Background: an optimization exercise with open tools, aiming at small area. Do not read the settings as production practice.
Where RTL was checked, it was by simulation tests only, not by an equivalence proof against the original.
The series may have gaps, and a smaller design here may also do less where the tests do not look.
For run 3, only the layout was checked, not whether the RTL still works.

<file path="flow/config.mk">
export PLATFORM = sky130hd
export DESIGN_NAME = AudDSP
export DESIGN_NICKNAME = AudDSP
export VERILOG_FILES = /design/flow/design.v
export SDC_FILE = /design/flow/constraint.sdc
export NUM_CORES = 4
export LEC_CHECK = 0
export CAP_MARGIN = 20
export CORE_MARGIN = 2
export CORE_UTILIZATION = 40
export SLEW_MARGIN = 20
</file>
<file path="flow/constraint.sdc">
create_clock -name core_clock -period 100.0 [get_ports {i_clk}]
set_input_delay 20.0000 -clock core_clock [delete_from_list [all_inputs] [get_ports {i_clk}]]
set_output_delay 20.0000 -clock core_clock [all_outputs]
set_load 0.01 [all_outputs]
</file>
<file path="flow/design.v">
module AudDSP (
    input i_rst_n,
    input i_clk,
    input i_start,  
    input i_pause,  
    input [2:0] i_speed,
    input i_is_slow,
    input i_slow_mode,
    input i_daclrck,                
    input signed [15:0] i_sram_data,
    input [19:0] i_sram_stop_addr,  
    output signed [15:0] o_dac_data,
    output o_en,                    
    output o_is_pause,
    output [19:0] o_sram_addr
);
    localparam S_IDLE = 0;
    localparam S_PAUSE = 1;
    localparam S_PLAY = 2;
    localparam S_EMPTY = 3;
    reg [2:0] state_r, state_w;
    reg is_pause_r, is_pause_w;
    reg is_slow_r, is_slow_w;
    reg slow_mode_r, slow_mode_w;
    reg [2:0] speed_r, speed_w;
    reg [3:0] slow_counter_r, slow_counter_w;
    reg [1:0] get_data_counter_r, get_data_counter_w;
    reg [19:0] addr_r, addr_w;
    reg signed [15:0] sram_data_r, sram_data_w, sram_data_next_r, sram_data_next_w;
    reg [15:0] o_data_r, o_data_w;
    assign o_en = !i_daclrck;
    assign o_dac_data = o_data_r;
    assign o_sram_addr = addr_r;
    assign o_is_pause = is_pause_r;
    always @(*) begin
        state_w = state_r;
        case(state_r)
            S_IDLE: begin
                if(i_start)         state_w = S_PAUSE;
                else                state_w = S_IDLE;
            end
            S_PAUSE: begin
                if(!is_pause_r)     state_w = S_PLAY;
                else                state_w = S_PAUSE;
            end
            S_PLAY: begin
                if(is_pause_r)      state_w = S_PAUSE;
                else begin
                    if(!i_daclrck)  state_w = S_EMPTY;
                    else            state_w = S_PLAY;
                end
            end
            S_EMPTY: begin
                if(is_pause_r)      state_w = S_PAUSE;
                else begin
                    if(!i_daclrck)  state_w = S_EMPTY;
                    else            state_w = S_PLAY;
                end
            end
        endcase
    end
    always @(*) begin
        slow_counter_w = slow_counter_r;
        case(state_r)
            S_IDLE:     slow_counter_w = 0;
            S_PAUSE:    slow_counter_w = 0;
            S_PLAY: begin
                if(is_slow_r && !is_pause_r && i_daclrck) begin
                    if(slow_counter_r == speed_r)   slow_counter_w = 0;
                    else                            slow_counter_w = slow_counter_r + 1;
                end
            end
        endcase
    end
    always @(*) begin
        get_data_counter_w = get_data_counter_r;
        case(state_r)
            S_IDLE:     get_data_counter_w = 0;
            S_PAUSE:    get_data_counter_w = 0;
            S_PLAY: begin
                if(get_data_counter_r < 3)  get_data_counter_w = get_data_counter_r + 1;
            end
            S_EMPTY:    get_data_counter_w = 0;
        endcase
    end
    always @(*) begin
        is_pause_w = is_pause_r;
        case(state_r)
            S_IDLE:                 is_pause_w = 1;
            S_PAUSE: if(i_pause)    is_pause_w = 0;
            S_PLAY:  if(i_pause)    is_pause_w = 1;
            S_EMPTY: if(i_pause)    is_pause_w = 1;
        endcase
    end
    always @(*) begin
        is_slow_w = is_slow_r;
        slow_mode_w = slow_mode_r;
        speed_w = speed_r;
        case(state_r)
            S_IDLE: begin
                is_slow_w = 0;
                slow_mode_w = 0;
                speed_w = 0;
            end
            S_PAUSE: begin
                is_slow_w = i_is_slow;
                slow_mode_w = i_slow_mode;
                speed_w = i_speed;
            end
            S_PLAY: begin
                is_slow_w = is_slow_r;
                slow_mode_w = slow_mode_r;
                speed_w = speed_r;
            end
            S_EMPTY: begin
                is_slow_w = i_is_slow;
                slow_mode_w = i_slow_mode;
                speed_w = i_speed;
            end
        endcase
    end
    reg [20:0] temp_addr;      
    always @(*) begin
        addr_w = addr_r;
        temp_addr = addr_r;
        case(state_r)
            S_IDLE:     temp_addr = 0;
            S_PLAY: begin
                if(get_data_counter_r == 0) begin
                    if(is_slow_r) begin
                        if(slow_counter_r == 0)     temp_addr = addr_r + 1;
                    end
                    else                            temp_addr = addr_r + speed_r + 1;
                end
            end
        endcase
        if(temp_addr > i_sram_stop_addr)    addr_w = 0;
        else                                addr_w = temp_addr;
    end
    always @(*) begin
        sram_data_w = sram_data_r;
        sram_data_next_w = sram_data_next_r;
        case(state_r)
            S_IDLE: begin
                sram_data_w = 0;
                sram_data_next_w = 0;
            end
            S_PAUSE: begin
                sram_data_next_w = i_sram_data;
            end
            S_PLAY: begin
                if(get_data_counter_r == 2) begin
                    if(is_slow_r)begin           
                        if(slow_counter_r == 0) begin
                            sram_data_w = sram_data_next_r;
                            sram_data_next_w = i_sram_data;
                        end
                    end
                    else begin                   
                        sram_data_w = sram_data_next_r;
                        sram_data_next_w = i_sram_data;
                    end
                end
            end
        endcase
    end
    reg signed [16:0] diff;
    reg signed [20:0] diff_counter_prod;
    reg signed [20:0] diff_counter_prod_div_speed;
    always @(*) begin
        o_data_w = o_data_r;
        diff = 0;
        diff_counter_prod = 0;
        diff_counter_prod_div_speed = 0;
        case(state_r)
            S_IDLE: o_data_w = 0;
            S_PLAY: begin
                if(get_data_counter_r == 3) begin
                    if(is_slow_r) begin
                        if(slow_mode_r) begin
                            diff = $signed(sram_data_next_r) - $signed(sram_data_r);
                            diff_counter_prod = $signed(diff) * $signed({1'b0, slow_counter_r});
                            diff_counter_prod_div_speed = $signed($signed(diff_counter_prod) / $signed({1'b0, speed_r + 1}));
                            o_data_w = $signed($signed(sram_data_r) + $signed(diff_counter_prod_div_speed));
                        end
                        else o_data_w = sram_data_r;
                    end
                    else o_data_w = sram_data_r;
                end
            end
        endcase
    end
    always_ff @(posedge i_clk or negedge i_rst_n) begin
        if(!i_rst_n) begin
            state_r <= S_IDLE;
            is_pause_r <= 1;
            addr_r <= 0;
            speed_r <= 0;
            o_data_r <= 0;
            is_slow_r <= 0;
            slow_mode_r <= 0;
            sram_data_r <= 0;
            slow_counter_r <= 0;
            sram_data_next_r <= 0;
            get_data_counter_r <= 0;
        end
        else begin
            state_r <= state_w;
            is_pause_r <= is_pause_w;
            addr_r <= addr_w;
            speed_r <= i_speed;
            o_data_r <= o_data_w;
            is_slow_r <= i_is_slow;
            slow_mode_r <= i_slow_mode;
            sram_data_r <= sram_data_w;
            slow_counter_r <= slow_counter_w;
            sram_data_next_r <= sram_data_next_w;
            get_data_counter_r <= get_data_counter_w;
        end
    end
endmodule
</file>
<file path="flow/run.sh">
#!/bin/bash
# synth_recipe.tcl (not shown) runs the flow's synth.tcl, then flattens the netlist and writes it again
# the make line also repeats each setting of config.mk as NAME=value (left out here)
make -C /OpenROAD-flow-scripts/flow DESIGN_CONFIG=/design/flow/config.mk WORK_HOME=/design/flow/orfs CLKGATE_MAP_FILE= SYNTH_SCRIPT=/design/flow/synth_recipe.tcl finish
</file>
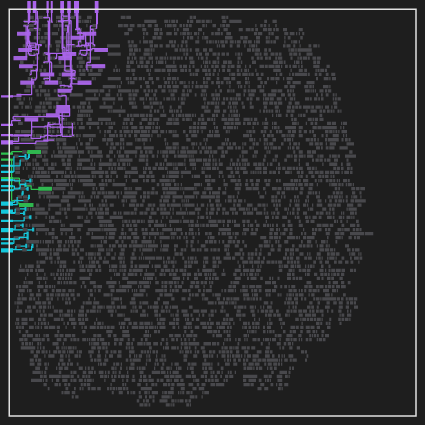
(run_1/port_trees.png)
Drawn at 1.5 px/um.
i_sram_data: in cyan, bits 16, direction input, edge left, end cells 16, buffers 16, wire 175 um. i_speed: in green, bits 3, direction input, edge left, end cells 3, buffers 3, wire 66.2 um. o_sram_addr: in purple, bits 20, direction output, edge 15 top, 5 left, end cells 20, buffers 20, wire 1150 um.
I/O Buffers: 83
# IOs: 84

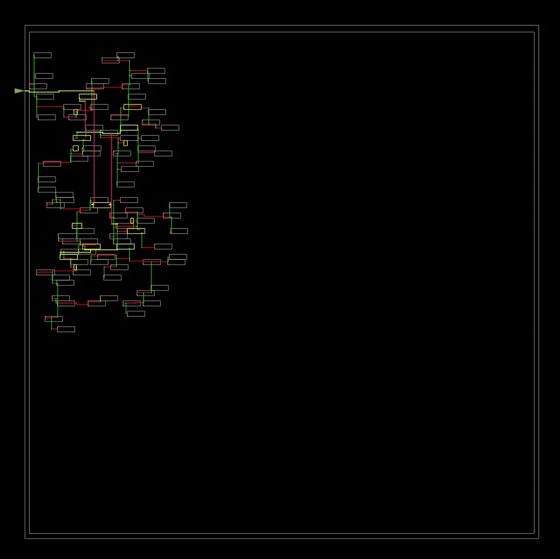
(run_1/clock_nets.png)
num sequential: 82
CLK BUF: 12
total CTS buffers: 9
clk sinks: 82

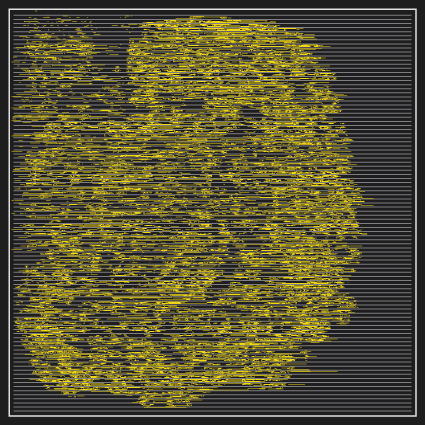
(run_1/m1.png)
Drawn at 1.5 px/um. Supply wires on this layer in grey.
The layer holds 49% of the routed length. The longest straight run is 84.6 um. The layer carries 42.3 mm of wire. 4079 nets have wire on it.

==> results by group, run 1 <==
Final layout
  – Final Core Density: 0.4315
  – Most common cell after layout, fill and taps aside: nand2_1
  – Buffers outside the clock class: 107
  – Max reg flops: 20
  – Final nets: 4253
  – Register Area: 2054 um2
  – Reg with most FFs: addr_r
  – Fraction of area in multi-input gates: 0.8276
  – Inverters: 188
  – Ant diodes: 0
  – Final non-clock buffer share: 0.03337
  – FILL cells: 7349
  – Most frequent cells in the layout: 383 x nand2_1, 346 x nor2_1, 253 x a21oi_1, 235 x ha_1, 198 x o21ai_0

Synthesis
  – Post-synth top cells: 383 x nand2_1, 346 x nor2_1, 253 x a21oi_1, 235 x ha_1, 198 x o21ai_0
  – Largest family of logic cells by synthesized area: simple AND/OR/NAND/NOR gates
  – Cell area after synthesis: 28320 um2
  – YS warnings: 1
  – Synth Area in XOR/XNOR: 0.08830
  – Synth unique cells: 161
  – Cells after synthesis: 3921
  – Compound-Gate Fraction of Synth Area: 0.3087
  – Asr flop ratio synth: 1.000
  – Dominant synthesized flop cell: dfrtp_1
  – Post-synthesis mux area share: 0.03030
  – Largest area contributor in the netlist: ha_1
  – Seq/Total Area, Yosys: 0.07249
  – Yosys reg bits: 82
  – Adder-Cell Fraction of Synth Area: 0.1303

CTS
  – Hold-fix buffers at CTS: 0
  – Clk slew on worst S/H paths: 60 ps
  – Clk root buf: clkbuf_16
  – Post-CTS Setup Bufs: 0
  – Worst-skew pair later-pin latency: 330 ps
  – CTS tree: built

Placement
  – Placed cells: 4864
  – Placed inst area: 29950 um2
  – DP HPWL: 70.54 mm
  – Post-Place Worst Slack: 20990 ps
  – Gpl congestion: 0.9726

Die
  – Die Wd: 270.1 um
  – Rows: 97
  – Die height: 270.1 um
  – Core ar.: 70030 um2
  – Initial core utilization: 0.4045
  – Total Die Area: 72960 um2
  – Tap Count: 940

Setup path
  – CP delay by family, top: simple AND/OR/NAND/NOR gates
  – Most used cell, CP: ha_1
  – Crit path DAT: 80190 ps
  – R2r worst-path depth: 316
  – Crit Reg-Reg Startpoint: speed_r[0]
  – Worst flop-to-flop path endpoint: o_data_r[15]
  – Reg-to-reg slack, setup: 20010 ps
  – WP depth: 316
  – CP startpoint: speed_r[0]
  – Crit Path Class: reg2reg
  – Termination of the worst setup path: o_data_r[15]
  – Worst Path Max Fanout: 37

Timing
  – Setup_tns: 0 ps
  – Setup violators final: 0
  – Fin crit share: 0.7999
  – Tightest hold margin: 480.7 ps
  – Relative slew slack: 0.2849
  – Clock Skew: 8.745 ps
  – RSZ-0062 raised after global routing: no
  – Fmax: 0.01250 GHz
  – Pins Over Slew Limit: 0
  – Worst-margin pin slew: 1061 ps
  – PnR worst setup slack: 20010 ps
  – Final Hold Fails: 0

Hold path
  – Hold Path Class: reg2reg
  – Hold path start: o_data_r[14]
  – Hold endpoint: o_data_r[14]

Global routing
  – Tot GR Track Use: 0.2264
  – Pin count of the biggest net entering global routing: 69
  – First-pass GRT wire length: 141.6 mm
  – GR peak layer: met2
  – Number of global-route vias before repair: 27370
  – Grt met3 use: 0.01591
  – Met2 Use GR: 0.3774
  – Initial antenna violation count: 0

Route
  – Routed Wire Length: 85.86 mm
  – DRT antenna net count: 0
  – Via/cell ratio: 6.031
  – Routed length on met1: 42.30 mm
  – Pre-Repair DR Iteration Count: 8
  – 1st-iter DRT viols: 1963
  – Residual DRC: 0

Outcome
  – Status: timing/DRC/antenna clean

Flow run
  – Max_cap viols: 0
--- run 2 (diff from run 1) ---
==> flow/design.v (replaced) <==
module AudDSP (
    input i_rst_n,
    input i_clk,
    input i_start,
    input i_pause,
    input [2:0] i_speed,
    input i_is_slow,
    input i_slow_mode,
    input i_daclrck,
    input signed [15:0] i_sram_data,
    input [19:0] i_sram_stop_addr,
    output signed [15:0] o_dac_data,
    output o_en,
    output o_is_pause,
    output [19:0] o_sram_addr
);
    localparam S_IDLE  = 2'd0;
    localparam S_PAUSE = 2'd1;
    localparam S_PLAY  = 2'd2;
    localparam S_EMPTY = 2'd3;
    reg [1:0]  state_r;
    reg        is_pause_r;
    reg [19:0] addr_r;
    reg [15:0] o_data_r;
    reg [15:0] sram_data_r;
    reg [2:0]  speed_r;
    reg        is_slow_r;
    reg        slow_mode_r;
    reg [3:0]  slow_counter_r;
    reg [1:0]  get_data_counter_r;
    reg [15:0] sram_data_next_r;
    assign o_en = !i_daclrck;
    assign o_dac_data = o_data_r;
    assign o_sram_addr = addr_r;
    assign o_is_pause = is_pause_r;
    wire idle  = state_r == S_IDLE;
    wire pause = state_r == S_PAUSE;
    wire play  = state_r == S_PLAY;
    wire empty = state_r == S_EMPTY;
    wire play0 = play && get_data_counter_r == 2'd0;
    wire play2 = play && get_data_counter_r == 2'd2;
    wire play3 = play && get_data_counter_r == 2'd3;
    wire sc_zero = slow_counter_r == 4'd0;
    wire fetch   = !is_slow_r || sc_zero;
    reg [1:0] state_w;
    always @(*) begin
        case (state_r)
            S_IDLE:  state_w = i_start ? S_PAUSE : S_IDLE;
            S_PAUSE: state_w = is_pause_r ? S_PAUSE : S_PLAY;
            default: state_w = is_pause_r ? S_PAUSE : (i_daclrck ? S_PLAY : S_EMPTY);
        endcase
    end
    wire [3:0]  addr_inc = !play0 ? 4'd0 : (is_slow_r ? {3'd0, sc_zero} : {1'b0, speed_r} + 4'd1);
    wire [20:0] temp_addr = {1'b0, addr_r} + {17'd0, addr_inc};
    wire [19:0] addr_w = (temp_addr > {1'b0, i_sram_stop_addr}) ? 20'd0 : temp_addr[19:0];
    wire [15:0] interp;
    AudDSP_interp u_interp (
        .cur(sram_data_r), .nxt(sram_data_next_r),
        .k((is_slow_r && slow_mode_r) ? slow_counter_r : 4'd0),
        .sp(speed_r), .out(interp)
    );
    always @(posedge i_clk or negedge i_rst_n) begin
        if (!i_rst_n) begin
            state_r     <= S_IDLE;
            is_pause_r  <= 1'b1;
            addr_r      <= 20'd0;
            o_data_r    <= 16'd0;
            sram_data_r <= 16'd0;
        end else begin
            state_r <= state_w;
            if (pause)                      is_pause_r <= is_pause_r && !i_pause;
            else if (play || empty)         is_pause_r <= is_pause_r || i_pause;
            addr_r <= addr_w;
            if (play3)                      o_data_r <= interp;
            if (play2 && fetch)             sram_data_r <= sram_data_next_r;
        end
    end
    always @(posedge i_clk) begin
        speed_r     <= i_speed;
        is_slow_r   <= i_is_slow;
        slow_mode_r <= i_slow_mode;
        if (pause || (play2 && fetch)) sram_data_next_r <= i_sram_data;
        if (!play) get_data_counter_r <= 2'd0;
        else if (get_data_counter_r != 2'd3) get_data_counter_r <= get_data_counter_r + 2'd1;
        if (pause || idle) slow_counter_r <= 4'd0;
        else if (play && is_slow_r && i_daclrck)
            slow_counter_r <= (slow_counter_r == {1'b0, speed_r}) ? 4'd0 : slow_counter_r + 4'd1;
    end
endmodule
module AudDSP_interp (
    input  [15:0] cur,
    input  [15:0] nxt,
    input  [3:0]  k,
    input  [2:0]  sp,
    output [15:0] out
);
    wire signed [16:0] diff = $signed({nxt[15], nxt}) - $signed({cur[15], cur});
    wire neg = diff[16];
    wire signed [20:0] prod = diff * $signed({1'b0, k}) + $signed({18'd0, neg ? sp : 3'd0});
    wire [3:0] dv = {1'b0, sp} + 4'd1;
    reg [2:0] rem [0:20];
    reg [15:0] quo;
    integer i;
    reg [4:0] t;
    reg [4:0] sub;
    always @(*) begin
        rem[20] = prod[20] ? sp : 3'd0;
        quo = 16'd0;
        for (i = 19; i >= 0; i = i - 1) begin
            t = {1'b0, rem[i+1], prod[i]};
            sub = t - {1'b0, dv};
            if (!sub[4]) rem[i] = sub[2:0];
            else         rem[i] = t[2:0];
            if (i < 16) quo[i] = !sub[4];
        end
    end
    assign out = cur + quo;
endmodule
==> run 2 against run 1 <==
Via count down 71%. Routed wire length down 72%. Critical path type is now in2out. Clock skew up 3.2 ps. Final cell count down 66%. Final area down 60%.
==> results by group, run 2 <==
Outcome
  – Status: timing/DRC/antenna clean

Placement
  – DP HPWL: 20.11 mm
  – Placed cells: 1649
  – Placed inst area: 11870 um2
  – I/O Buffers: 83
  – Gpl congestion: 0.8465
  – Post-Place Worst Slack: 58950 ps

Final layout
  – Most common cell after layout, fill and taps aside: inv_1
  – FILL cells: 2546
  – Final nets: 1605
  – CLK BUF: 10
  – Fraction of area in multi-input gates: 0.6392
  – Buffers outside the clock class: 92
  – Inverters: 183
  – Num sequential: 82
  – Final non-clock buffer share: 0.07328
  – Reg with most FFs: addr_r
  – Max reg flops: 20
  – Most frequent cells in the layout: 183 x inv_1, 176 x ha_1, 122 x nor2_1, 82 x clkdlybuf4s50_1, 77 x nand2_1
  – Register Area: 2078 um2
  – Share of cells above drive strength 1: 0.04887
  – Ant diodes: 0

Synthesis
  – Largest area contributor in the netlist: ha_1
  – Largest family of logic cells by synthesized area: adder cells
  – Post-synth top cells: 183 x inv_1, 176 x ha_1, 122 x nor2_1, 77 x nand2_1, 75 x a21oi_1
  – Yosys reg bits: 82
  – Asr flop ratio synth: 0.6707
  – Synth unique cells: 68
  – Adder-Cell Fraction of Synth Area: 0.3166
  – Seq/Total Area, Yosys: 0.1956
  – Synth Area in XOR/XNOR: 0.06832
  – Cell area after synthesis: 10620 um2
  – Compound-Gate Fraction of Synth Area: 0.1601
  – Cells after synthesis: 1241
  – YS warnings: 3
  – Post-synthesis mux area share: 0.03604
  – Dominant synthesized flop cell: dfrtp_1

Global routing
  – Number of global-route vias before repair: 8364
  – Met2 Use GR: 0.3002
  – Initial antenna violation count: 0
  – Grt met3 use: 0.02519
  – Tot GR Track Use: 0.1752
  – Pin count of the biggest net entering global routing: 56
  – GR peak layer: met2
  – First-pass GRT wire length: 40.31 mm

Timing
  – Pins Over Slew Limit: 0
  – PnR worst setup slack: 58940 ps
  – Fin crit share: 0.4106
  – Relative slew slack: 0.4292
  – Fmax: 0.02435 GHz
  – Tightest hold margin: 486.4 ps
  – Setup_tns: 0 ps
  – RSZ-0062 raised after global routing: no
  – Worst-margin pin slew: 856.0 ps
  – Post-route minimum period: 41060 ps
  – Final Hold Fails: 0
  – Setup violators final: 0

CTS
  – Total CTS buffers: 9
  – CTS tree: built
  – Clk slew on worst S/H paths: 70 ps
  – Clk root buf: clkbuf_16
  – Hold-fix buffers at CTS: 0
  – Clk sinks: 82
  – Worst-skew pair later-pin latency: 350 ps
  – Post-CTS Setup Bufs: 0

Flow run
  – Max_cap viols: 0

Setup path
  – Worst flop-to-flop path endpoint: o_data_r[14]
  – Termination of the worst setup path: o_en
  – Crit path largest cell delay: 530 ps
  – Crit Path Class: in2out
  – WP depth: 3
  – Reg-to-reg slack, setup: 66350 ps
  – CP delay by family, top: buffers and inverters
  – Crit Reg-Reg Startpoint: sram_data_next_r[0]
  – Worst Path Max Fanout: 3
  – Crit path DAT: 21060 ps
  – R2r worst-path depth: 122
  – CP startpoint: i_daclrck
  – Most used cell, CP: clkdlybuf4s50_1

Hold path
  – Hold endpoint: o_data_r[6]
  – Hold path start: o_data_r[6]
  – Hold Path Class: reg2reg

Die
  – Die height: 167.0 um
  – Die Wd: 167.0 um
  – Tap Count: 335
  – Rows: 59
  – Total Die Area: 27880 um2
  – # IOs: 84
  – Initial core utilization: 0.4076

Route
  – Pre-Repair DR Iteration Count: 6
  – 1st-iter DRT viols: 293
  – Routed Wire Length: 24.40 mm
  – Residual DRC: 0
  – DRT antenna net count: 0
  – Via/cell ratio: 5.076
  – Routed length on met1: 11.70 mm
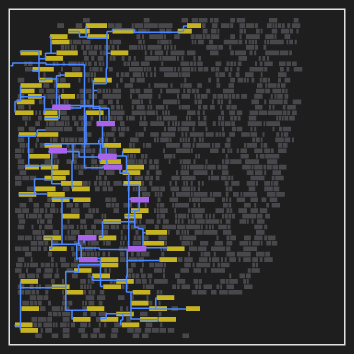
(run_2/clock_wires.png)
Drawn at 2 px/um.
clock-net drivers: in purple, count 9. clock wires: in blue, length 1270 um. flip-flops: in yellow, count 82.
There are 10 routed clock nets.
Clock Skew: 11.91 ps

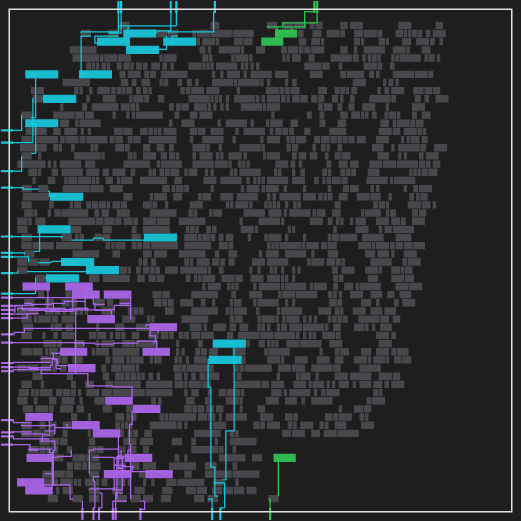
(run_2/port_trees.png)
Drawn at 3 px/um.
i_sram_data: in cyan, bits 16, direction input, edge 9 left, 5 top, 2 bottom, end cells 16, buffers 16, wire 472 um. o_sram_addr: in purple, bits 20, direction output, edge 14 left, 6 bottom, end cells 20, buffers 20, wire 886 um. i_speed: in green, bits 3, direction input, edge 2 top, 1 bottom, end cells 3, buffers 3, wire 69.3 um.

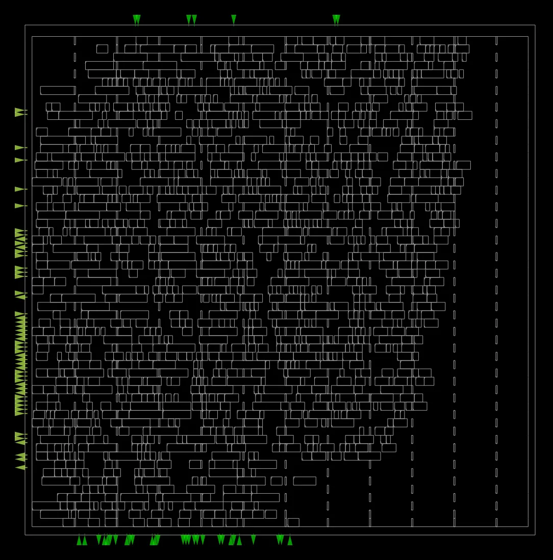
(run_2/placed.png)
Core ar.: 26060 um2
Final Core Density: 0.4678

## Run 3: files that changed since run 2, shown whole
removed: flow/run.sh
==> flow/design.v <==
module AudDSP (
    input i_rst_n,
    input i_clk,
    input i_start,
    input i_pause,
    input [2:0] i_speed,
    input i_is_slow,
    input i_slow_mode,
    input i_daclrck,
    input signed [15:0] i_sram_data,
    input [19:0] i_sram_stop_addr,
    output signed [15:0] o_dac_data,
    output o_en,
    output o_is_pause,
    output [19:0] o_sram_addr
);
    localparam S_IDLE  = 2'd0;
    localparam S_PAUSE = 2'd1;
    localparam S_PLAY  = 2'd2;
    localparam S_EMPTY = 2'd3;
    reg [1:0]  state_r;
    reg        is_play_r;      
    reg [19:0] addr_r;
    reg [15:0] o_data_r;
    reg [15:0] sram_data_r;
    reg [2:0]  speed_r;
    reg        is_slow_r;
    reg        slow_mode_r;
    reg [3:0]  slow_counter_r;
    reg [1:0]  get_data_counter_r;
    reg [15:0] sram_data_next_r;
    assign o_en = !i_daclrck;
    assign o_dac_data = o_data_r;
    assign o_sram_addr = addr_r;
    assign o_is_pause = !is_play_r;
    wire is_pause_r = !is_play_r;
    wire idle  = state_r == S_IDLE;
    wire pause = state_r == S_PAUSE;
    wire play  = state_r == S_PLAY;
    wire empty = state_r == S_EMPTY;
    wire play0 = play && get_data_counter_r == 2'd0;
    wire play2 = play && get_data_counter_r == 2'd2;
    wire play3 = play && get_data_counter_r == 2'd3;
    wire sc_zero = slow_counter_r == 4'd0;
    wire fetch   = !is_slow_r || sc_zero;
    reg [1:0] state_w;
    always @(*) begin
        case (state_r)
            S_IDLE:  state_w = i_start ? S_PAUSE : S_IDLE;
            S_PAUSE: state_w = is_pause_r ? S_PAUSE : S_PLAY;
            default: state_w = is_pause_r ? S_PAUSE : (i_daclrck ? S_PLAY : S_EMPTY);
        endcase
    end
    wire [3:0] addr_inc = !play0 ? 4'd0 : (is_slow_r ? {3'd0, sc_zero} : {1'b0, speed_r} + 4'd1);
    reg [19:0] temp_addr;
    reg        temp_c, gt_c;
    always @(*) begin
        temp_c = 1'b0;
        for (int j = 0; j < 20; j = j + 1) begin
            temp_addr[j] = addr_r[j] ^ (j < 4 ? addr_inc[j] : 1'b0) ^ temp_c;
            temp_c = (addr_r[j] & (j < 4 ? addr_inc[j] : 1'b0)) | (temp_c & (addr_r[j] ^ (j < 4 ? addr_inc[j] : 1'b0)));
        end
        gt_c = 1'b0;
        for (int j = 0; j < 20; j = j + 1)
            gt_c = (temp_addr[j] & !i_sram_stop_addr[j]) | (gt_c & !(i_sram_stop_addr[j] & !temp_addr[j]));
    end
    wire [19:0] addr_w = (temp_c || gt_c) ? 20'd0 : temp_addr;
    wire [15:0] interp;
    AudDSP_interp u_interp (
        .cur(sram_data_r), .nxt(sram_data_next_r),
        .k((is_slow_r && slow_mode_r) ? slow_counter_r : 4'd0),
        .sp(speed_r), .out(interp)
    );
    always @(posedge i_clk or negedge i_rst_n) begin
        if (!i_rst_n) begin
            state_r     <= S_IDLE;
            is_play_r   <= 1'b0;
            addr_r      <= 20'd0;
            o_data_r    <= 16'd0;
            sram_data_r <= 16'd0;
        end else begin
            state_r <= state_w;
            if (pause)                      is_play_r <= is_play_r || i_pause;
            else if (play || empty)         is_play_r <= is_play_r && !i_pause;
            addr_r <= addr_w;
            if (play3)                      o_data_r <= interp;
            if (play2 && fetch)             sram_data_r <= sram_data_next_r;
        end
    end
    always @(posedge i_clk) begin
        speed_r     <= i_speed;
        is_slow_r   <= i_is_slow;
        slow_mode_r <= i_slow_mode;
        if (pause || (play2 && fetch)) sram_data_next_r <= i_sram_data;
        if (!play) get_data_counter_r <= 2'd0;
        else if (get_data_counter_r != 2'd3) get_data_counter_r <= get_data_counter_r + 2'd1;
        if (pause || idle) slow_counter_r <= 4'd0;
        else if (play && is_slow_r && i_daclrck)
            slow_counter_r <= (slow_counter_r == {1'b0, speed_r}) ? 4'd0 : slow_counter_r + 4'd1;
    end
endmodule
module AudDSP_interp (
    input  [15:0] cur,
    input  [15:0] nxt,
    input  [3:0]  k,
    input  [2:0]  sp,
    output [15:0] out
);
    function automatic [1:0] fa(input a, input b, input c);
        fa = {(a & b) | (c & (a ^ b)), a ^ b ^ c};
    endfunction
    reg [16:0] diff;
    always @(*) begin
        reg c;
        reg [1:0] r;
        c = 1'b1;
        for (int i = 0; i < 16; i = i + 1) begin
            r = fa(nxt[i], !cur[i], c);
            diff[i] = r[0];
            c = r[1];
        end
        diff[16] = nxt[15] ^ !cur[15] ^ c;
    end
    wire neg = diff[16];
    reg [20:0] prod;
    always @(*) begin
        reg [20:0] acc;
        reg [20:0] row;
        reg c;
        reg [1:0] r;
        acc = 21'd0;
        acc[15:0] = diff[15:0] & {16{k[0]}};
        acc[16] = diff[16] & k[0];
        acc[17] = !(diff[16] & k[0]);
        for (int j = 1; j < 4; j = j + 1) begin
            row = 21'd0;
            for (int i = 0; i < 16; i = i + 1) row[i + j] = diff[i] & k[j];
            row[16 + j] = !(diff[16] & k[j]);
            c = 1'b0;
            for (int i = j; i < 17 + j; i = i + 1) begin
                r = fa(acc[i], row[i], c);
                acc[i] = r[0];
                c = r[1];
            end
            acc[17 + j] = c;
        end
        acc[20] = !acc[20];
        prod = acc;
    end
    reg [15:0] quo;
    reg [2:0] rem;
    always @(*) begin
        reg [3:0] t;
        reg [2:0] s;
        reg [1:0] r0, r1, r2;
        reg q;
        rem = prod[20] ? sp : 3'd0;
        quo = 16'd0;
        for (int i = 19; i >= 0; i = i - 1) begin
            t = {rem, prod[i]};
            r0 = fa(t[0], !sp[0], 1'b0);
            r1 = fa(t[1], !sp[1], r0[1]);
            r2 = fa(t[2], !sp[2], r1[1]);
            s = {r2[0], r1[0], r0[0]};
            q = t[3] | r2[1];
            rem = q ? s : t[2:0];
            if (i < 16) quo[i] = q;
        end
    end
    reg [15:0] o;
    always @(*) begin
        reg c;
        reg [1:0] r;
        c = neg & (rem != 3'd0);
        for (int i = 0; i < 16; i = i + 1) begin
            r = fa(cur[i], quo[i], c);
            o[i] = r[0];
            c = r[1];
        end
    end
    assign out = o;
endmodule
==> flow/flow/run.sh <==
#!/bin/bash
# Layout flow: the standard layout, on a netlist whose combinational logic
# is mapped by ABC for area. The flip-flops are those of the standard
# synthesis, with the same names and cell types; when a re-mapped netlist does
# not keep them, the standard synthesis netlist is used.
set -uo pipefail
W=$(pwd)
F=$W/flow
R=orfs/results/$FLOW_PLATFORM/AudDSP/base

# 1. the standard synthesis (reference for the flip-flops)
bash standard.sh synth > $W/log_synth_standard.txt 2>&1 || exit 1
cp $R/1_2_yosys.v $W/netlist_standard.v
cp orfs/reports/$FLOW_PLATFORM/AudDSP/base/synth_stat.txt $W/stat_standard.txt
best=$W/netlist_standard.v
best_area=$(sed -n 's/.*Chip area for module.*: *//p' $W/stat_standard.txt | head -1)
echo "standard: $best_area" > $W/log_choice.txt

# 2. the same synthesis script with an area-oriented ABC script in place of
#    the final ABC call; variant "noabc" also skips the quick ABC pass of
#    synth's fine step
sed 's|log_cmd abc {\*}\$abc_args|log_cmd abc -script $::env(MY_ABC_SCRIPT) {*}[lrange $abc_args 2 end]|' \
  $FLOW_HOME/scripts/synth.tcl > $W/synth_area.tcl
sed "s|source \$::env(SCRIPTS_DIR)/synth.tcl|source $W/synth_area.tcl|" $W/synth_recipe.tcl > $W/synth_recipe_area.tcl
for v in fast noabc; do
  extra=()
  [[ $v == noabc ]] && extra=(SYNTH_ARGS=-noabc)
  MY_ABC_SCRIPT=$F/area.script make -C $FLOW_HOME DESIGN_CONFIG=$W/config.mk WORK_HOME=$W/synth_$v \
    CLKGATE_MAP_FILE= SYNTH_SCRIPT=$W/synth_recipe_area.tcl "${extra[@]}" synth > $W/log_synth_$v.txt 2>&1 || continue
  cr=$W/synth_$v/results/$FLOW_PLATFORM/AudDSP/base
  area=$(sed -n 's/.*Chip area for module.*: *//p' $W/synth_$v/reports/$FLOW_PLATFORM/AudDSP/base/synth_stat.txt | head -1)
  if python3 $F/match.py $W/netlist_standard.v $cr/1_2_yosys.v $W/netlist_$v.v > $W/log_match_$v.txt 2>&1; then
    echo "$v: $area" >> $W/log_choice.txt
    if python3 -c "import sys; sys.exit(0 if float('$area') < float('$best_area') else 1)"; then
      best=$W/netlist_$v.v; best_area=$area
    fi
  else
    echo "$v: $area (flip-flops differ, not used)" >> $W/log_choice.txt
  fi
done
echo "chosen: $best ($best_area)" >> $W/log_choice.txt

# 3. the standard layout of the chosen netlist; ports buffered with buf_1
rm -rf orfs
bash standard.sh SYNTH_NETLIST_FILES=$best "BUFFER_PORTS_ARGS=-buffer_cell sky130_fd_sc_hd__buf_1" finish \
  > $W/log_layout.txt 2>&1
==> flow/flow/area.script <==
strash
dc2
dc2
dch -f
amap
topo
dnsize
==> flow/flow/match.py <==
"""Give each flip-flop of a re-optimised netlist the instance name that the
standard synthesis gave the flip-flop driving the same Q net, and check that
both netlists hold the same flip-flops (same Q nets, same cell types).
usage: match.py STANDARD.v CUSTOM.v OUT.v ; exit status 1 when they differ."""
import re
import sys

FF = re.compile(r'^(\s*)(sky130_fd_sc_hd__(?:df|edf|sdf|dl)\w*)\s+(\\\S+\s|\S+)\s*\((.*?)\);', re.S | re.M)
QPIN = re.compile(r'\.Q\(\s*(\\\S+\s|[^\s()]+)\s*\)')


def ffs(text):
    out = {}
    for m in FF.finditer(text):
        cell, name, body = m.group(2), m.group(3).strip(), m.group(4)
        q = QPIN.search(body)
        if not q:
            sys.exit(f"no Q pin on {name}")
        net = q.group(1).strip()
        if net in out:
            sys.exit(f"two flip-flops drive {net}")
        out[net] = (name, cell, m)
    return out


std = open(sys.argv[1]).read()
cus = open(sys.argv[2]).read()
a, b = ffs(std), ffs(cus)
if set(a) != set(b):
    sys.exit(f"flip-flop Q nets differ: {sorted(set(a) ^ set(b))[:10]}")
for net in a:
    if a[net][1] != b[net][1]:
        sys.exit(f"cell type differs for {net}: {a[net][1]} vs {b[net][1]}")
names_std = {v[0] for v in a.values()}
if len(names_std) != len(a):
    sys.exit("duplicate flip-flop names in the standard netlist")
# every instance name in the custom netlist other than its flip-flops
others = set(re.findall(r'^\s*sky130_fd_sc_hd__\w+\s+(\\\S+\s|\S+)\s*\(', cus, re.M))
others = {o.strip() for o in others} - {v[0] for v in b.values()}
clash = names_std & others
for net in b:
    new, old = a[net][0], b[net][0]
    if new != old and not new.startswith('\\'):
        if re.search(r'(?<![\w$\\])' + re.escape(new) + r'(?![\w$])', cus):
            clash.add(new)
if clash:
    sys.exit(f"standard flip-flop names clash with other cells: {sorted(clash)[:5]}")
# rename, from the end so match offsets stay valid
edits = [(b[net][2], a[net][0]) for net in b]
edits.sort(key=lambda e: e[0].start(3), reverse=True)
out = cus
for m, new in edits:
    out = out[:m.start(3)] + new + ' ' + out[m.end(3):]
open(sys.argv[3], 'w').write(out)
renamed = sum(1 for net in b if b[net][0] != a[net][0])
print(f"{len(a)} flip-flops match; {renamed} renamed")
==> flow/standard.sh <==
#!/bin/bash
# synth_recipe.tcl (not shown) runs the flow's synth.tcl, then flattens the netlist and writes it again
# the make line also repeats each setting of config.mk as NAME=value (left out here)
make -C /OpenROAD-flow-scripts/flow DESIGN_CONFIG=/design/flow/config.mk WORK_HOME=/design/flow/orfs CLKGATE_MAP_FILE= SYNTH_SCRIPT=/design/flow/synth_recipe.tcl "${@:-finish}"
==> run 3 against run 2 <==
First-iteration DRC count shrank 24%. Still clean. Global-route usage grew 0.47 points.
==> results by group, run 3 <==
Flow run
  – Max_cap viols: 0

Global routing
  – Pin count of the biggest net entering global routing: 56
  – Met2 Use GR: 0.3148
  – Number of global-route vias before repair: 5620
  – GRT met1 Usage: 0.2257
  – Tot GR Track Use: 0.1799
  – GR peak layer: met2
  – Initial antenna violation count: 0
  – Grt met3 use: 0.03593

Setup path
  – CP startpoint: sram_data_next_r[0]
  – Crit Reg-Reg Startpoint: sram_data_next_r[0]
  – Termination of the worst setup path: o_data_r[15]
  – Worst flop-to-flop path endpoint: o_data_r[15]
  – R2r worst-path depth: 144
  – Crit path DAT: 42530 ps
  – Most used cell, CP: fa_1
  – WP depth: 144
  – Slowest CP cell: fa_1
  – CP delay by family, top: adder cells
  – Crit Path Class: reg2reg

Placement
  – Placed inst area: 7749 um2
  – DP HPWL: 12.09 mm
  – Post-Place Worst Slack: 57900 ps
  – Placed cells: 965
  – I/O Buffers: 83
  – Gpl congestion: 0.8088

Timing
  – Setup violators final: 0
  – RSZ-0062 raised after global routing: no
  – Setup_tns: 0 ps
  – PnR worst setup slack: 57700 ps
  – Fmax: 0.02364 GHz
  – Relative slew slack: 0.4790
  – Tightest hold margin: 507.8 ps
  – Final Hold Fails: 0
  – Worst-margin pin slew: 781.5 ps
  – Pins Over Slew Limit: 0
  – Post-route minimum period: 42300 ps

Synthesis
  – Cell area after synthesis: 7079 um2
  – YS warnings: 0
  – Cells after synthesis: 648

CTS
  – Total CTS buffers: 9
  – CTS tree: built
  – Clk sinks: 82
  – Post-CTS Setup Bufs: 0
  – Hold-fix buffers at CTS: 0
  – Clk root buf: clkbuf_16
  – Clk slew on worst S/H paths: 70 ps

Final layout
  – Final nets: 966
  – Area of the multi-input gates: 4617 um2
  – Buffers outside the clock class: 92
  – Final non-clock buffer share: 0.04737
  – Most frequent cells in the layout: 129 x nor2_1, 121 x fa_1, 104 x clkinv_1, 82 x buf_1, 55 x dfrtp_1
  – Ant diodes: 0
  – Inverters: 104
  – Most common cell after layout, fill and taps aside: nor2_1
  – Num sequential: 82
  – Reg with most FFs: addr_r
  – Share of cells above drive strength 1: 0.03968

Route
  – DRT antenna net count: 0
  – Via/cell ratio: 5.172
  – 1st-iter DRT viols: 222
  – Residual DRC: 0
  – Routed Wire Length: 15.18 mm
  – Routed length on met1: 6.452 mm
  – Pre-Repair DR Iteration Count: 5

Die
  – Die height: 137.0 um
  – Die Wd: 137.0 um
  – Initial core utilization: 0.4093
  – # IOs: 84
  – Core ar.: 17300 um2

Hold path
  – Hold endpoint: o_data_r[7]
  – Hold path start: o_data_r[7]

Outcome
  – Status: timing/DRC/antenna clean
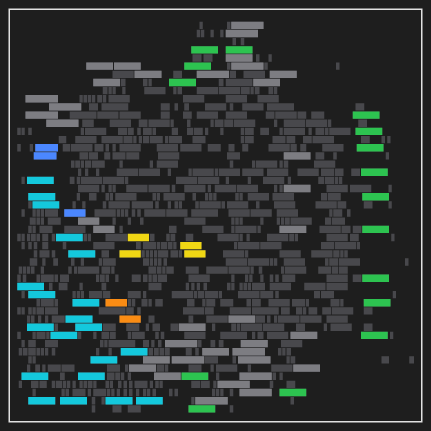
(run_3/ff_map.png)
Drawn at 3 px/um. Other sequential cells in the stronger grey, the rest of the logic in the fainter grey.
get_data_counter_r: in orange, sequential cells 2. o_data_r: in green, sequential cells 16. addr_r: in cyan, sequential cells 20. speed_r: in blue, sequential cells 3. slow_counter_r: in yellow, sequential cells 4.
Register Area: 2079 um2
Final Core Density: 0.4643
fraction of area in registers: 0.2590

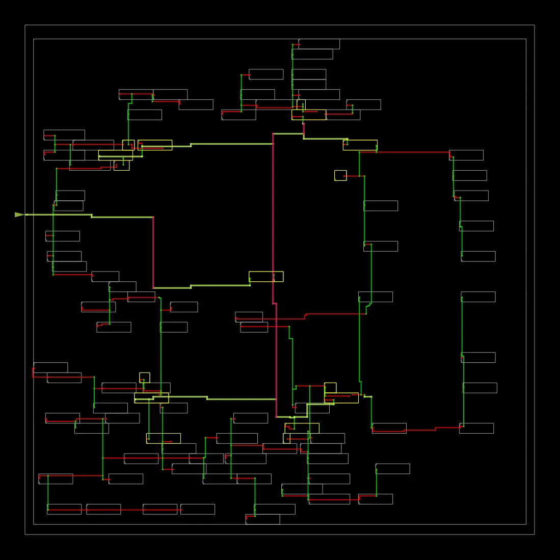
(run_3/clock_nets.png)
CLK BUF: 9
Clock Skew: 13.34 ps
worst-skew pair later-pin latency: 350 ps

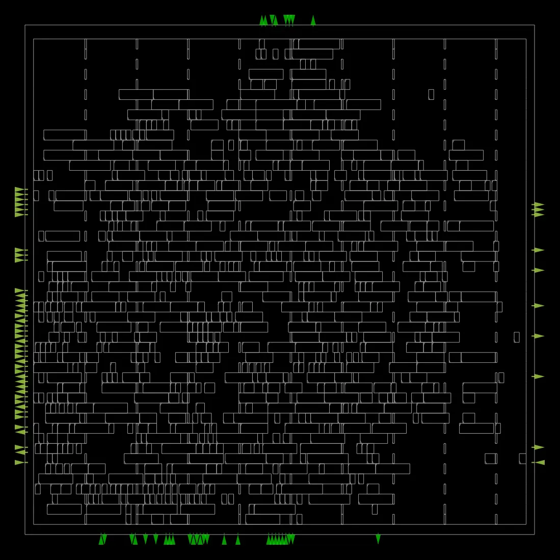
(run_3/placed.png)
FILL cells: 1626
Rows: 48
Tap Count: 225

--- run 4 (diff from run 3) ---
--- a/flow/design.v
+++ b/flow/design.v
@@ -54,15 +54,19 @@
     wire [3:0] addr_inc = !play0 ? 4'd0 : (is_slow_r ? {3'd0, sc_zero} : {1'b0, speed_r} + 4'd1);
-    reg [19:0] temp_addr;
-    reg        temp_c, gt_c;
-    always @(*) begin
-        temp_c = 1'b0;
-        for (int j = 0; j < 20; j = j + 1) begin
-            temp_addr[j] = addr_r[j] ^ (j < 4 ? addr_inc[j] : 1'b0) ^ temp_c;
-            temp_c = (addr_r[j] & (j < 4 ? addr_inc[j] : 1'b0)) | (temp_c & (addr_r[j] ^ (j < 4 ? addr_inc[j] : 1'b0)));
+    wire [19:0] temp_addr;
+    wire [20:0] temp_c;      
+    wire [20:0] gt_c;        
+    assign temp_c[0] = 1'b0;
+    assign gt_c[0] = 1'b0;
+    genvar j;
+    generate
+        for (j = 0; j < 20; j = j + 1) begin : g_addr
+            wire inc_j = (j < 4) ? addr_inc[j < 4 ? j : 0] : 1'b0;
+            assign temp_addr[j] = addr_r[j] ^ inc_j ^ temp_c[j];
+            assign temp_c[j+1] = (addr_r[j] & inc_j) | (temp_c[j] & (addr_r[j] ^ inc_j));
+            assign gt_c[j+1] = (temp_addr[j] & !i_sram_stop_addr[j]) | (gt_c[j] & !(i_sram_stop_addr[j] & !temp_addr[j]));
         end
-        gt_c = 1'b0;
-        for (int j = 0; j < 20; j = j + 1)
-            gt_c = (temp_addr[j] & !i_sram_stop_addr[j]) | (gt_c & !(i_sram_stop_addr[j] & !temp_addr[j]));
-    end
-    wire [19:0] addr_w = (temp_c || gt_c) ? 20'd0 : temp_addr;
+    endgenerate
+    wire temp_cout = temp_c[20];
+    wire temp_gt = gt_c[20];
+    wire [19:0] addr_w = (temp_cout || temp_gt) ? 20'd0 : temp_addr;
     wire [15:0] interp;
@@ -108,75 +112,29 @@
 );
-    function automatic [1:0] fa(input a, input b, input c);
-        fa = {(a & b) | (c & (a ^ b)), a ^ b ^ c};
-    endfunction
-    reg [16:0] diff;
-    always @(*) begin
-        reg c;
-        reg [1:0] r;
-        c = 1'b1;
-        for (int i = 0; i < 16; i = i + 1) begin
-            r = fa(nxt[i], !cur[i], c);
-            diff[i] = r[0];
-            c = r[1];
+    wire [16:0] diff = {nxt[15], nxt} - {cur[15], cur};
+    wire neg = diff[16];
+    wire [3:0] sk = {4{diff[16]}} & k;
+    wire [20:0] row0 = {3'd0, !sk[0], sk[0], diff[15:0] & {16{k[0]}}};
+    wire [20:0] row1 = {3'd0, !sk[1], diff[15:0] & {16{k[1]}}, 1'd0};
+    wire [20:0] row2 = {2'd0, !sk[2], diff[15:0] & {16{k[2]}}, 2'd0};
+    wire [20:0] row3 = {1'd0, !sk[3], diff[15:0] & {16{k[3]}}, 3'd0};
+    wire [20:0] sum1 = row0 + row1;
+    wire [20:0] sum2 = sum1 + row2;
+    wire [20:0] sum3 = sum2 + row3;
+    wire [20:0] prod = {!sum3[20], sum3[19:0]};
+    wire [2:0] rem [0:20];
+    wire [15:0] quo;
+    assign rem[20] = prod[20] ? sp : 3'd0;
+    genvar i;
+    generate
+        for (i = 19; i >= 0; i = i - 1) begin : g_div
+            wire [3:0] t = {rem[i+1], prod[i]};
+            wire [4:0] s = {1'b0, t} + {2'b01, ~sp};
+            assign rem[i] = s[4] ? s[2:0] : t[2:0];
+            if (i < 16) begin : g_q
+                assign quo[i] = s[4];
+            end
         end
-        diff[16] = nxt[15] ^ !cur[15] ^ c;
-    end
-    wire neg = diff[16];
-    reg [20:0] prod;
-    always @(*) begin
-        reg [20:0] acc;
-        reg [20:0] row;
-        reg c;
-        reg [1:0] r;
-        acc = 21'd0;
-        acc[15:0] = diff[15:0] & {16{k[0]}};
-        acc[16] = diff[16] & k[0];
-        acc[17] = !(diff[16] & k[0]);
-        for (int j = 1; j < 4; j = j + 1) begin
-            row = 21'd0;
-            for (int i = 0; i < 16; i = i + 1) row[i + j] = diff[i] & k[j];
-            row[16 + j] = !(diff[16] & k[j]);
-            c = 1'b0;
-            for (int i = j; i < 17 + j; i = i + 1) begin
-                r = fa(acc[i], row[i], c);
-                acc[i] = r[0];
-                c = r[1];
-            end
-            acc[17 + j] = c;
-        end
-        acc[20] = !acc[20];
-        prod = acc;
-    end
-    reg [15:0] quo;
-    reg [2:0] rem;
-    always @(*) begin
-        reg [3:0] t;
-        reg [2:0] s;
-        reg [1:0] r0, r1, r2;
-        reg q;
-        rem = prod[20] ? sp : 3'd0;
-        quo = 16'd0;
-        for (int i = 19; i >= 0; i = i - 1) begin
-            t = {rem, prod[i]};
-            r0 = fa(t[0], !sp[0], 1'b0);
-            r1 = fa(t[1], !sp[1], r0[1]);
-            r2 = fa(t[2], !sp[2], r1[1]);
-            s = {r2[0], r1[0], r0[0]};
-            q = t[3] | r2[1];
-            rem = q ? s : t[2:0];
-            if (i < 16) quo[i] = q;
-        end
-    end
-    reg [15:0] o;
-    always @(*) begin
-        reg c;
-        reg [1:0] r;
-        c = neg & (rem != 3'd0);
-        for (int i = 0; i < 16; i = i + 1) begin
-            r = fa(cur[i], quo[i], c);
-            o[i] = r[0];
-            c = r[1];
-        end
-    end
-    assign out = o;
+    endgenerate
+    wire round = neg & (rem[0] != 3'd0);
+    assign out = cur + quo + {15'd0, round};
 endmodule
--- a/flow/flow/run.sh
+++ b/flow/flow/run.sh
@@ -19,4 +19,4 @@
 # 2. the same synthesis script with an area-oriented ABC script in place of
-#    the final ABC call; variant "noabc" also skips the quick ABC pass of
-#    synth's fine step
+#    the final ABC call and ripple-carry adders in place of Kogge-Stone ones;
+#    variants "noabc*" also skip the quick ABC pass of synth's fine step
 sed 's|log_cmd abc {\*}\$abc_args|log_cmd abc -script $::env(MY_ABC_SCRIPT) {*}[lrange $abc_args 2 end]|' \
@@ -24,6 +24,8 @@
 sed "s|source \$::env(SCRIPTS_DIR)/synth.tcl|source $W/synth_area.tcl|" $W/synth_recipe.tcl > $W/synth_recipe_area.tcl
-for v in fast noabc; do
-  extra=()
-  [[ $v == noabc ]] && extra=(SYNTH_ARGS=-noabc)
-  MY_ABC_SCRIPT=$F/area.script make -C $FLOW_HOME DESIGN_CONFIG=$W/config.mk WORK_HOME=$W/synth_$v \
+for v in fast noabc noabc2; do
+  extra=("SYNTH_OPERATIONS_ARGS=-extra-map $F/ripple_lcu.v")
+  [[ $v == noabc* ]] && extra+=(SYNTH_ARGS=-noabc)
+  script=$F/area.script
+  [[ $v == noabc2 ]] && script=$F/area2.script
+  MY_ABC_SCRIPT=$script make -C $FLOW_HOME DESIGN_CONFIG=$W/config.mk WORK_HOME=$W/synth_$v \
     CLKGATE_MAP_FILE= SYNTH_SCRIPT=$W/synth_recipe_area.tcl "${extra[@]}" synth > $W/log_synth_$v.txt 2>&1 || continue
==> flow/flow/area2.script (new file) <==
strash
dch
amap
topo
dnsize
==> flow/flow/ripple_lcu.v (new file) <==
(* techmap_celltype = "$lcu" *)
module _80_lcu_ripple (P, G, CI, CO);
	parameter WIDTH = 2;

	(* force_downto *)
	input [WIDTH-1:0] P, G;
	input CI;

	(* force_downto *)
	output [WIDTH-1:0] CO;

	genvar i;
	generate
		for (i = 0; i < WIDTH; i = i + 1) begin : g
			if (i == 0) begin : g0
				assign CO[0] = G[0] | (P[0] & CI);
			end else begin : gi
				assign CO[i] = G[i] | (P[i] & CO[i-1]);
			end
		end
	endgenerate
endmodule
==> run 4 against run 3 <==
Count of clock-buffer cells in the layout is the same. Clock skew up 1.1 ps. Global-route usage grew 0.31 points. Synthesized area barely moved. Die area about the same. Sequential share of layout area barely moved. Worst hold slack got worse by 1.3 ps. Final area shrank 0.14%. Largest cell class unchanged.
==> results by group, run 4 <==
Final layout
  – Register Area: 2079 um2
  – Final Core Density: 0.4636
  – Buffers outside the clock class: 90
  – Reg with most FFs: addr_r
  – Max reg flops: 20
  – Fraction of area in registers: 0.2593
  – CLK BUF: 9
  – Most frequent cells in the layout: 126 x nor2_1, 121 x fa_1, 104 x clkinv_1, 82 x buf_1, 55 x dfrtp_1
  – Fraction of area in multi-input gates: 0.5756
  – Num sequential: 82
  – Most common cell after layout, fill and taps aside: nor2_1

Setup path
  – Most used cell, CP: fa_1
  – Crit Path Class: reg2reg
  – WP depth: 146
  – Crit path largest cell delay: 600 ps
  – Worst Path Max Fanout: 6
  – Crit path DAT: 42350 ps
  – CP delay by family, top: adder cells

Placement
  – DP HPWL: 11.97 mm
  – I/O Buffers: 83

Die
  – Die Wd: 137.0 um
  – Initial core utilization: 0.4094
  – Total Die Area: 18780 um2
  – Die height: 137.0 um
  – Tap Count: 225
  – Rows: 48

Timing
  – PnR worst setup slack: 57880 ps
  – Fmax: 0.02374 GHz
  – Worst-margin pin slew: 978.3 ps
  – Post-route minimum period: 42120 ps
  – Fin crit share: 0.4212
  – Final Hold Fails: 0

Route
  – DRT antenna net count: 0
  – Residual DRC: 0
  – Pre-Repair DR Iteration Count: 4

Hold path
  – Hold path start: o_data_r[2]
  – Hold Path Class: reg2reg

Flow run
  – Max_cap viols: 0

Global routing
  – GR peak layer: met2
  – Pin count of the biggest net entering global routing: 56

CTS
  – Clk slew on worst S/H paths: 80 ps
  – Clk sinks: 82

Synthesis
  – Cells after synthesis: 642

Outcome
  – Status: timing/DRC/antenna clean
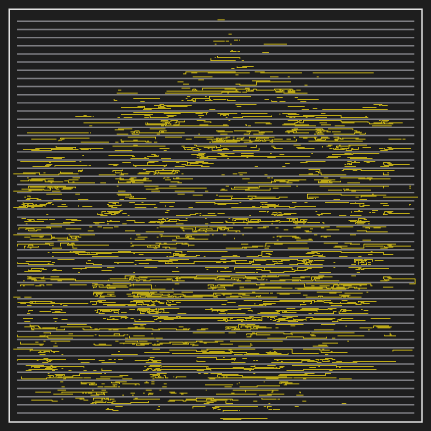
(run_4/m1.png)
Drawn at 3 px/um. Supply wires on this layer in grey.
The wires run mostly horizontal. 850 nets have wire on it. The layer holds 44% of the routed length. The longest straight run is 34.5 um.
via count: 5034
GRT met1 Usage: 0.2338
Routed Wire Length: 15.36 mm

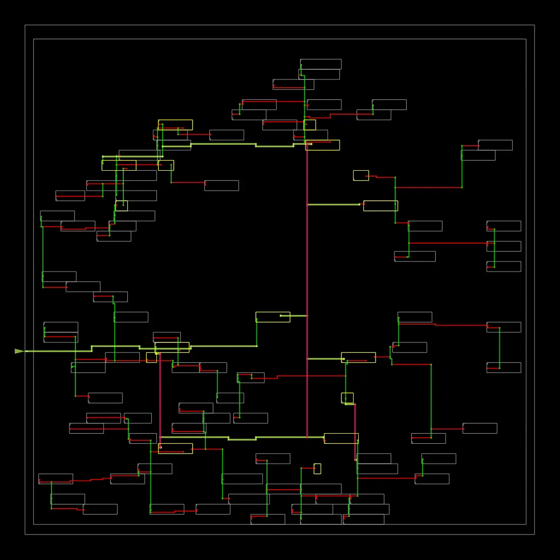
(run_4/clock_nets.png)
Clock Skew: 14.46 ps
worst-skew pair later-pin latency: 360 ps

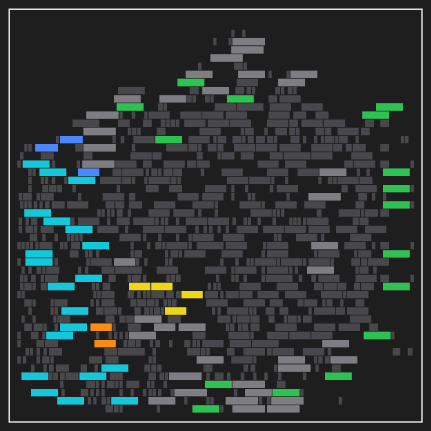
(run_4/ff_map.png)
Drawn at 3 px/um. Other sequential cells in the stronger grey, the rest of the logic in the fainter grey.
addr_r: in cyan, sequential cells 20. o_data_r: in green, sequential cells 16. slow_counter_r: in yellow, sequential cells 4. get_data_counter_r: in orange, sequential cells 2. speed_r: in blue, sequential cells 3.
Another 37 sequential cells are not coloured.

--- run 5 (diff from run 4) ---
--- a/flow/config.mk
+++ b/flow/config.mk
@@ -7,5 +7,6 @@
 export LEC_CHECK = 0
-export CAP_MARGIN = 20
+export CAP_MARGIN = 10
 export CORE_MARGIN = 2
 export CORE_UTILIZATION = 40
-export SLEW_MARGIN = 20
+export CTS_BUF_LIST = sky130_fd_sc_hd__clkbuf_8
+export SLEW_MARGIN = 10
==> run 5 against run 4 <==
Final area decreased by 1.3%. Sequential share of layout area increased by 0.33 points. Count of clock-buffer cells in the layout unchanged. Still clean on timing, DRC and antenna. Fmax about the same. Synthesized cell count unchanged. Synthesized area unchanged. Largest cell class unchanged. Clock skew increased by 5.6 ps. Global-route usage about the same.
==> results by group, run 5 <==
Outcome
  – Status: timing/DRC/antenna clean

Placement
  – DP HPWL: 11.97 mm
  – I/O Buffers: 83
  – Post-Place Worst Slack: 58020 ps
  – Placed cells: 957
  – Placed inst area: 7732 um2

Die
  – Total Die Area: 18780 um2
  – # IOs: 84
  – Rows: 48

Final layout
  – Fraction of area in multi-input gates: 0.5830
  – Area of the multi-input gates: 4616 um2
  – Buffers outside the clock class: 90
  – Most frequent cells in the layout: 126 x nor2_1, 121 x fa_1, 104 x clkinv_1, 82 x buf_1, 55 x dfrtp_1
  – Most common cell after layout, fill and taps aside: nor2_1
  – CLK BUF: 9
  – Share of cells above drive strength 1: 0.03610
  – Final nets: 960
  – Num sequential: 82
  – Inverters: 104
  – Max reg flops: 20

Setup path
  – Crit Reg-Reg Startpoint: sram_data_r[0]
  – Slowest CP cell: fa_1
  – Termination of the worst setup path: o_data_r[15]
  – Crit path largest cell delay: 600 ps
  – Crit path DAT: 42390 ps
  – R2r worst-path depth: 146
  – Worst flop-to-flop path endpoint: o_data_r[15]

CTS
  – Total CTS buffers: 9
  – Hold-fix buffers at CTS: 0
  – Worst-skew pair later-pin latency: 390 ps
  – CTS tree: built
  – Clk sinks: 82

Route
  – Residual DRC: 0
  – 1st-iter DRT viols: 183
  – DRT antenna net count: 0
  – Pre-Repair DR Iteration Count: 4

Hold path
  – Hold endpoint: get_data_counter_r[0]
  – Hold Path Class: reg2reg

Timing
  – Tightest hold margin: 507.0 ps
  – Fin crit share: 0.4212
  – Clock Skew: 20.06 ps
  – PnR worst setup slack: 57880 ps
  – Relative slew slack: 0.3508
  – Setup_tns: 0 ps
  – Setup violators final: 0
  – RSZ-0062 raised after global routing: no
  – Post-route minimum period: 42120 ps

Global routing
  – Tot GR Track Use: 0.1828
  – GR peak layer: met2
  – Initial antenna violation count: 0

Flow run
  – Max_cap viols: 0

Synthesis
  – YS warnings: 0
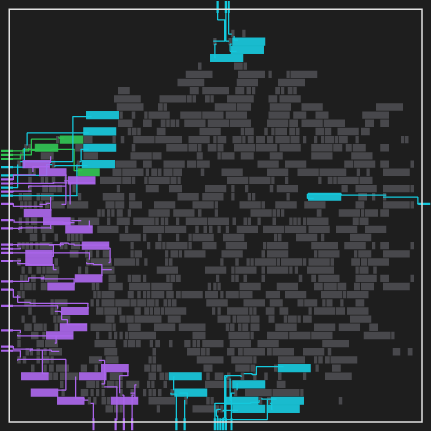
(run_5/port_trees.png)
Drawn at 3 px/um.
i_sram_data: in cyan, bits 16, direction input, edge 8 bottom, 4 left, 3 top, 1 right, end cells 16, buffers 16, wire 404 um. i_speed: in green, bits 3, direction input, edge left, end cells 3, buffers 3, wire 64.1 um. o_sram_addr: in purple, bits 20, direction output, edge 16 left, 4 bottom, end cells 20, buffers 20, wire 537 um.

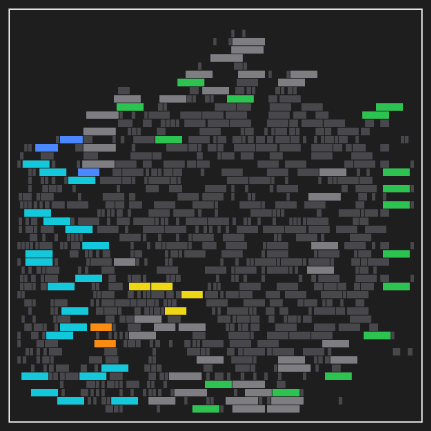
(run_5/ff_map.png)
Drawn at 3 px/um. Other sequential cells in the stronger grey, the rest of the logic in the fainter grey.
o_data_r: in green, sequential cells 16. get_data_counter_r: in orange, sequential cells 2. slow_counter_r: in yellow, sequential cells 4. speed_r: in blue, sequential cells 3. addr_r: in cyan, sequential cells 20.
Another 37 sequential cells are not coloured.

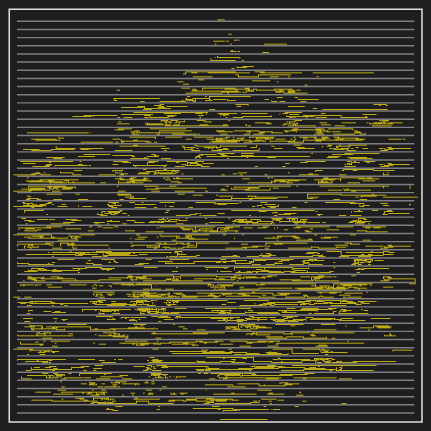
(run_5/m1.png)
Drawn at 3 px/um. Supply wires on this layer in grey.
The layer carries 6780 um of wire. The layer holds 44% of the routed length. The longest straight run is 34.5 um. 846 nets have wire on it. The wires run mostly horizontal.
Routed Wire Length: 15.34 mm
via count: 5028
GRT met1 Usage: 0.2348

--- run 6 (diff from run 5) ---
--- a/flow/design.v
+++ b/flow/design.v
@@ -87,3 +87,3 @@
             if (pause)                      is_play_r <= is_play_r || i_pause;
-            else if (play || empty)         is_play_r <= is_play_r && !i_pause;
+            else                            is_play_r <= is_play_r && !i_pause;
             addr_r <= addr_w;
@@ -100,3 +100,3 @@
         else if (get_data_counter_r != 2'd3) get_data_counter_r <= get_data_counter_r + 2'd1;
-        if (pause || idle) slow_counter_r <= 4'd0;
+        if (pause) slow_counter_r <= 4'd0;
         else if (play && is_slow_r && i_daclrck)
==> run 6 against run 5 <==
Via count increased by 2.3%. Final cell count is 0.21% higher. Count of clock-buffer cells in the layout unchanged. Critical path type unchanged.
==> results by group, run 6 <==
Outcome
  – Status: timing/DRC/antenna clean

Setup path
  – Worst Path Max Fanout: 6
  – Crit path largest cell delay: 600 ps
  – R2r worst-path depth: 147
  – Crit Path Class: reg2reg
  – Reg-to-reg slack, setup: 57290 ps
  – Termination of the worst setup path: o_data_r[15]
  – Slowest CP cell: fa_1
  – Most used cell, CP: fa_1
  – WP depth: 147
  – Crit path DAT: 42980 ps
  – CP delay by family, top: adder cells
  – Crit Reg-Reg Startpoint: sram_data_r[0]
  – CP startpoint: sram_data_r[0]
  – Worst flop-to-flop path endpoint: o_data_r[15]

Die
  – Initial core utilization: 0.4091
  – Die height: 137.0 um
  – # IOs: 84
  – Rows: 48
  – Die Wd: 137.0 um
  – Total Die Area: 18770 um2
  – Tap Count: 225

Final layout
  – Register Area: 2079 um2
  – Num sequential: 82
  – Inverters: 105
  – Share of cells above drive strength 1: 0.03333
  – Most common cell after layout, fill and taps aside: nor2_1
  – Clock-cell share: 0.02742
  – Area Overhead vs Synth: 12.18%
  – CLK BUF: 9
  – Area of the multi-input gates: 4608 um2
  – Reg with most FFs: addr_r
  – Ant diodes: 0
  – Final nets: 962
  – Most frequent cells in the layout: 127 x nor2_1, 121 x fa_1, 106 x clkinv_1, 82 x buf_1, 55 x dfrtp_1
  – Buffers outside the clock class: 89
  – Max reg flops: 20
  – Final non-clock buffer share: 0.04507
  – Fraction of area in multi-input gates: 0.5805

Timing
  – Setup_tns: 0 ps
  – Relative slew slack: 0.3636
  – Pins Over Slew Limit: 0
  – RSZ-0062 raised after global routing: no
  – Final Hold Fails: 0
  – Fmax: 0.02341 GHz
  – PnR worst setup slack: 57290 ps
  – Clock Skew: 13.97 ps
  – Fin crit share: 0.4271
  – Post-route minimum period: 42710 ps
  – Setup violators final: 0
  – Tightest hold margin: 491.9 ps
  – Worst-margin pin slew: 954.6 ps

Global routing
  – Tot GR Track Use: 0.1830
  – Initial antenna violation count: 0
  – Total grt overflow: 0
  – First-pass GRT wire length: 26.76 mm
  – Met2 Use GR: 0.3074
  – Grt met3 use: 0.03889
  – Pin count of the biggest net entering global routing: 56
  – Number of global-route vias before repair: 5626
  – GR peak layer: met2

Route
  – DRT antenna net count: 0
  – Via/cell ratio: 5.276
  – Pre-Repair DR Iteration Count: 4
  – Routed length on met1: 6.520 mm
  – Residual DRC: 0
  – Metal2 WL: 7.382 mm
  – 1st-iter DRT viols: 220
  – WL/cell: 15.55 um

Hold path
  – Hold Path Class: reg2reg
  – Hold path start: get_data_counter_r[0]
  – Hold endpoint: get_data_counter_r[0]

Placement
  – Placed cells: 959
  – I/O Buffers: 83
  – Placed inst area: 7721 um2
  – Post-Place Worst Slack: 57440 ps
  – Gpl congestion: 0.8634
  – DP HPWL: 12.08 mm

CTS
  – Clk slew on worst S/H paths: 90 ps
  – Hold-fix buffers at CTS: 0
  – CTS tree: built
  – Total CTS buffers: 9
  – Clk sinks: 82
  – Post-CTS Setup Bufs: 0
  – Post_cts resized: 0
  – Worst-skew pair later-pin latency: 380 ps
  – Clk root buf: clkbuf_8

Synthesis
  – YS warnings: 0
  – Cells after synthesis: 645
  – Cell area after synthesis: 7077 um2
  – Syn avg cell area: 10.97 um2

Flow run
  – Max_cap viols: 0
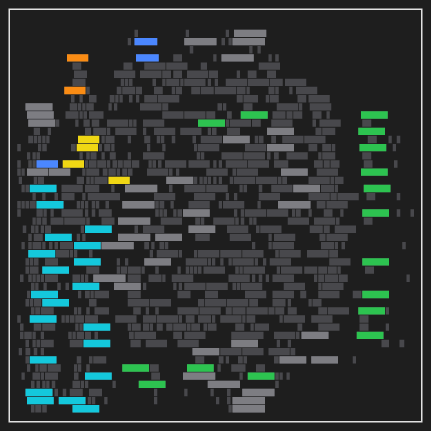
(run_6/ff_map.png)
Drawn at 3 px/um. Other sequential cells in the stronger grey, the rest of the logic in the fainter grey.
o_data_r: in green, sequential cells 16. get_data_counter_r: in orange, sequential cells 2. addr_r: in cyan, sequential cells 20. speed_r: in blue, sequential cells 3. slow_counter_r: in yellow, sequential cells 4.

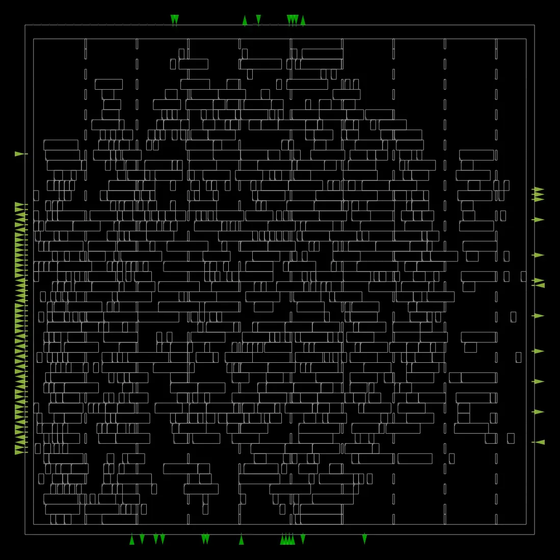
(run_6/placed.png)
FILL cells: 1659
fraction of area in registers: 0.2619
Final Core Density: 0.4590
Core ar.: 17300 um2
Finished Layout Cells: 975

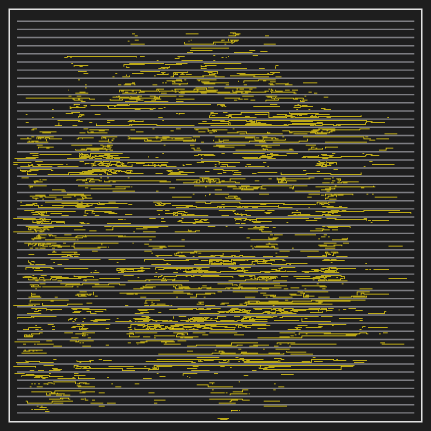
(run_6/m1.png)
Drawn at 3 px/um. Supply wires on this layer in grey.
The wires run mostly horizontal. The layer holds 43% of the routed length. The longest straight run is 66.7 um. 859 nets have wire on it.
GRT met1 Usage: 0.2296
via count: 5144
Routed Wire Length: 15.16 mm

--- run 7 (diff from run 6) ---
--- a/flow/design.v
+++ b/flow/design.v
@@ -125,2 +125,3 @@
     wire [15:0] quo;
+    wire [2:0] nsp = ~sp;
     assign rem[20] = prod[20] ? sp : 3'd0;
@@ -130,6 +131,9 @@
             wire [3:0] t = {rem[i+1], prod[i]};
-            wire [4:0] s = {1'b0, t} + {2'b01, ~sp};
-            assign rem[i] = s[4] ? s[2:0] : t[2:0];
+            wire c0 = t[0] & nsp[0];
+            wire c1 = (t[1] & nsp[1]) | (c0 & (t[1] | nsp[1]));
+            wire c2 = (t[2] & nsp[2]) | (c1 & (t[2] | nsp[2]));
+            wire q = t[3] | c2;
+            assign rem[i] = {t[2] ^ (q & (nsp[2] ^ c1)), t[1] ^ (q & (nsp[1] ^ c0)), t[0] ^ (q & nsp[0])};
             if (i < 16) begin : g_q
-                assign quo[i] = s[4];
+                assign quo[i] = q;
             end
--- a/flow/flow/run.sh
+++ b/flow/flow/run.sh
@@ -44,5 +44,7 @@
 
-# 3. the standard layout of the chosen netlist; ports buffered with buf_1
+# 3. the standard layout of the chosen netlist; ports buffered with buf_1,
+#    and no dummy loads on the clock tree
 rm -rf orfs
-bash standard.sh SYNTH_NETLIST_FILES=$best "BUFFER_PORTS_ARGS=-buffer_cell sky130_fd_sc_hd__buf_1" finish \
+bash standard.sh SYNTH_NETLIST_FILES=$best "BUFFER_PORTS_ARGS=-buffer_cell sky130_fd_sc_hd__buf_1" \
+  "CTS_ARGS=-sink_clustering_enable -repair_clock_nets -buf_list sky130_fd_sc_hd__clkbuf_8 -dont_use_dummy_load -sink_clustering_size 30 -sink_clustering_max_diameter 150" finish \
   > $W/log_layout.txt 2>&1
==> run 7 against run 6 <==
Still clean. Fmax grew 5.0%. First-iteration DRC count grew 5.9%. Worst hold slack better by 8.9 ps. Critical path depth grew 29. Flip-flop and latch count unchanged. Global-route usage shrank 0.61 points. Critical path type unchanged. Highest routed layer is now met5.
==> results by group, run 7 <==
CTS
  – Clk sinks: 82
  – Post-CTS Setup Bufs: 0
  – CTS tree: built
  – Post_cts resized: 0
  – Clk root buf: clkbuf_8
  – Hold-fix buffers at CTS: 0

Setup path
  – CP startpoint: sram_data_next_r[0]
  – Worst Path Max Fanout: 4
  – Slowest CP cell: fa_1
  – R2r worst-path depth: 176
  – CP delay by family, top: adder cells
  – Reg-to-reg slack, setup: 59320 ps
  – WP depth: 176
  – Crit path DAT: 40940 ps
  – Most used cell, CP: nor2_1

Timing
  – Worst-margin pin slew: 906.7 ps
  – Relative slew slack: 0.3918
  – Pins Over Slew Limit: 0
  – Tightest hold margin: 500.8 ps
  – Setup violators final: 0
  – RSZ-0062 raised after global routing: no
  – Fmax: 0.02458 GHz
  – Final Hold Fails: 0
  – Fin crit share: 0.4068
  – PnR worst setup slack: 59320 ps
  – Post-route minimum period: 40680 ps

Final layout
  – Inverters: 94
  – Finished Layout Cells: 1156
  – CLK BUF: 9
  – Final non-clock buffer share: 0.04931
  – Area of the multi-input gates: 4643 um2
  – Num sequential: 82
  – Most frequent cells in the layout: 221 x nor2_1, 94 x clkinv_1, 82 x buf_1, 81 x fa_1, 74 x o21ai_0
  – Final nets: 1090
  – Post-Layout Inst Area: 7866 um2
  – Area Overhead vs Synth: 11.31%
  – FILL cells: 1754
  – Ant diodes: 0
  – Fraction of area in multi-input gates: 0.5903
  – Reg with most FFs: addr_r
  – Clock-cell share: 0.01575

Die
  – Core ar.: 17300 um2
  – Tap Count: 225
  – Total Die Area: 18750 um2
  – Rows: 48
  – Initial core utilization: 0.4086
  – Die height: 136.9 um
  – Die Wd: 136.9 um
  – # IOs: 84

Global routing
  – Grt met3 use: 0.04926
  – Initial antenna violation count: 1
  – First-pass GRT wire length: 26.01 mm
  – GR peak layer: met2
  – Met2 Use GR: 0.2717
  – Pin count of the biggest net entering global routing: 59
  – GRT met1 Usage: 0.2529
  – Number of global-route vias before repair: 5335
  – Tot GR Track Use: 0.1769
  – Total grt overflow: 0

Route
  – Routed length on met1: 7.704 mm
  – Routed Wire Length: 15.35 mm
  – Metal2 WL: 6.710 mm
  – Via count: 5725
  – Residual DRC: 0
  – DRT antenna net count: 0
  – 1st-iter DRT viols: 233
  – Pre-Repair DR Iteration Count: 5
  – WL/cell: 13.28 um
  – Via/cell ratio: 4.952

Hold path
  – Hold Path Class: reg2reg
  – Hold path start: slow_counter_r[3]
  – Hold endpoint: slow_counter_r[3]

Placement
  – Placed cells: 1147
  – Gpl congestion: 0.7892
  – Placed inst area: 7742 um2
  – Post-Place Worst Slack: 59430 ps
  – I/O Buffers: 83

Synthesis
  – Cells after synthesis: 829
  – YS warnings: 0
  – Cell area after synthesis: 7067 um2
  – Syn avg cell area: 8.524 um2

Flow run
  – Max_cap viols: 0

Outcome
  – Status: timing/DRC/antenna clean
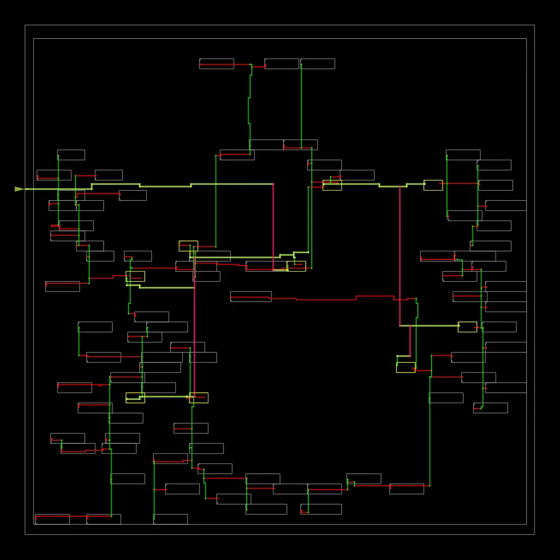
(run_7/clock_nets.png)
worst-skew pair later-pin latency: 390 ps

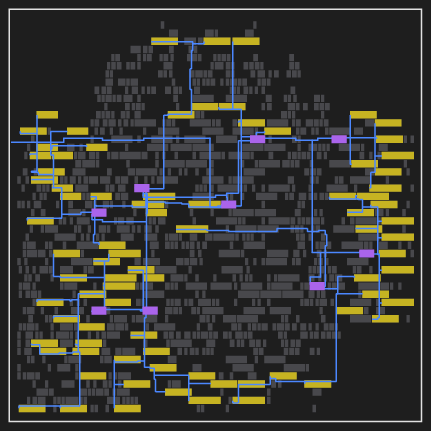
(run_7/clock_wires.png)
Drawn at 3 px/um.
clock-net drivers: in purple, count 9. flip-flops: in yellow, count 82. clock wires: in blue, length 1300 um.
There are 10 routed clock nets. Position of the flops: spread over the die.

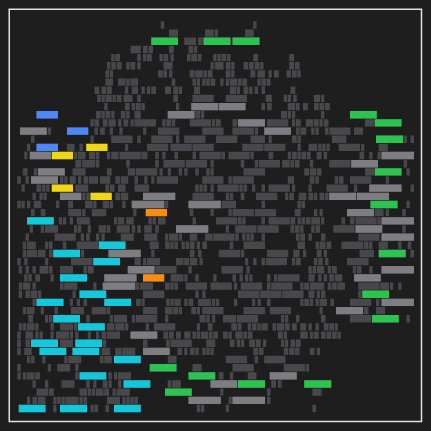
(run_7/ff_map.png)
Drawn at 3 px/um. Other sequential cells in the stronger grey, the rest of the logic in the fainter grey.
o_data_r: in green, sequential cells 16. get_data_counter_r: in orange, sequential cells 2. addr_r: in cyan, sequential cells 20, where lower left. speed_r: in blue, sequential cells 3. slow_counter_r: in yellow, sequential cells 4, where middle left.
Another 37 sequential cells are not coloured.
fraction of area in registers: 0.2640
Register Area: 2077 um2
Final Core Density: 0.4548

--- run 8 (diff from run 7) ---
--- a/flow/flow/run.sh
+++ b/flow/flow/run.sh
@@ -48,3 +48,3 @@
 bash standard.sh SYNTH_NETLIST_FILES=$best "BUFFER_PORTS_ARGS=-buffer_cell sky130_fd_sc_hd__buf_1" \
-  "CTS_ARGS=-sink_clustering_enable -repair_clock_nets -buf_list sky130_fd_sc_hd__clkbuf_8 -dont_use_dummy_load -sink_clustering_size 30 -sink_clustering_max_diameter 150" finish \
+  "CTS_ARGS=-sink_clustering_enable -repair_clock_nets -buf_list sky130_fd_sc_hd__clkbuf_8 -dont_use_dummy_load" finish \
   > $W/log_layout.txt 2>&1
--- a/flow/config.mk
+++ b/flow/config.mk
@@ -9,3 +9,3 @@
 export CORE_MARGIN = 2
-export CORE_UTILIZATION = 40
+export CORE_UTILIZATION = 70
 export CTS_BUF_LIST = sky130_fd_sc_hd__clkbuf_8
==> run 8 against run 7 <==
Critical path type unchanged. Core utilization rose by 34 points. Global-route usage rose by 14 points. Still clean on timing, DRC and antenna. Die area is 42% lower. Critical path depth increased by 3.
==> results by group, run 8 <==
Placement
  – DP HPWL: 12.11 mm
  – Post-Place Worst Slack: 59380 ps
  – Placed cells: 1055
  – I/O Buffers: 83

Die
  – Tap Count: 133
  – # IOs: 84
  – Initial core utilization: 0.7230

Setup path
  – Termination of the worst setup path: o_data_r[15]
  – Reg-to-reg slack, setup: 58630 ps
  – WP depth: 179
  – Crit Reg-Reg Startpoint: sram_data_next_r[0]
  – Crit Path Class: reg2reg
  – R2r worst-path depth: 179

Global routing
  – Met2 Use GR: 0.5345
  – Pin count of the biggest net entering global routing: 59
  – GR peak layer: met2
  – Number of global-route vias before repair: 6318
  – Grt met3 use: 0.05827
  – Total grt overflow: 0
  – First-pass GRT wire length: 27.52 mm

Route
  – Via count: 6305
  – Routed Wire Length: 16.03 mm
  – DRT antenna net count: 0
  – Pre-Repair DR Iteration Count: 5
  – Routed length on met1: 6.516 mm

Timing
  – Fin crit share: 0.4137
  – RSZ-0062 raised after global routing: no
  – PnR worst setup slack: 58630 ps
  – Worst-margin pin slew: 764.2 ps
  – Tightest hold margin: 503.9 ps
  – Fmax: 0.02417 GHz

Final layout
  – Ant diodes: 0
  – Max reg flops: 20
  – Post-Layout Inst Area: 7747 um2
  – Area Overhead vs Synth: 9.632%
  – Register Area: 2077 um2
  – Num sequential: 82
  – Fraction of area in multi-input gates: 0.5988
  – Reg with most FFs: addr_r
  – Share of cells above drive strength 1: 0.02256
  – Most common cell after layout, fill and taps aside: nor2_1
  – Final non-clock buffer share: 0.05006
  – FILL cells: 689
  – Final nets: 1090
  – Fraction of area in registers: 0.2681

CTS
  – Total CTS buffers: 9
  – CTS tree: built
  – Post_cts resized: 0

Outcome
  – Status: timing/DRC/antenna clean

Hold path
  – Hold endpoint: o_data_r[12]
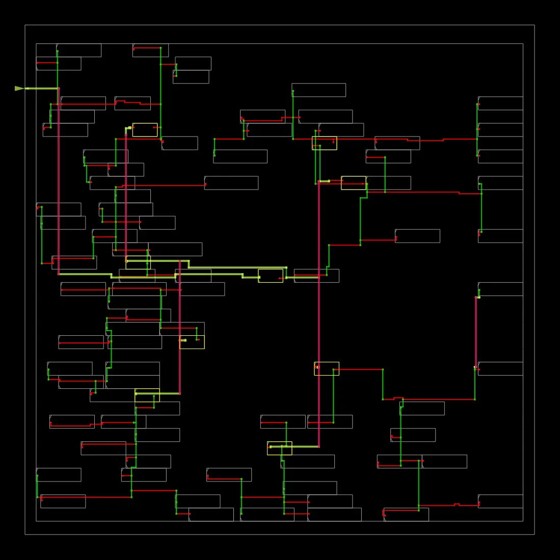
(run_8/clock_nets.png)
Clock Skew: 23.18 ps
worst-skew pair later-pin latency: 360 ps

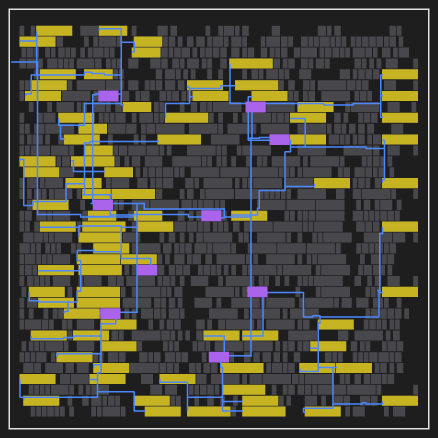
(run_8/clock_wires.png)
Drawn at 4 px/um.
flip-flops: in yellow, count 82. clock wires: in blue, length 1080 um. clock-net drivers: in purple, count 9.
Position of the flops: spread over the die. There are 10 routed clock nets.

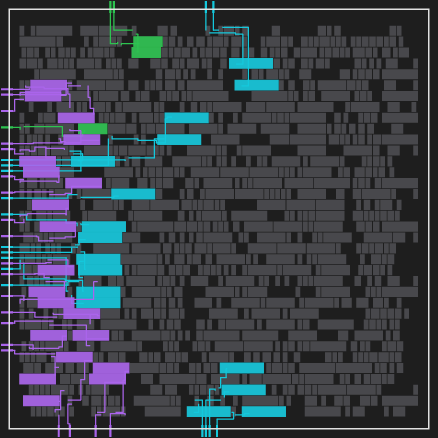
(run_8/port_trees.png)
Drawn at 4 px/um.
o_sram_addr: in purple, bits 20, direction output, edge 16 left, 4 bottom, end cells 20, buffers 20, wire 436 um. i_speed: in green, bits 3, direction input, edge 2 top, 1 left, end cells 3, buffers 3, wire 51.0 um. i_sram_data: in cyan, bits 16, direction input, edge 10 left, 4 bottom, 2 top, end cells 16, buffers 16, wire 400 um.

--- run 9 (diff from run 8) ---
--- a/flow/config.mk
+++ b/flow/config.mk
@@ -9,3 +9,3 @@
 export CORE_MARGIN = 2
-export CORE_UTILIZATION = 70
+export CORE_UTILIZATION = 40
 export CTS_BUF_LIST = sky130_fd_sc_hd__clkbuf_8
==> run 9 against run 8 <==
Register-to-register slack improved by 680 ps. Via count decreased by 9.2%. Largest cell class unchanged. Critical endpoint unchanged. Sequential share of layout area decreased by 0.41 points.
==> results by group, run 9 <==
Synthesis
  – Cell area after synthesis: 7067 um2
  – Syn avg cell area: 8.524 um2
  – Cells after synthesis: 829
  – YS warnings: 0

Global routing
  – Tot GR Track Use: 0.1769
  – GR peak layer: met2
  – Initial antenna violation count: 1
  – Pin count of the biggest net entering global routing: 59
  – Grt met3 use: 0.04926
  – Number of global-route vias before repair: 5335
  – Met2 Use GR: 0.2717
  – First-pass GRT wire length: 26.01 mm

Final layout
  – Register Area: 2077 um2
  – CLK BUF: 9
  – Inverters: 94
  – Final nets: 1090
  – Area of the multi-input gates: 4643 um2
  – Post-Layout Inst Area: 7866 um2
  – Most frequent cells in the layout: 221 x nor2_1, 94 x clkinv_1, 82 x buf_1, 81 x fa_1, 74 x o21ai_0
  – Most common cell after layout, fill and taps aside: nor2_1
  – Buffers outside the clock class: 93
  – Max reg flops: 20
  – Num sequential: 82
  – Share of cells above drive strength 1: 0.02363
  – Reg with most FFs: addr_r
  – Area Overhead vs Synth: 11.31%
  – Final non-clock buffer share: 0.04931
  – Fraction of area in multi-input gates: 0.5903

Flow run
  – Max_cap viols: 0

CTS
  – Hold-fix buffers at CTS: 0
  – Clk slew on worst S/H paths: 110 ps
  – Post-CTS Setup Bufs: 0
  – Clk root buf: clkbuf_8
  – Worst-skew pair later-pin latency: 390 ps
  – Total CTS buffers: 9
  – Post_cts resized: 0
  – CTS tree: built

Placement
  – Placed cells: 1147
  – DP HPWL: 11.80 mm
  – Post-Place Worst Slack: 59430 ps
  – Placed inst area: 7742 um2
  – I/O Buffers: 83
  – Gpl congestion: 0.7892

Die
  – Total Die Area: 18750 um2
  – Initial core utilization: 0.4086
  – # IOs: 84
  – Die Wd: 136.9 um
  – Rows: 48
  – Tap Count: 225

Setup path
  – Crit Reg-Reg Startpoint: sram_data_next_r[0]
  – Termination of the worst setup path: o_data_r[15]
  – Most used cell, CP: nor2_1
  – Reg-to-reg slack, setup: 59320 ps
  – CP startpoint: sram_data_next_r[0]
  – Crit Path Class: reg2reg
  – Slowest CP cell: fa_1
  – CP delay by family, top: adder cells
  – R2r worst-path depth: 176
  – Worst Path Max Fanout: 4

Outcome
  – Status: timing/DRC/antenna clean

Timing
  – RSZ-0062 raised after global routing: no
  – Final Hold Fails: 0
  – Setup violators final: 0
  – Fmax: 0.02458 GHz
  – Pins Over Slew Limit: 0
  – PnR worst setup slack: 59320 ps
  – Setup_tns: 0 ps
  – Relative slew slack: 0.3918
  – Tightest hold margin: 500.8 ps
  – Post-route minimum period: 40680 ps
  – Fin crit share: 0.4068
  – Clock Skew: 43.43 ps
  – Worst-margin pin slew: 906.7 ps

Route
  – Residual DRC: 0
  – 1st-iter DRT viols: 233
  – DRT antenna net count: 0
  – WL/cell: 13.28 um
  – Metal2 WL: 6.710 mm
  – Pre-Repair DR Iteration Count: 5

Hold path
  – Hold Path Class: reg2reg
  – Hold path start: slow_counter_r[3]
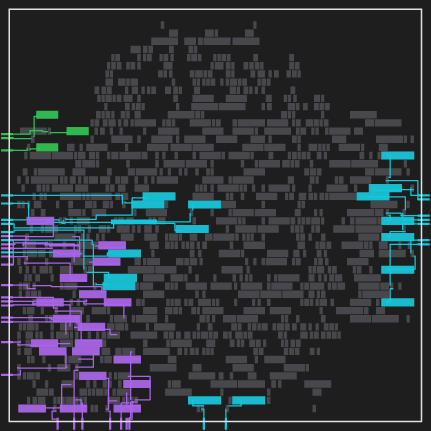
(run_9/port_trees.png)
Drawn at 3 px/um.
i_sram_data: in cyan, bits 16, direction input, edge 7 left, 7 right, 2 bottom, end cells 16, buffers 16, wire 538 um. i_speed: in green, bits 3, direction input, edge left, end cells 3, buffers 3, wire 46.6 um. o_sram_addr: in purple, bits 20, direction output, edge 13 left, 7 bottom, end cells 20, buffers 20, wire 608 um.

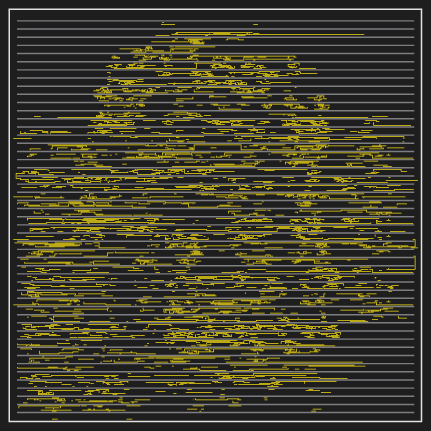
(run_9/m1.png)
Drawn at 3 px/um. Supply wires on this layer in grey.
The layer holds 50% of the routed length. The wires run mostly horizontal. 969 nets have wire on it. The longest straight run is 63.9 um. The layer carries 7700 um of wire.
via count: 5725
GRT met1 Usage: 0.2529
Routed Wire Length: 15.35 mm

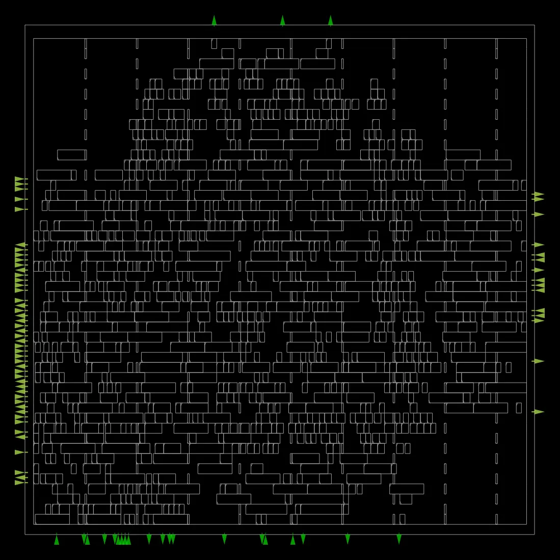
(run_9/placed.png)
Finished Layout Cells: 1156
FILL cells: 1754

--- run 10 (diff from run 9) ---
--- a/flow/flow/run.sh
+++ b/flow/flow/run.sh
@@ -20,3 +20,4 @@
 #    the final ABC call and ripple-carry adders in place of Kogge-Stone ones;
-#    variants "noabc*" also skip the quick ABC pass of synth's fine step
+#    "noabc" variants also skip the quick ABC pass of synth's fine step.
+#    The variants run two at a time.
 sed 's|log_cmd abc {\*}\$abc_args|log_cmd abc -script $::env(MY_ABC_SCRIPT) {*}[lrange $abc_args 2 end]|' \
@@ -24,11 +25,22 @@
 sed "s|source \$::env(SCRIPTS_DIR)/synth.tcl|source $W/synth_area.tcl|" $W/synth_recipe.tcl > $W/synth_recipe_area.tcl
-for v in fast noabc noabc2; do
-  extra=("SYNTH_OPERATIONS_ARGS=-extra-map $F/ripple_lcu.v")
-  [[ $v == noabc* ]] && extra+=(SYNTH_ARGS=-noabc)
-  script=$F/area.script
-  [[ $v == noabc2 ]] && script=$F/area2.script
-  MY_ABC_SCRIPT=$script make -C $FLOW_HOME DESIGN_CONFIG=$W/config.mk WORK_HOME=$W/synth_$v \
-    CLKGATE_MAP_FILE= SYNTH_SCRIPT=$W/synth_recipe_area.tcl "${extra[@]}" synth > $W/log_synth_$v.txt 2>&1 || continue
+variants="fast_b8 noabc_b8 noabc_a5 noabc_d2 noabc_c3"
+run_variant() {
+  local v=$1
+  local extra=("SYNTH_OPERATIONS_ARGS=-extra-map $F/ripple_lcu.v")
+  [[ $v == noabc_* ]] && extra+=(SYNTH_ARGS=-noabc)
+  MY_ABC_SCRIPT=$F/area_${v#*_}.script make -C $FLOW_HOME DESIGN_CONFIG=$W/config.mk WORK_HOME=$W/synth_$v \
+    CLKGATE_MAP_FILE= SYNTH_SCRIPT=$W/synth_recipe_area.tcl "${extra[@]}" synth > $W/log_synth_$v.txt 2>&1
+}
+n=0
+for v in $variants; do
+  run_variant $v &
+  n=$((n + 1))
+  if (( n % 2 == 0 )); then wait; fi
+done
+wait
+for v in $variants; do
   cr=$W/synth_$v/results/$FLOW_PLATFORM/AudDSP/base
-  area=$(sed -n 's/.*Chip area for module.*: *//p' $W/synth_$v/reports/$FLOW_PLATFORM/AudDSP/base/synth_stat.txt | head -1)
+  st=$W/synth_$v/reports/$FLOW_PLATFORM/AudDSP/base/synth_stat.txt
+  [[ -f $cr/1_2_yosys.v && -f $st ]] || { echo "$v: failed" >> $W/log_choice.txt; continue; }
+  area=$(sed -n 's/.*Chip area for module.*: *//p' $st | head -1)
   if python3 $F/match.py $W/netlist_standard.v $cr/1_2_yosys.v $W/netlist_$v.v > $W/log_match_$v.txt 2>&1; then
@@ -49,2 +61,7 @@
   "CTS_ARGS=-sink_clustering_enable -repair_clock_nets -buf_list sky130_fd_sc_hd__clkbuf_8 -dont_use_dummy_load" finish \
-  > $W/log_layout.txt 2>&1
+  > $W/log_layout.txt 2>&1 && [[ -s out/final.def ]] && exit 0
+
+# 4. if that layout failed, the standard layout as it is
+echo "layout of the chosen netlist failed; standard layout" >> $W/log_choice.txt
+rm -rf orfs out/final.def
+bash standard.sh finish > $W/log_layout_standard.txt 2>&1
==> flow/flow/area_a5.script (new file) <==
strash
dch
amap
topo
dnsize
==> flow/flow/area_b8.script (new file) <==
strash
dc2
dc2
dch -f
amap
topo
dnsize
==> flow/flow/area_c3.script (new file) <==
strash
dc2
dch -f
amap
strash
dc2
dch -f
amap
topo
dnsize
==> flow/flow/area_d2.script (new file) <==
strash
dc2
dc2
dc2
dch -f
amap
topo
dnsize
--- a/flow/config.mk
+++ b/flow/config.mk
@@ -11,2 +11,3 @@
 export CTS_BUF_LIST = sky130_fd_sc_hd__clkbuf_8
+export GPL_TIMING_DRIVEN = 0
 export SLEW_MARGIN = 10
removed: flow/flow/area.script
removed: flow/flow/area2.script
==> run 10 against run 9 <==
Via count up 0.31%. Die area shrank 0.72%. Largest cell class unchanged. Flip-flop and latch count did not move. Final area fell by 0.89%.
==> results by group, run 10 <==
Outcome
  – Status: timing/DRC/antenna clean

Timing
  – Fmax: 0.02460 GHz
  – RSZ-0062 raised after global routing: no
  – PnR worst setup slack: 59350 ps
  – Final Hold Fails: 0
  – Relative slew slack: 0.4109
  – Fin crit share: 0.4065
  – Post-route minimum period: 40650 ps
  – Tightest hold margin: 489.5 ps
  – Setup_tns: 0 ps
  – Pins Over Slew Limit: 0
  – Setup violators final: 0

Final layout
  – Final non-clock buffer share: 0.04654
  – FILL cells: 1697
  – Most common cell after layout, fill and taps aside: nor2_1
  – Area of the multi-input gates: 4617 um2
  – Max reg flops: 20
  – Final nets: 1072
  – Inverters: 88
  – Num sequential: 82
  – Share of cells above drive strength 1: 0.02081
  – CLK BUF: 9
  – Clock-cell share: 0.01589
  – Fraction of area in multi-input gates: 0.5922
  – Post-Layout Inst Area: 7796 um2
  – Reg with most FFs: addr_r
  – Most frequent cells in the layout: 186 x nor2_1, 96 x o21ai_0, 86 x clkinv_1, 82 x buf_1, 81 x fa_1
  – Area Overhead vs Synth: 11.15%
  – Finished Layout Cells: 1138

Route
  – 1st-iter DRT viols: 261
  – DRT antenna net count: 0
  – Residual DRC: 0
  – Via count: 5743
  – Via/cell ratio: 5.047
  – Routed Wire Length: 15.21 mm
  – Pre-Repair DR Iteration Count: 4
  – Metal2 WL: 6.861 mm
  – WL/cell: 13.36 um

Setup path
  – Crit Path Class: reg2reg
  – CP delay by family, top: adder cells
  – WP depth: 172
  – CP startpoint: sram_data_next_r[0]
  – Crit path largest cell delay: 590 ps
  – Most used cell, CP: o21ai_0
  – R2r worst-path depth: 172
  – Termination of the worst setup path: o_data_r[15]
  – Crit Reg-Reg Startpoint: sram_data_next_r[0]
  – Worst Path Max Fanout: 4
  – Worst flop-to-flop path endpoint: o_data_r[15]
  – Crit path DAT: 40910 ps

Die
  – Tap Count: 225
  – # IOs: 84
  – Core ar.: 17240 um2
  – Total Die Area: 18610 um2
  – Initial core utilization: 0.4069
  – Die Wd: 136.4 um
  – Rows: 48

Placement
  – Post-Place Worst Slack: 59420 ps
  – Placed inst area: 7672 um2
  – DP HPWL: 11.97 mm
  – I/O Buffers: 83
  – Placed cells: 1129
  – Gpl congestion: 0.7904

Global routing
  – GR peak layer: met2
  – First-pass GRT wire length: 25.92 mm
  – GRT met1 Usage: 0.2488
  – Grt met3 use: 0.03990
  – Initial antenna violation count: 0
  – Pin count of the biggest net entering global routing: 58
  – Total grt overflow: 0
  – Number of global-route vias before repair: 5477
  – Tot GR Track Use: 0.1770

Hold path
  – Hold Path Class: reg2reg
  – Hold endpoint: get_data_counter_r[0]
  – Hold path start: get_data_counter_r[0]
  – Hold Path Depth: 1

CTS
  – H-tree depth: 3
  – Post_cts resized: 0
  – Hold-fix buffers at CTS: 0
  – Clk root buf: clkbuf_8
  – Post-CTS Setup Bufs: 0
  – Clk slew on worst S/H paths: 110 ps
  – Total CTS buffers: 9
  – CTS tree: built
  – Clk sinks: 82

Flow run
  – Max_cap viols: 0

Synthesis
  – YS warnings: 0
  – Cell area after synthesis: 7014 um2
  – Cells after synthesis: 818
  – Syn avg cell area: 8.575 um2
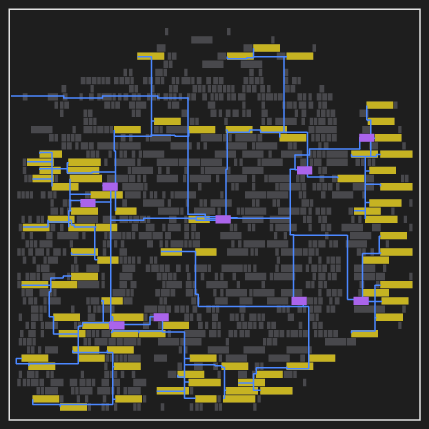
(run_10/clock_wires.png)
Drawn at 3 px/um.
clock-net drivers: in purple, count 9. clock wires: in blue, length 1270 um. flip-flops: in yellow, count 82.
There are 10 routed clock nets. Position of the flops: spread over the die.

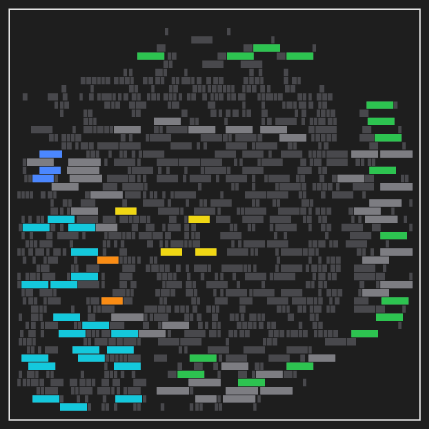
(run_10/ff_map.png)
Drawn at 3 px/um. Other sequential cells in the stronger grey, the rest of the logic in the fainter grey.
speed_r: in blue, sequential cells 3. addr_r: in cyan, sequential cells 20. o_data_r: in green, sequential cells 16. slow_counter_r: in yellow, sequential cells 4, where centre. get_data_counter_r: in orange, sequential cells 2.
Another 37 sequential cells are not coloured.
Final Core Density: 0.4523
Register Area: 2078 um2
fraction of area in registers: 0.2666

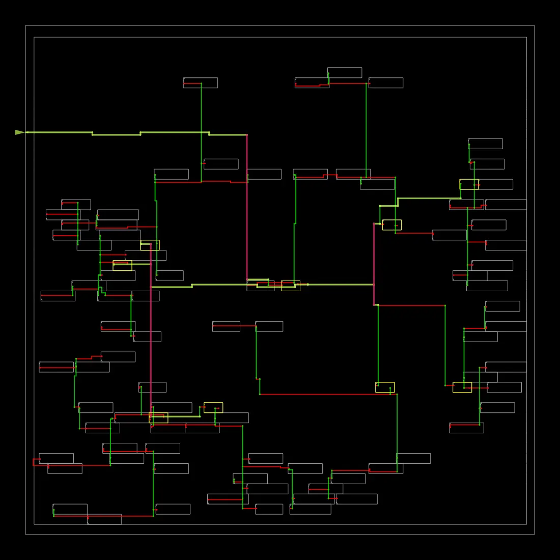
(run_10/clock_nets.png)
Clock Skew: 37.85 ps
worst-skew pair later-pin latency: 390 ps

--- run 11 (diff from run 10) ---
--- a/flow/design.v
+++ b/flow/design.v
@@ -16,7 +16,7 @@
 );
-    localparam S_IDLE  = 2'd0;
-    localparam S_PAUSE = 2'd1;
-    localparam S_PLAY  = 2'd2;
-    localparam S_EMPTY = 2'd3;
-    reg [1:0]  state_r;
+    localparam S_IDLE  = 3'b000;
+    localparam S_PAUSE = 3'b001;
+    localparam S_EMPTY = 3'b010;
+    localparam S_PLAY0 = 3'b100;
+    reg [2:0]  state_r;
     reg        is_play_r;      
@@ -29,3 +29,2 @@
     reg [3:0]  slow_counter_r;
-    reg [1:0]  get_data_counter_r;
     reg [15:0] sram_data_next_r;
@@ -38,16 +37,16 @@
     wire pause = state_r == S_PAUSE;
-    wire play  = state_r == S_PLAY;
-    wire empty = state_r == S_EMPTY;
-    wire play0 = play && get_data_counter_r == 2'd0;
-    wire play2 = play && get_data_counter_r == 2'd2;
-    wire play3 = play && get_data_counter_r == 2'd3;
+    wire play  = state_r[2];
+    wire play0 = state_r == 3'b100;
+    wire play2 = state_r == 3'b110;
+    wire play3 = state_r == 3'b111;
     wire sc_zero = slow_counter_r == 4'd0;
     wire fetch   = !is_slow_r || sc_zero;
-    reg [1:0] state_w;
+    reg [2:0] state_w;
     always @(*) begin
-        case (state_r)
-            S_IDLE:  state_w = i_start ? S_PAUSE : S_IDLE;
-            S_PAUSE: state_w = is_pause_r ? S_PAUSE : S_PLAY;
-            default: state_w = is_pause_r ? S_PAUSE : (i_daclrck ? S_PLAY : S_EMPTY);
-        endcase
+        if (idle)             state_w = i_start ? S_PAUSE : S_IDLE;
+        else if (is_pause_r)  state_w = S_PAUSE;
+        else if (pause)       state_w = S_PLAY0;
+        else if (!i_daclrck)  state_w = S_EMPTY;
+        else if (!play)       state_w = S_PLAY0;
+        else                  state_w = {1'b1, state_r[1:0] == 2'd3 ? 2'd3 : state_r[1:0] + 2'd1};
     end
@@ -98,4 +97,2 @@
         if (pause || (play2 && fetch)) sram_data_next_r <= i_sram_data;
-        if (!play) get_data_counter_r <= 2'd0;
-        else if (get_data_counter_r != 2'd3) get_data_counter_r <= get_data_counter_r + 2'd1;
         if (pause) slow_counter_r <= 4'd0;
--- a/flow/flow/run.sh
+++ b/flow/flow/run.sh
@@ -25,8 +25,17 @@
 sed "s|source \$::env(SCRIPTS_DIR)/synth.tcl|source $W/synth_area.tcl|" $W/synth_recipe.tcl > $W/synth_recipe_area.tcl
-variants="fast_b8 noabc_b8 noabc_a5 noabc_d2 noabc_c3"
+# Variant names: <mode>_<script>[_noha]; mode fast or noabc, script
+# flow/area_<script>.script, _noha keeps extract_fa from making half adders
+# (their cells are left out of this synthesis only).
+variants="noabc_b8_noha noabc_c3_noha noabc_d2_noha fast_b8_noha noabc_b8 noabc_d2"
+dont_use_noha="$(make -s -C $FLOW_HOME DESIGN_CONFIG=$W/config.mk WORK_HOME=$W/synth_probe print-DONT_USE_CELLS 2>/dev/null | sed -n 's/^DONT_USE_CELLS *[:=] *//p') sky130_fd_sc_hd__ha_1 sky130_fd_sc_hd__ha_2 sky130_fd_sc_hd__ha_4"
+echo "dont_use for _noha: $dont_use_noha" > $W/log_dont_use.txt
 run_variant() {
   local v=$1
+  local mode=${v%%_*}
+  local rest=${v#*_}
+  local script=${rest%%_*}
   local extra=("SYNTH_OPERATIONS_ARGS=-extra-map $F/ripple_lcu.v")
-  [[ $v == noabc_* ]] && extra+=(SYNTH_ARGS=-noabc)
-  MY_ABC_SCRIPT=$F/area_${v#*_}.script make -C $FLOW_HOME DESIGN_CONFIG=$W/config.mk WORK_HOME=$W/synth_$v \
+  [[ $mode == noabc ]] && extra+=(SYNTH_ARGS=-noabc)
+  [[ $v == *_noha ]] && extra+=("DONT_USE_CELLS=$dont_use_noha")
+  MY_ABC_SCRIPT=$F/area_$script.script make -C $FLOW_HOME DESIGN_CONFIG=$W/config.mk WORK_HOME=$W/synth_$v \
     CLKGATE_MAP_FILE= SYNTH_SCRIPT=$W/synth_recipe_area.tcl "${extra[@]}" synth > $W/log_synth_$v.txt 2>&1
==> run 11 against run 10 <==
Still clean on timing, DRC and antenna. Routed wire length rose by 9.0%. Count of clock-buffer cells in the layout unchanged. Clock skew decreased by 9.9 ps. Worst setup slack improved by 200 ps. First-iteration DRC count grew 21%. Flip-flop and latch count fell by 1. Non-clock buffer count grew 2. Critical path depth decreased by 169. Die area shrank 3.1%. Critical path type is now in2out.
==> results by group, run 11 <==
Final layout
  – Share of cells above drive strength 1: 0.02070
  – Final Core Density: 0.4571
  – Inverters: 110
  – Max reg flops: 20
  – Ant diodes: 1
  – FILL cells: 1722
  – Finished Layout Cells: 1139
  – Fraction of area in multi-input gates: 0.5711
  – Area Overhead vs Synth: 11.63%
  – Area of the multi-input gates: 4329 um2
  – CLK BUF: 9
  – Most frequent cells in the layout: 214 x nor2_1, 109 x clkinv_1, 100 x a21oi_1, 82 x buf_1, 81 x fa_1
  – Buffers outside the clock class: 88
  – Final non-clock buffer share: 0.04936
  – Final nets: 1047
  – Post-Layout Inst Area: 7580 um2
  – Clock-cell share: 0.01634
  – Reg with most FFs: addr_r
  – Num sequential: 81

Outcome
  – Status: timing/DRC/antenna clean

Die
  – Rows: 47
  – Core ar.: 16580 um2
  – Die height: 134.3 um
  – Tap Count: 220
  – Die Wd: 134.3 um
  – Total Die Area: 18030 um2
  – Initial core utilization: 0.4095

Setup path
  – CP delay by family, top: buffers and inverters
  – WP depth: 3
  – Crit Reg-Reg Startpoint: sram_data_r[0]
  – Reg-to-reg slack, setup: 60180 ps
  – Crit path DAT: 20440 ps
  – Worst flop-to-flop path endpoint: o_data_r[15]
  – Crit path largest cell delay: 180 ps
  – Worst Path Max Fanout: 4
  – Crit Path Class: in2out
  – Slowest CP cell: buf_1
  – R2r worst-path depth: 175

CTS
  – Post_cts resized: 0
  – H-tree depth: 3
  – CTS tree: built
  – Hold-fix buffers at CTS: 0
  – Total CTS buffers: 9
  – Clk slew on worst S/H paths: 70 ps
  – Post-CTS Setup Bufs: 0

Route
  – Residual DRC: 0
  – Routed length on met1: 8.053 mm
  – 1st-iter DRT viols: 316
  – Pre-Repair DR Iteration Count: 5
  – Metal2 WL: 7.537 mm
  – WL/cell: 14.56 um
  – DRT antenna net count: 0
  – Via count: 5921
  – Via/cell ratio: 5.198

Timing
  – Setup violators final: 0
  – Setup_tns: 0 ps
  – Post-route minimum period: 40440 ps
  – Pins Over Slew Limit: 0
  – Relative slew slack: 0.2203
  – Final Hold Fails: 0
  – Worst-margin pin slew: 1168 ps
  – Tightest hold margin: 506.7 ps
  – Fin crit share: 0.4044
  – RSZ-0062 raised after global routing: no
  – Clock Skew: 27.97 ps
  – Fmax: 0.02473 GHz
  – PnR worst setup slack: 59560 ps

Global routing
  – Number of global-route vias before repair: 5657
  – Grt met3 use: 0.03212
  – Pin count of the biggest net entering global routing: 44
  – Met2 Use GR: 0.3087
  – GR peak layer: met2
  – GRT met1 Usage: 0.2819
  – Total grt overflow: 0
  – Initial antenna violation count: 1

Synthesis
  – YS warnings: 0
  – Syn avg cell area: 8.271 um2
  – Cells after synthesis: 821

Placement
  – Placed inst area: 7453 um2
  – Placed cells: 1129
  – DP HPWL: 12.62 mm
  – Gpl congestion: 0.8370
  – Post-Place Worst Slack: 59570 ps
  – I/O Buffers: 83

Hold path
  – Hold path start: o_data_r[6]
  – Hold endpoint: o_data_r[6]

Flow run
  – Max_cap viols: 0
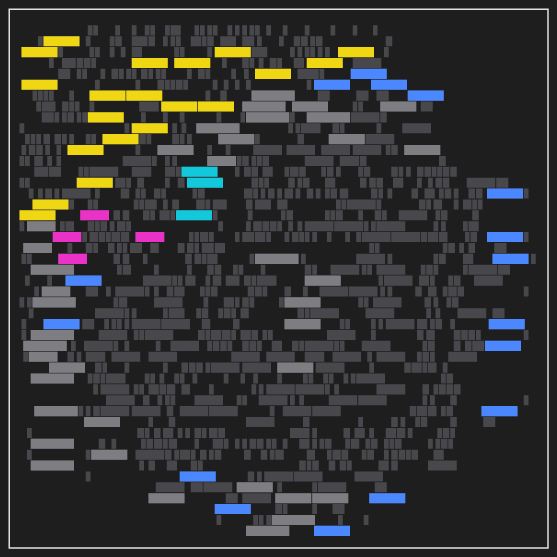
(run_11/ff_map.png)
Drawn at 4 px/um. Other sequential cells in the stronger grey, the rest of the logic in the fainter grey.
state_r: in cyan, sequential cells 3. o_data_r: in blue, sequential cells 16, where spread over the die. addr_r: in yellow, sequential cells 20. slow_counter_r: in magenta, sequential cells 4, where middle left.
fraction of area in registers: 0.2720
Register Area: 2062 um2

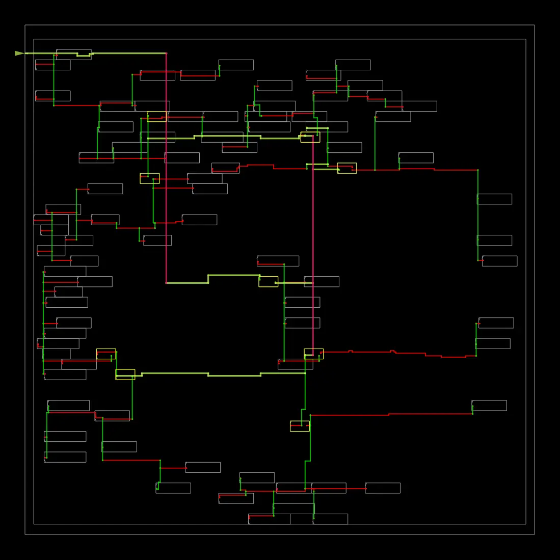
(run_11/clock_nets.png)
worst-skew pair later-pin latency: 370 ps
clk sinks: 81

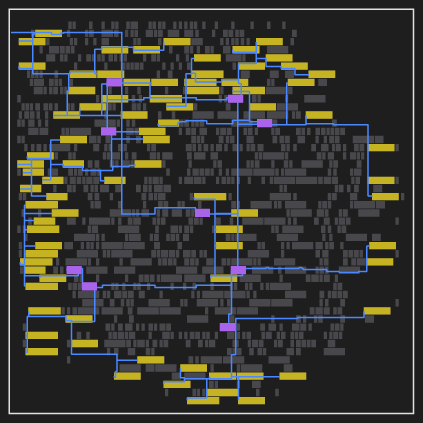
(run_11/clock_wires.png)
Drawn at 3 px/um.
clock-net drivers: in purple, count 9. clock wires: in blue, length 1270 um. flip-flops: in yellow, count 81.
There are 10 routed clock nets. Position of the flops: spread over the die.

--- run 12 (diff from run 11) ---
--- a/flow/design.v
+++ b/flow/design.v
@@ -109,13 +109,36 @@
 );
-    wire [16:0] diff = {nxt[15], nxt} - {cur[15], cur};
+    genvar i, j;
+    wire [16:0] diff;
+    wire [16:0] dc;
+    assign dc[0] = 1'b1;
+    generate
+        for (i = 0; i < 16; i = i + 1) begin : g_sub
+            wire a = nxt[i];
+            wire b = !cur[i];
+            assign diff[i] = a ^ b ^ dc[i];
+            assign dc[i+1] = (a & b) | (dc[i] & (a ^ b));
+        end
+    endgenerate
+    assign diff[16] = nxt[15] ^ !cur[15] ^ dc[16];
     wire neg = diff[16];
-    wire [3:0] sk = {4{diff[16]}} & k;
-    wire [20:0] row0 = {3'd0, !sk[0], sk[0], diff[15:0] & {16{k[0]}}};
-    wire [20:0] row1 = {3'd0, !sk[1], diff[15:0] & {16{k[1]}}, 1'd0};
-    wire [20:0] row2 = {2'd0, !sk[2], diff[15:0] & {16{k[2]}}, 2'd0};
-    wire [20:0] row3 = {1'd0, !sk[3], diff[15:0] & {16{k[3]}}, 3'd0};
-    wire [20:0] sum1 = row0 + row1;
-    wire [20:0] sum2 = sum1 + row2;
-    wire [20:0] sum3 = sum2 + row3;
-    wire [20:0] prod = {!sum3[20], sum3[19:0]};
+    wire [20:0] acc [0:3];
+    assign acc[0] = {3'd0, !(diff[16] & k[0]), diff[16] & k[0], diff[15:0] & {16{k[0]}}};
+    generate
+        for (j = 1; j < 4; j = j + 1) begin : g_row
+            wire [20:0] row = {{(4 - j){1'b0}}, !(diff[16] & k[j]), diff[15:0] & {16{k[j]}}, {j{1'b0}}};
+            wire [21:0] c;
+            wire [20:0] s;
+            assign c[j] = 1'b0;
+            for (i = j; i < 17 + j; i = i + 1) begin : g_bit
+                assign s[i] = acc[j-1][i] ^ row[i] ^ c[i];
+                assign c[i+1] = (acc[j-1][i] & row[i]) | (c[i] & (acc[j-1][i] ^ row[i]));
+            end
+            if (j < 3) begin : g_mid
+                assign acc[j] = {{(3 - j){1'b0}}, c[17 + j], s[16 + j:j], acc[j-1][j-1:0]};
+            end else begin : g_last
+                assign acc[j] = {!c[20], s[19:3], acc[2][2:0]};
+            end
+        end
+    endgenerate
+    wire [20:0] prod = acc[3];
     wire [2:0] rem [0:20];
@@ -124,3 +147,2 @@
     assign rem[20] = prod[20] ? sp : 3'd0;
-    genvar i;
     generate
@@ -138,4 +160,10 @@
     endgenerate
-    wire round = neg & (rem[0] != 3'd0);
-    assign out = cur + quo + {15'd0, round};
+    wire [16:0] oc;
+    assign oc[0] = neg & (rem[0] != 3'd0);
+    generate
+        for (i = 0; i < 16; i = i + 1) begin : g_add
+            assign out[i] = cur[i] ^ quo[i] ^ oc[i];
+            assign oc[i+1] = (cur[i] & quo[i]) | (oc[i] & (cur[i] ^ quo[i]));
+        end
+    endgenerate
 endmodule
--- a/flow/flow/run.sh
+++ b/flow/flow/run.sh
@@ -28,3 +28,3 @@
 # (their cells are left out of this synthesis only).
-variants="noabc_b8_noha noabc_c3_noha noabc_d2_noha fast_b8_noha noabc_b8 noabc_d2"
+variants="noabc_b8_noha noabc_e1_noha noabc_e2_noha noabc_c3_noha noabc_d2_noha noabc_b8"
 dont_use_noha="$(make -s -C $FLOW_HOME DESIGN_CONFIG=$W/config.mk WORK_HOME=$W/synth_probe print-DONT_USE_CELLS 2>/dev/null | sed -n 's/^DONT_USE_CELLS *[:=] *//p') sky130_fd_sc_hd__ha_1 sky130_fd_sc_hd__ha_2 sky130_fd_sc_hd__ha_4"
==> flow/flow/area_e1.script (new file) <==
strash
&get -n
&deepsyn -T 60
&put
dc2
dch -f
amap
topo
dnsize
==> flow/flow/area_e2.script (new file) <==
strash
&get -n
&dc2
&dc2
&dch -f
&put
amap
topo
dnsize
--- a/flow/flow/match.py
+++ b/flow/flow/match.py
@@ -7,3 +7,3 @@
 
-FF = re.compile(r'^(\s*)(sky130_fd_sc_hd__(?:df|edf|sdf|dl)\w*)\s+(\\\S+\s|\S+)\s*\((.*?)\);', re.S | re.M)
+FF = re.compile(r'^(\s*)(sky130_fd_sc_hd__(?:df|edf|sdf|sedf|dl(?!y))\w*)\s+(\\\S+\s|\S+)\s*\((.*?)\);', re.S | re.M)
 QPIN = re.compile(r'\.Q\(\s*(\\\S+\s|[^\s()]+)\s*\)')
==> run 12 against run 11 <==
Global-route usage shrank 1.5 points. Worst setup slack got worse by 610 ps. Final cell count decreased by 1.8%. Fmax shrank 1.5%. Count of clock-buffer cells in the layout is the same. Die area fell by 0.77%.
==> results by group, run 12 <==
Timing
  – RSZ-0062 raised after global routing: no
  – PnR worst setup slack: 58950 ps
  – Pins Over Slew Limit: 0
  – Tightest hold margin: 492.3 ps
  – Fin crit share: 0.4105
  – Final Hold Fails: 0
  – Relative slew slack: 0.4438
  – Setup violators final: 0
  – Setup_tns: 0 ps
  – Worst-margin pin slew: 833.8 ps

Global routing
  – Initial antenna violation count: 0
  – Met2 Use GR: 0.2744
  – Total grt overflow: 0
  – Pin count of the biggest net entering global routing: 42
  – Tot GR Track Use: 0.1816

Final layout
  – Final nets: 1028
  – Inverters: 97
  – Finished Layout Cells: 1119
  – Most frequent cells in the layout: 228 x nor2_1, 97 x clkinv_1, 92 x o21ai_0, 82 x buf_1, 81 x fa_1
  – Most common cell after layout, fill and taps aside: nor2_1
  – Fraction of area in multi-input gates: 0.5775
  – FILL cells: 1638
  – Area of the multi-input gates: 4320 um2
  – Reg with most FFs: addr_r
  – Max reg flops: 20
  – Final non-clock buffer share: 0.04449

Synthesis
  – Cells after synthesis: 806
  – Syn avg cell area: 8.358 um2
  – YS warnings: 0
  – Cell area after synthesis: 6736 um2

Setup path
  – Crit path largest cell delay: 590 ps
  – Crit Path Class: reg2reg
  – Slowest CP cell: fa_1
  – CP startpoint: sram_data_r[0]
  – R2r worst-path depth: 205
  – Worst Path Max Fanout: 5
  – Termination of the worst setup path: o_data_r[15]
  – WP depth: 205

CTS
  – CTS tree: built
  – Clk slew on worst S/H paths: 60 ps
  – H-tree depth: 3
  – Post-CTS Setup Bufs: 0
  – Post_cts resized: 0
  – Total CTS buffers: 9

Route
  – DRT antenna net count: 0
  – Metal2 WL: 6.832 mm
  – WL/cell: 13.52 um
  – Pre-Repair DR Iteration Count: 5
  – Via/cell ratio: 5.061
  – Routed length on met1: 7.536 mm
  – Routed Wire Length: 15.13 mm
  – Residual DRC: 0

Die
  – Rows: 47
  – Tap Count: 220
  – Total Die Area: 17900 um2
  – # IOs: 84
  – Initial core utilization: 0.4077

Hold path
  – Hold endpoint: o_data_r[14]
  – Hold Path Class: reg2reg
  – Hold Path Depth: 1

Placement
  – Placed cells: 1110
  – DP HPWL: 12.33 mm
  – Placed inst area: 7356 um2

Flow run
  – Max_cap viols: 0

Outcome
  – Status: timing/DRC/antenna clean
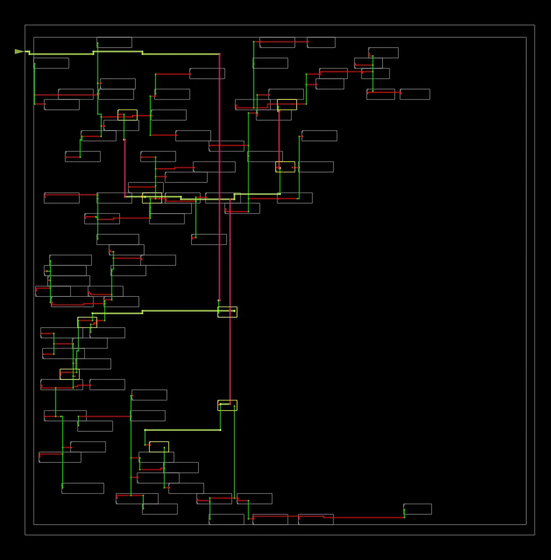
(run_12/clock_nets.png)
num sequential: 81
Clock Skew: 20.77 ps

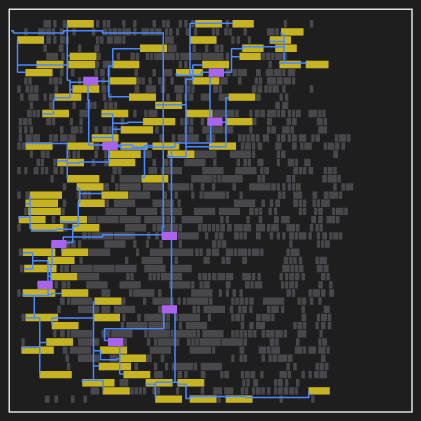
(run_12/clock_wires.png)
Drawn at 3 px/um.
flip-flops: in yellow, count 81. clock wires: in blue, length 1120 um. clock-net drivers: in purple, count 9.
There are 10 routed clock nets.

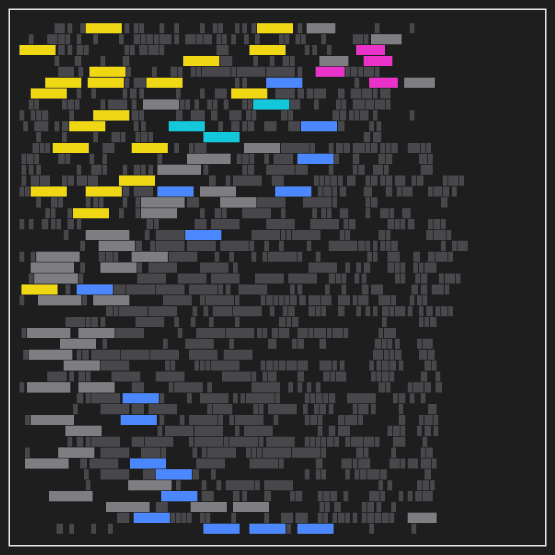
(run_12/ff_map.png)
Drawn at 4 px/um. Other sequential cells in the stronger grey, the rest of the logic in the fainter grey.
state_r: in cyan, sequential cells 3. addr_r: in yellow, sequential cells 20, where upper left. o_data_r: in blue, sequential cells 16. slow_counter_r: in magenta, sequential cells 4.
Another 38 sequential cells are not coloured.
fraction of area in registers: 0.2760
Register Area: 2064 um2
Final Core Density: 0.4527


## Gallery

Clock distribution.
(a)
Drawn at 1.5 px/um.
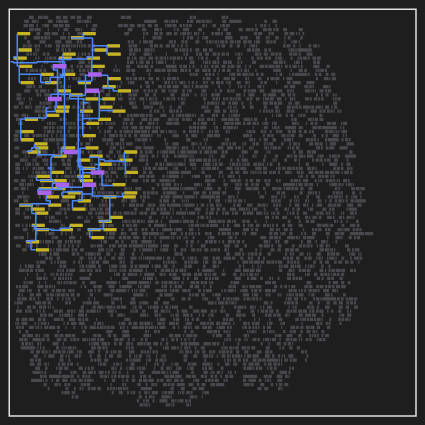
(b)
Drawn at 3 px/um.
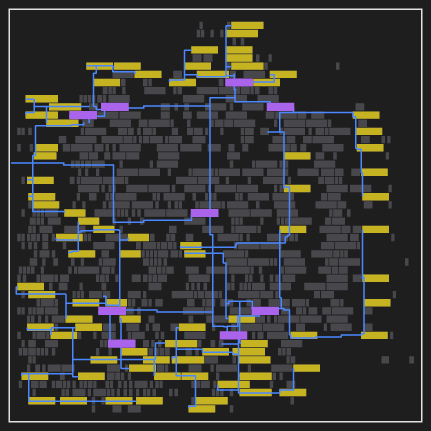
(c)
Drawn at 3 px/um.
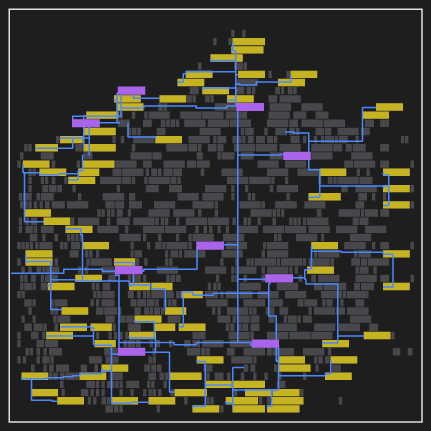
(d)
Drawn at 3 px/um.
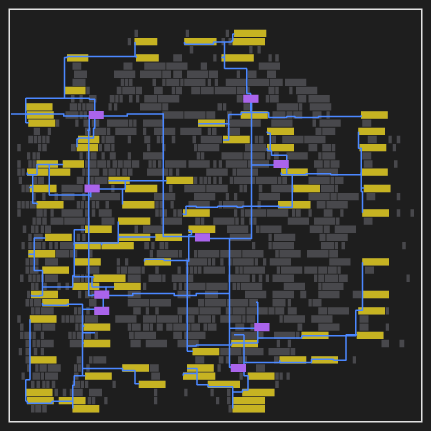
Of these, largest die: (a)
| picture | from |
|---|---|
| (b) | run 3 |
| (c) | run 4 |
| (d) | run 6 |
| (a) | run 1 |

Key to (a):
clock wires: in blue, length 1080 um. flip-flops: in yellow, count 82. clock-net drivers: in purple, count 9.
There are 10 routed clock nets.


==> gallery <==
Register map, names as in the netlist.
panel A
Drawn at 3 px/um. Other sequential cells in the stronger grey, the rest of the logic in the fainter grey.
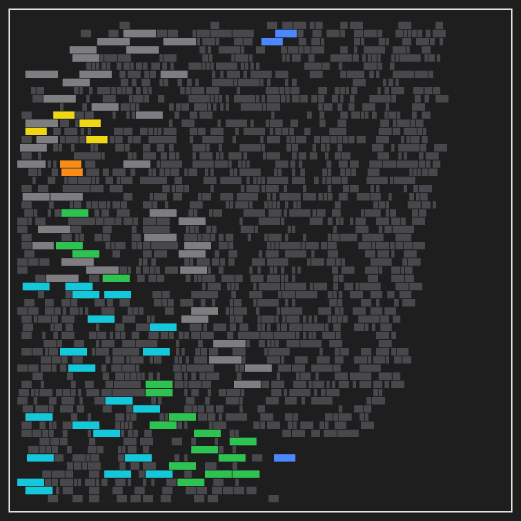
panel B
Drawn at 4 px/um. Other sequential cells in the stronger grey, the rest of the logic in the fainter grey.
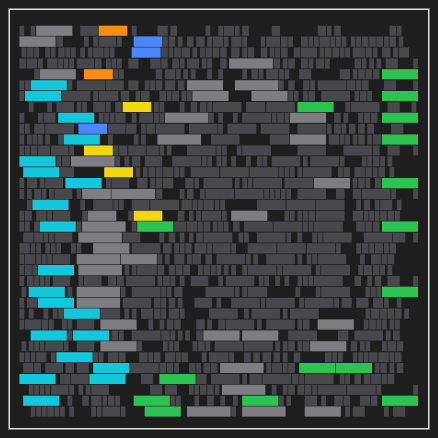
panel C
Drawn at 1.5 px/um. Other sequential cells in the stronger grey, the rest of the logic in the fainter grey.
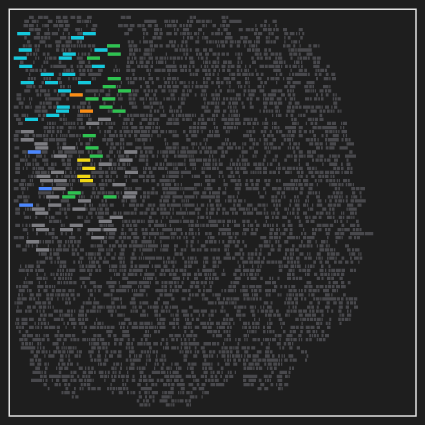
- panel B = run 8
- panel A = run 2
- panel C = run 1
- smallest die: panel B

Key to panel B:
slow_counter_r: in yellow, sequential cells 4. o_data_r: in green, sequential cells 16. speed_r: in blue, sequential cells 3. addr_r: in cyan, sequential cells 20. get_data_counter_r: in orange, sequential cells 2.

==> separate check: timing with driven ports <==
The results above use ideal ports. As a check the final layouts listed here were re-extracted and re-timed, cells and wires unchanged.
Step 1 sets driving cells, clkbuf_16 on the clock port and buf_2 on the other inputs (assumed; they add their load-dependent delay and slew).
Step 2, shift: input delay + t, output delay - t, t = (earliest + latest rising clock arrival at the registers) / 2. This alone moves slack from input paths to output paths.
Three values: no drivers, after step 1, after step 2; two values: the first two.
run | shift t [ns] | setup WS [ns] | latest minus earliest clock arrival (ns) | worst slew at a driven data input, ns
run 1 | 0.366 | 20.009 / 20.009 / 20.009 | 0.010 / 0.010 | 0.04
run 2 | 0.382 | 58.936 / 58.912 / 58.912 | 0.012 / 0.013 | 0.05
run 3 | 0.380 | 57.700 / 57.700 / 57.700 | 0.014 / 0.013 | 0.04
run 4 | 0.384 | 57.880 / 57.880 / 57.880 | 0.014 / 0.015 | 0.05
run 5 | 0.407 | 57.877 / 57.877 / 57.877 | 0.020 / 0.021 | 0.05
run 6 | 0.402 | 57.288 / 57.288 / 57.288 | 0.014 / 0.014 | 0.05
run 7 | 0.403 | 59.316 / 59.316 / 59.316 | 0.045 / 0.045 | 0.08
run 8 | 0.383 | 58.632 / 58.632 / 58.632 | 0.023 / 0.023 | 0.04
run 9 | 0.403 | 59.316 / 59.316 / 59.316 | 0.045 / 0.045 | 0.08
run 10 | 0.405 | 59.353 / 59.353 / 59.353 | 0.040 / 0.040 | 0.05
run 11 | 0.401 | 59.558 / 59.526 / 59.526 | 0.031 / 0.032 | 0.07
run 12 | 0.394 | 58.951 / 58.951 / 58.951 | 0.021 / 0.021 | 0.05
After both steps every run listed still meets setup and hold. The setup slack of run 11, which loses most, moves by -0.032 ns with the drivers and by -0.032 ns with both steps.
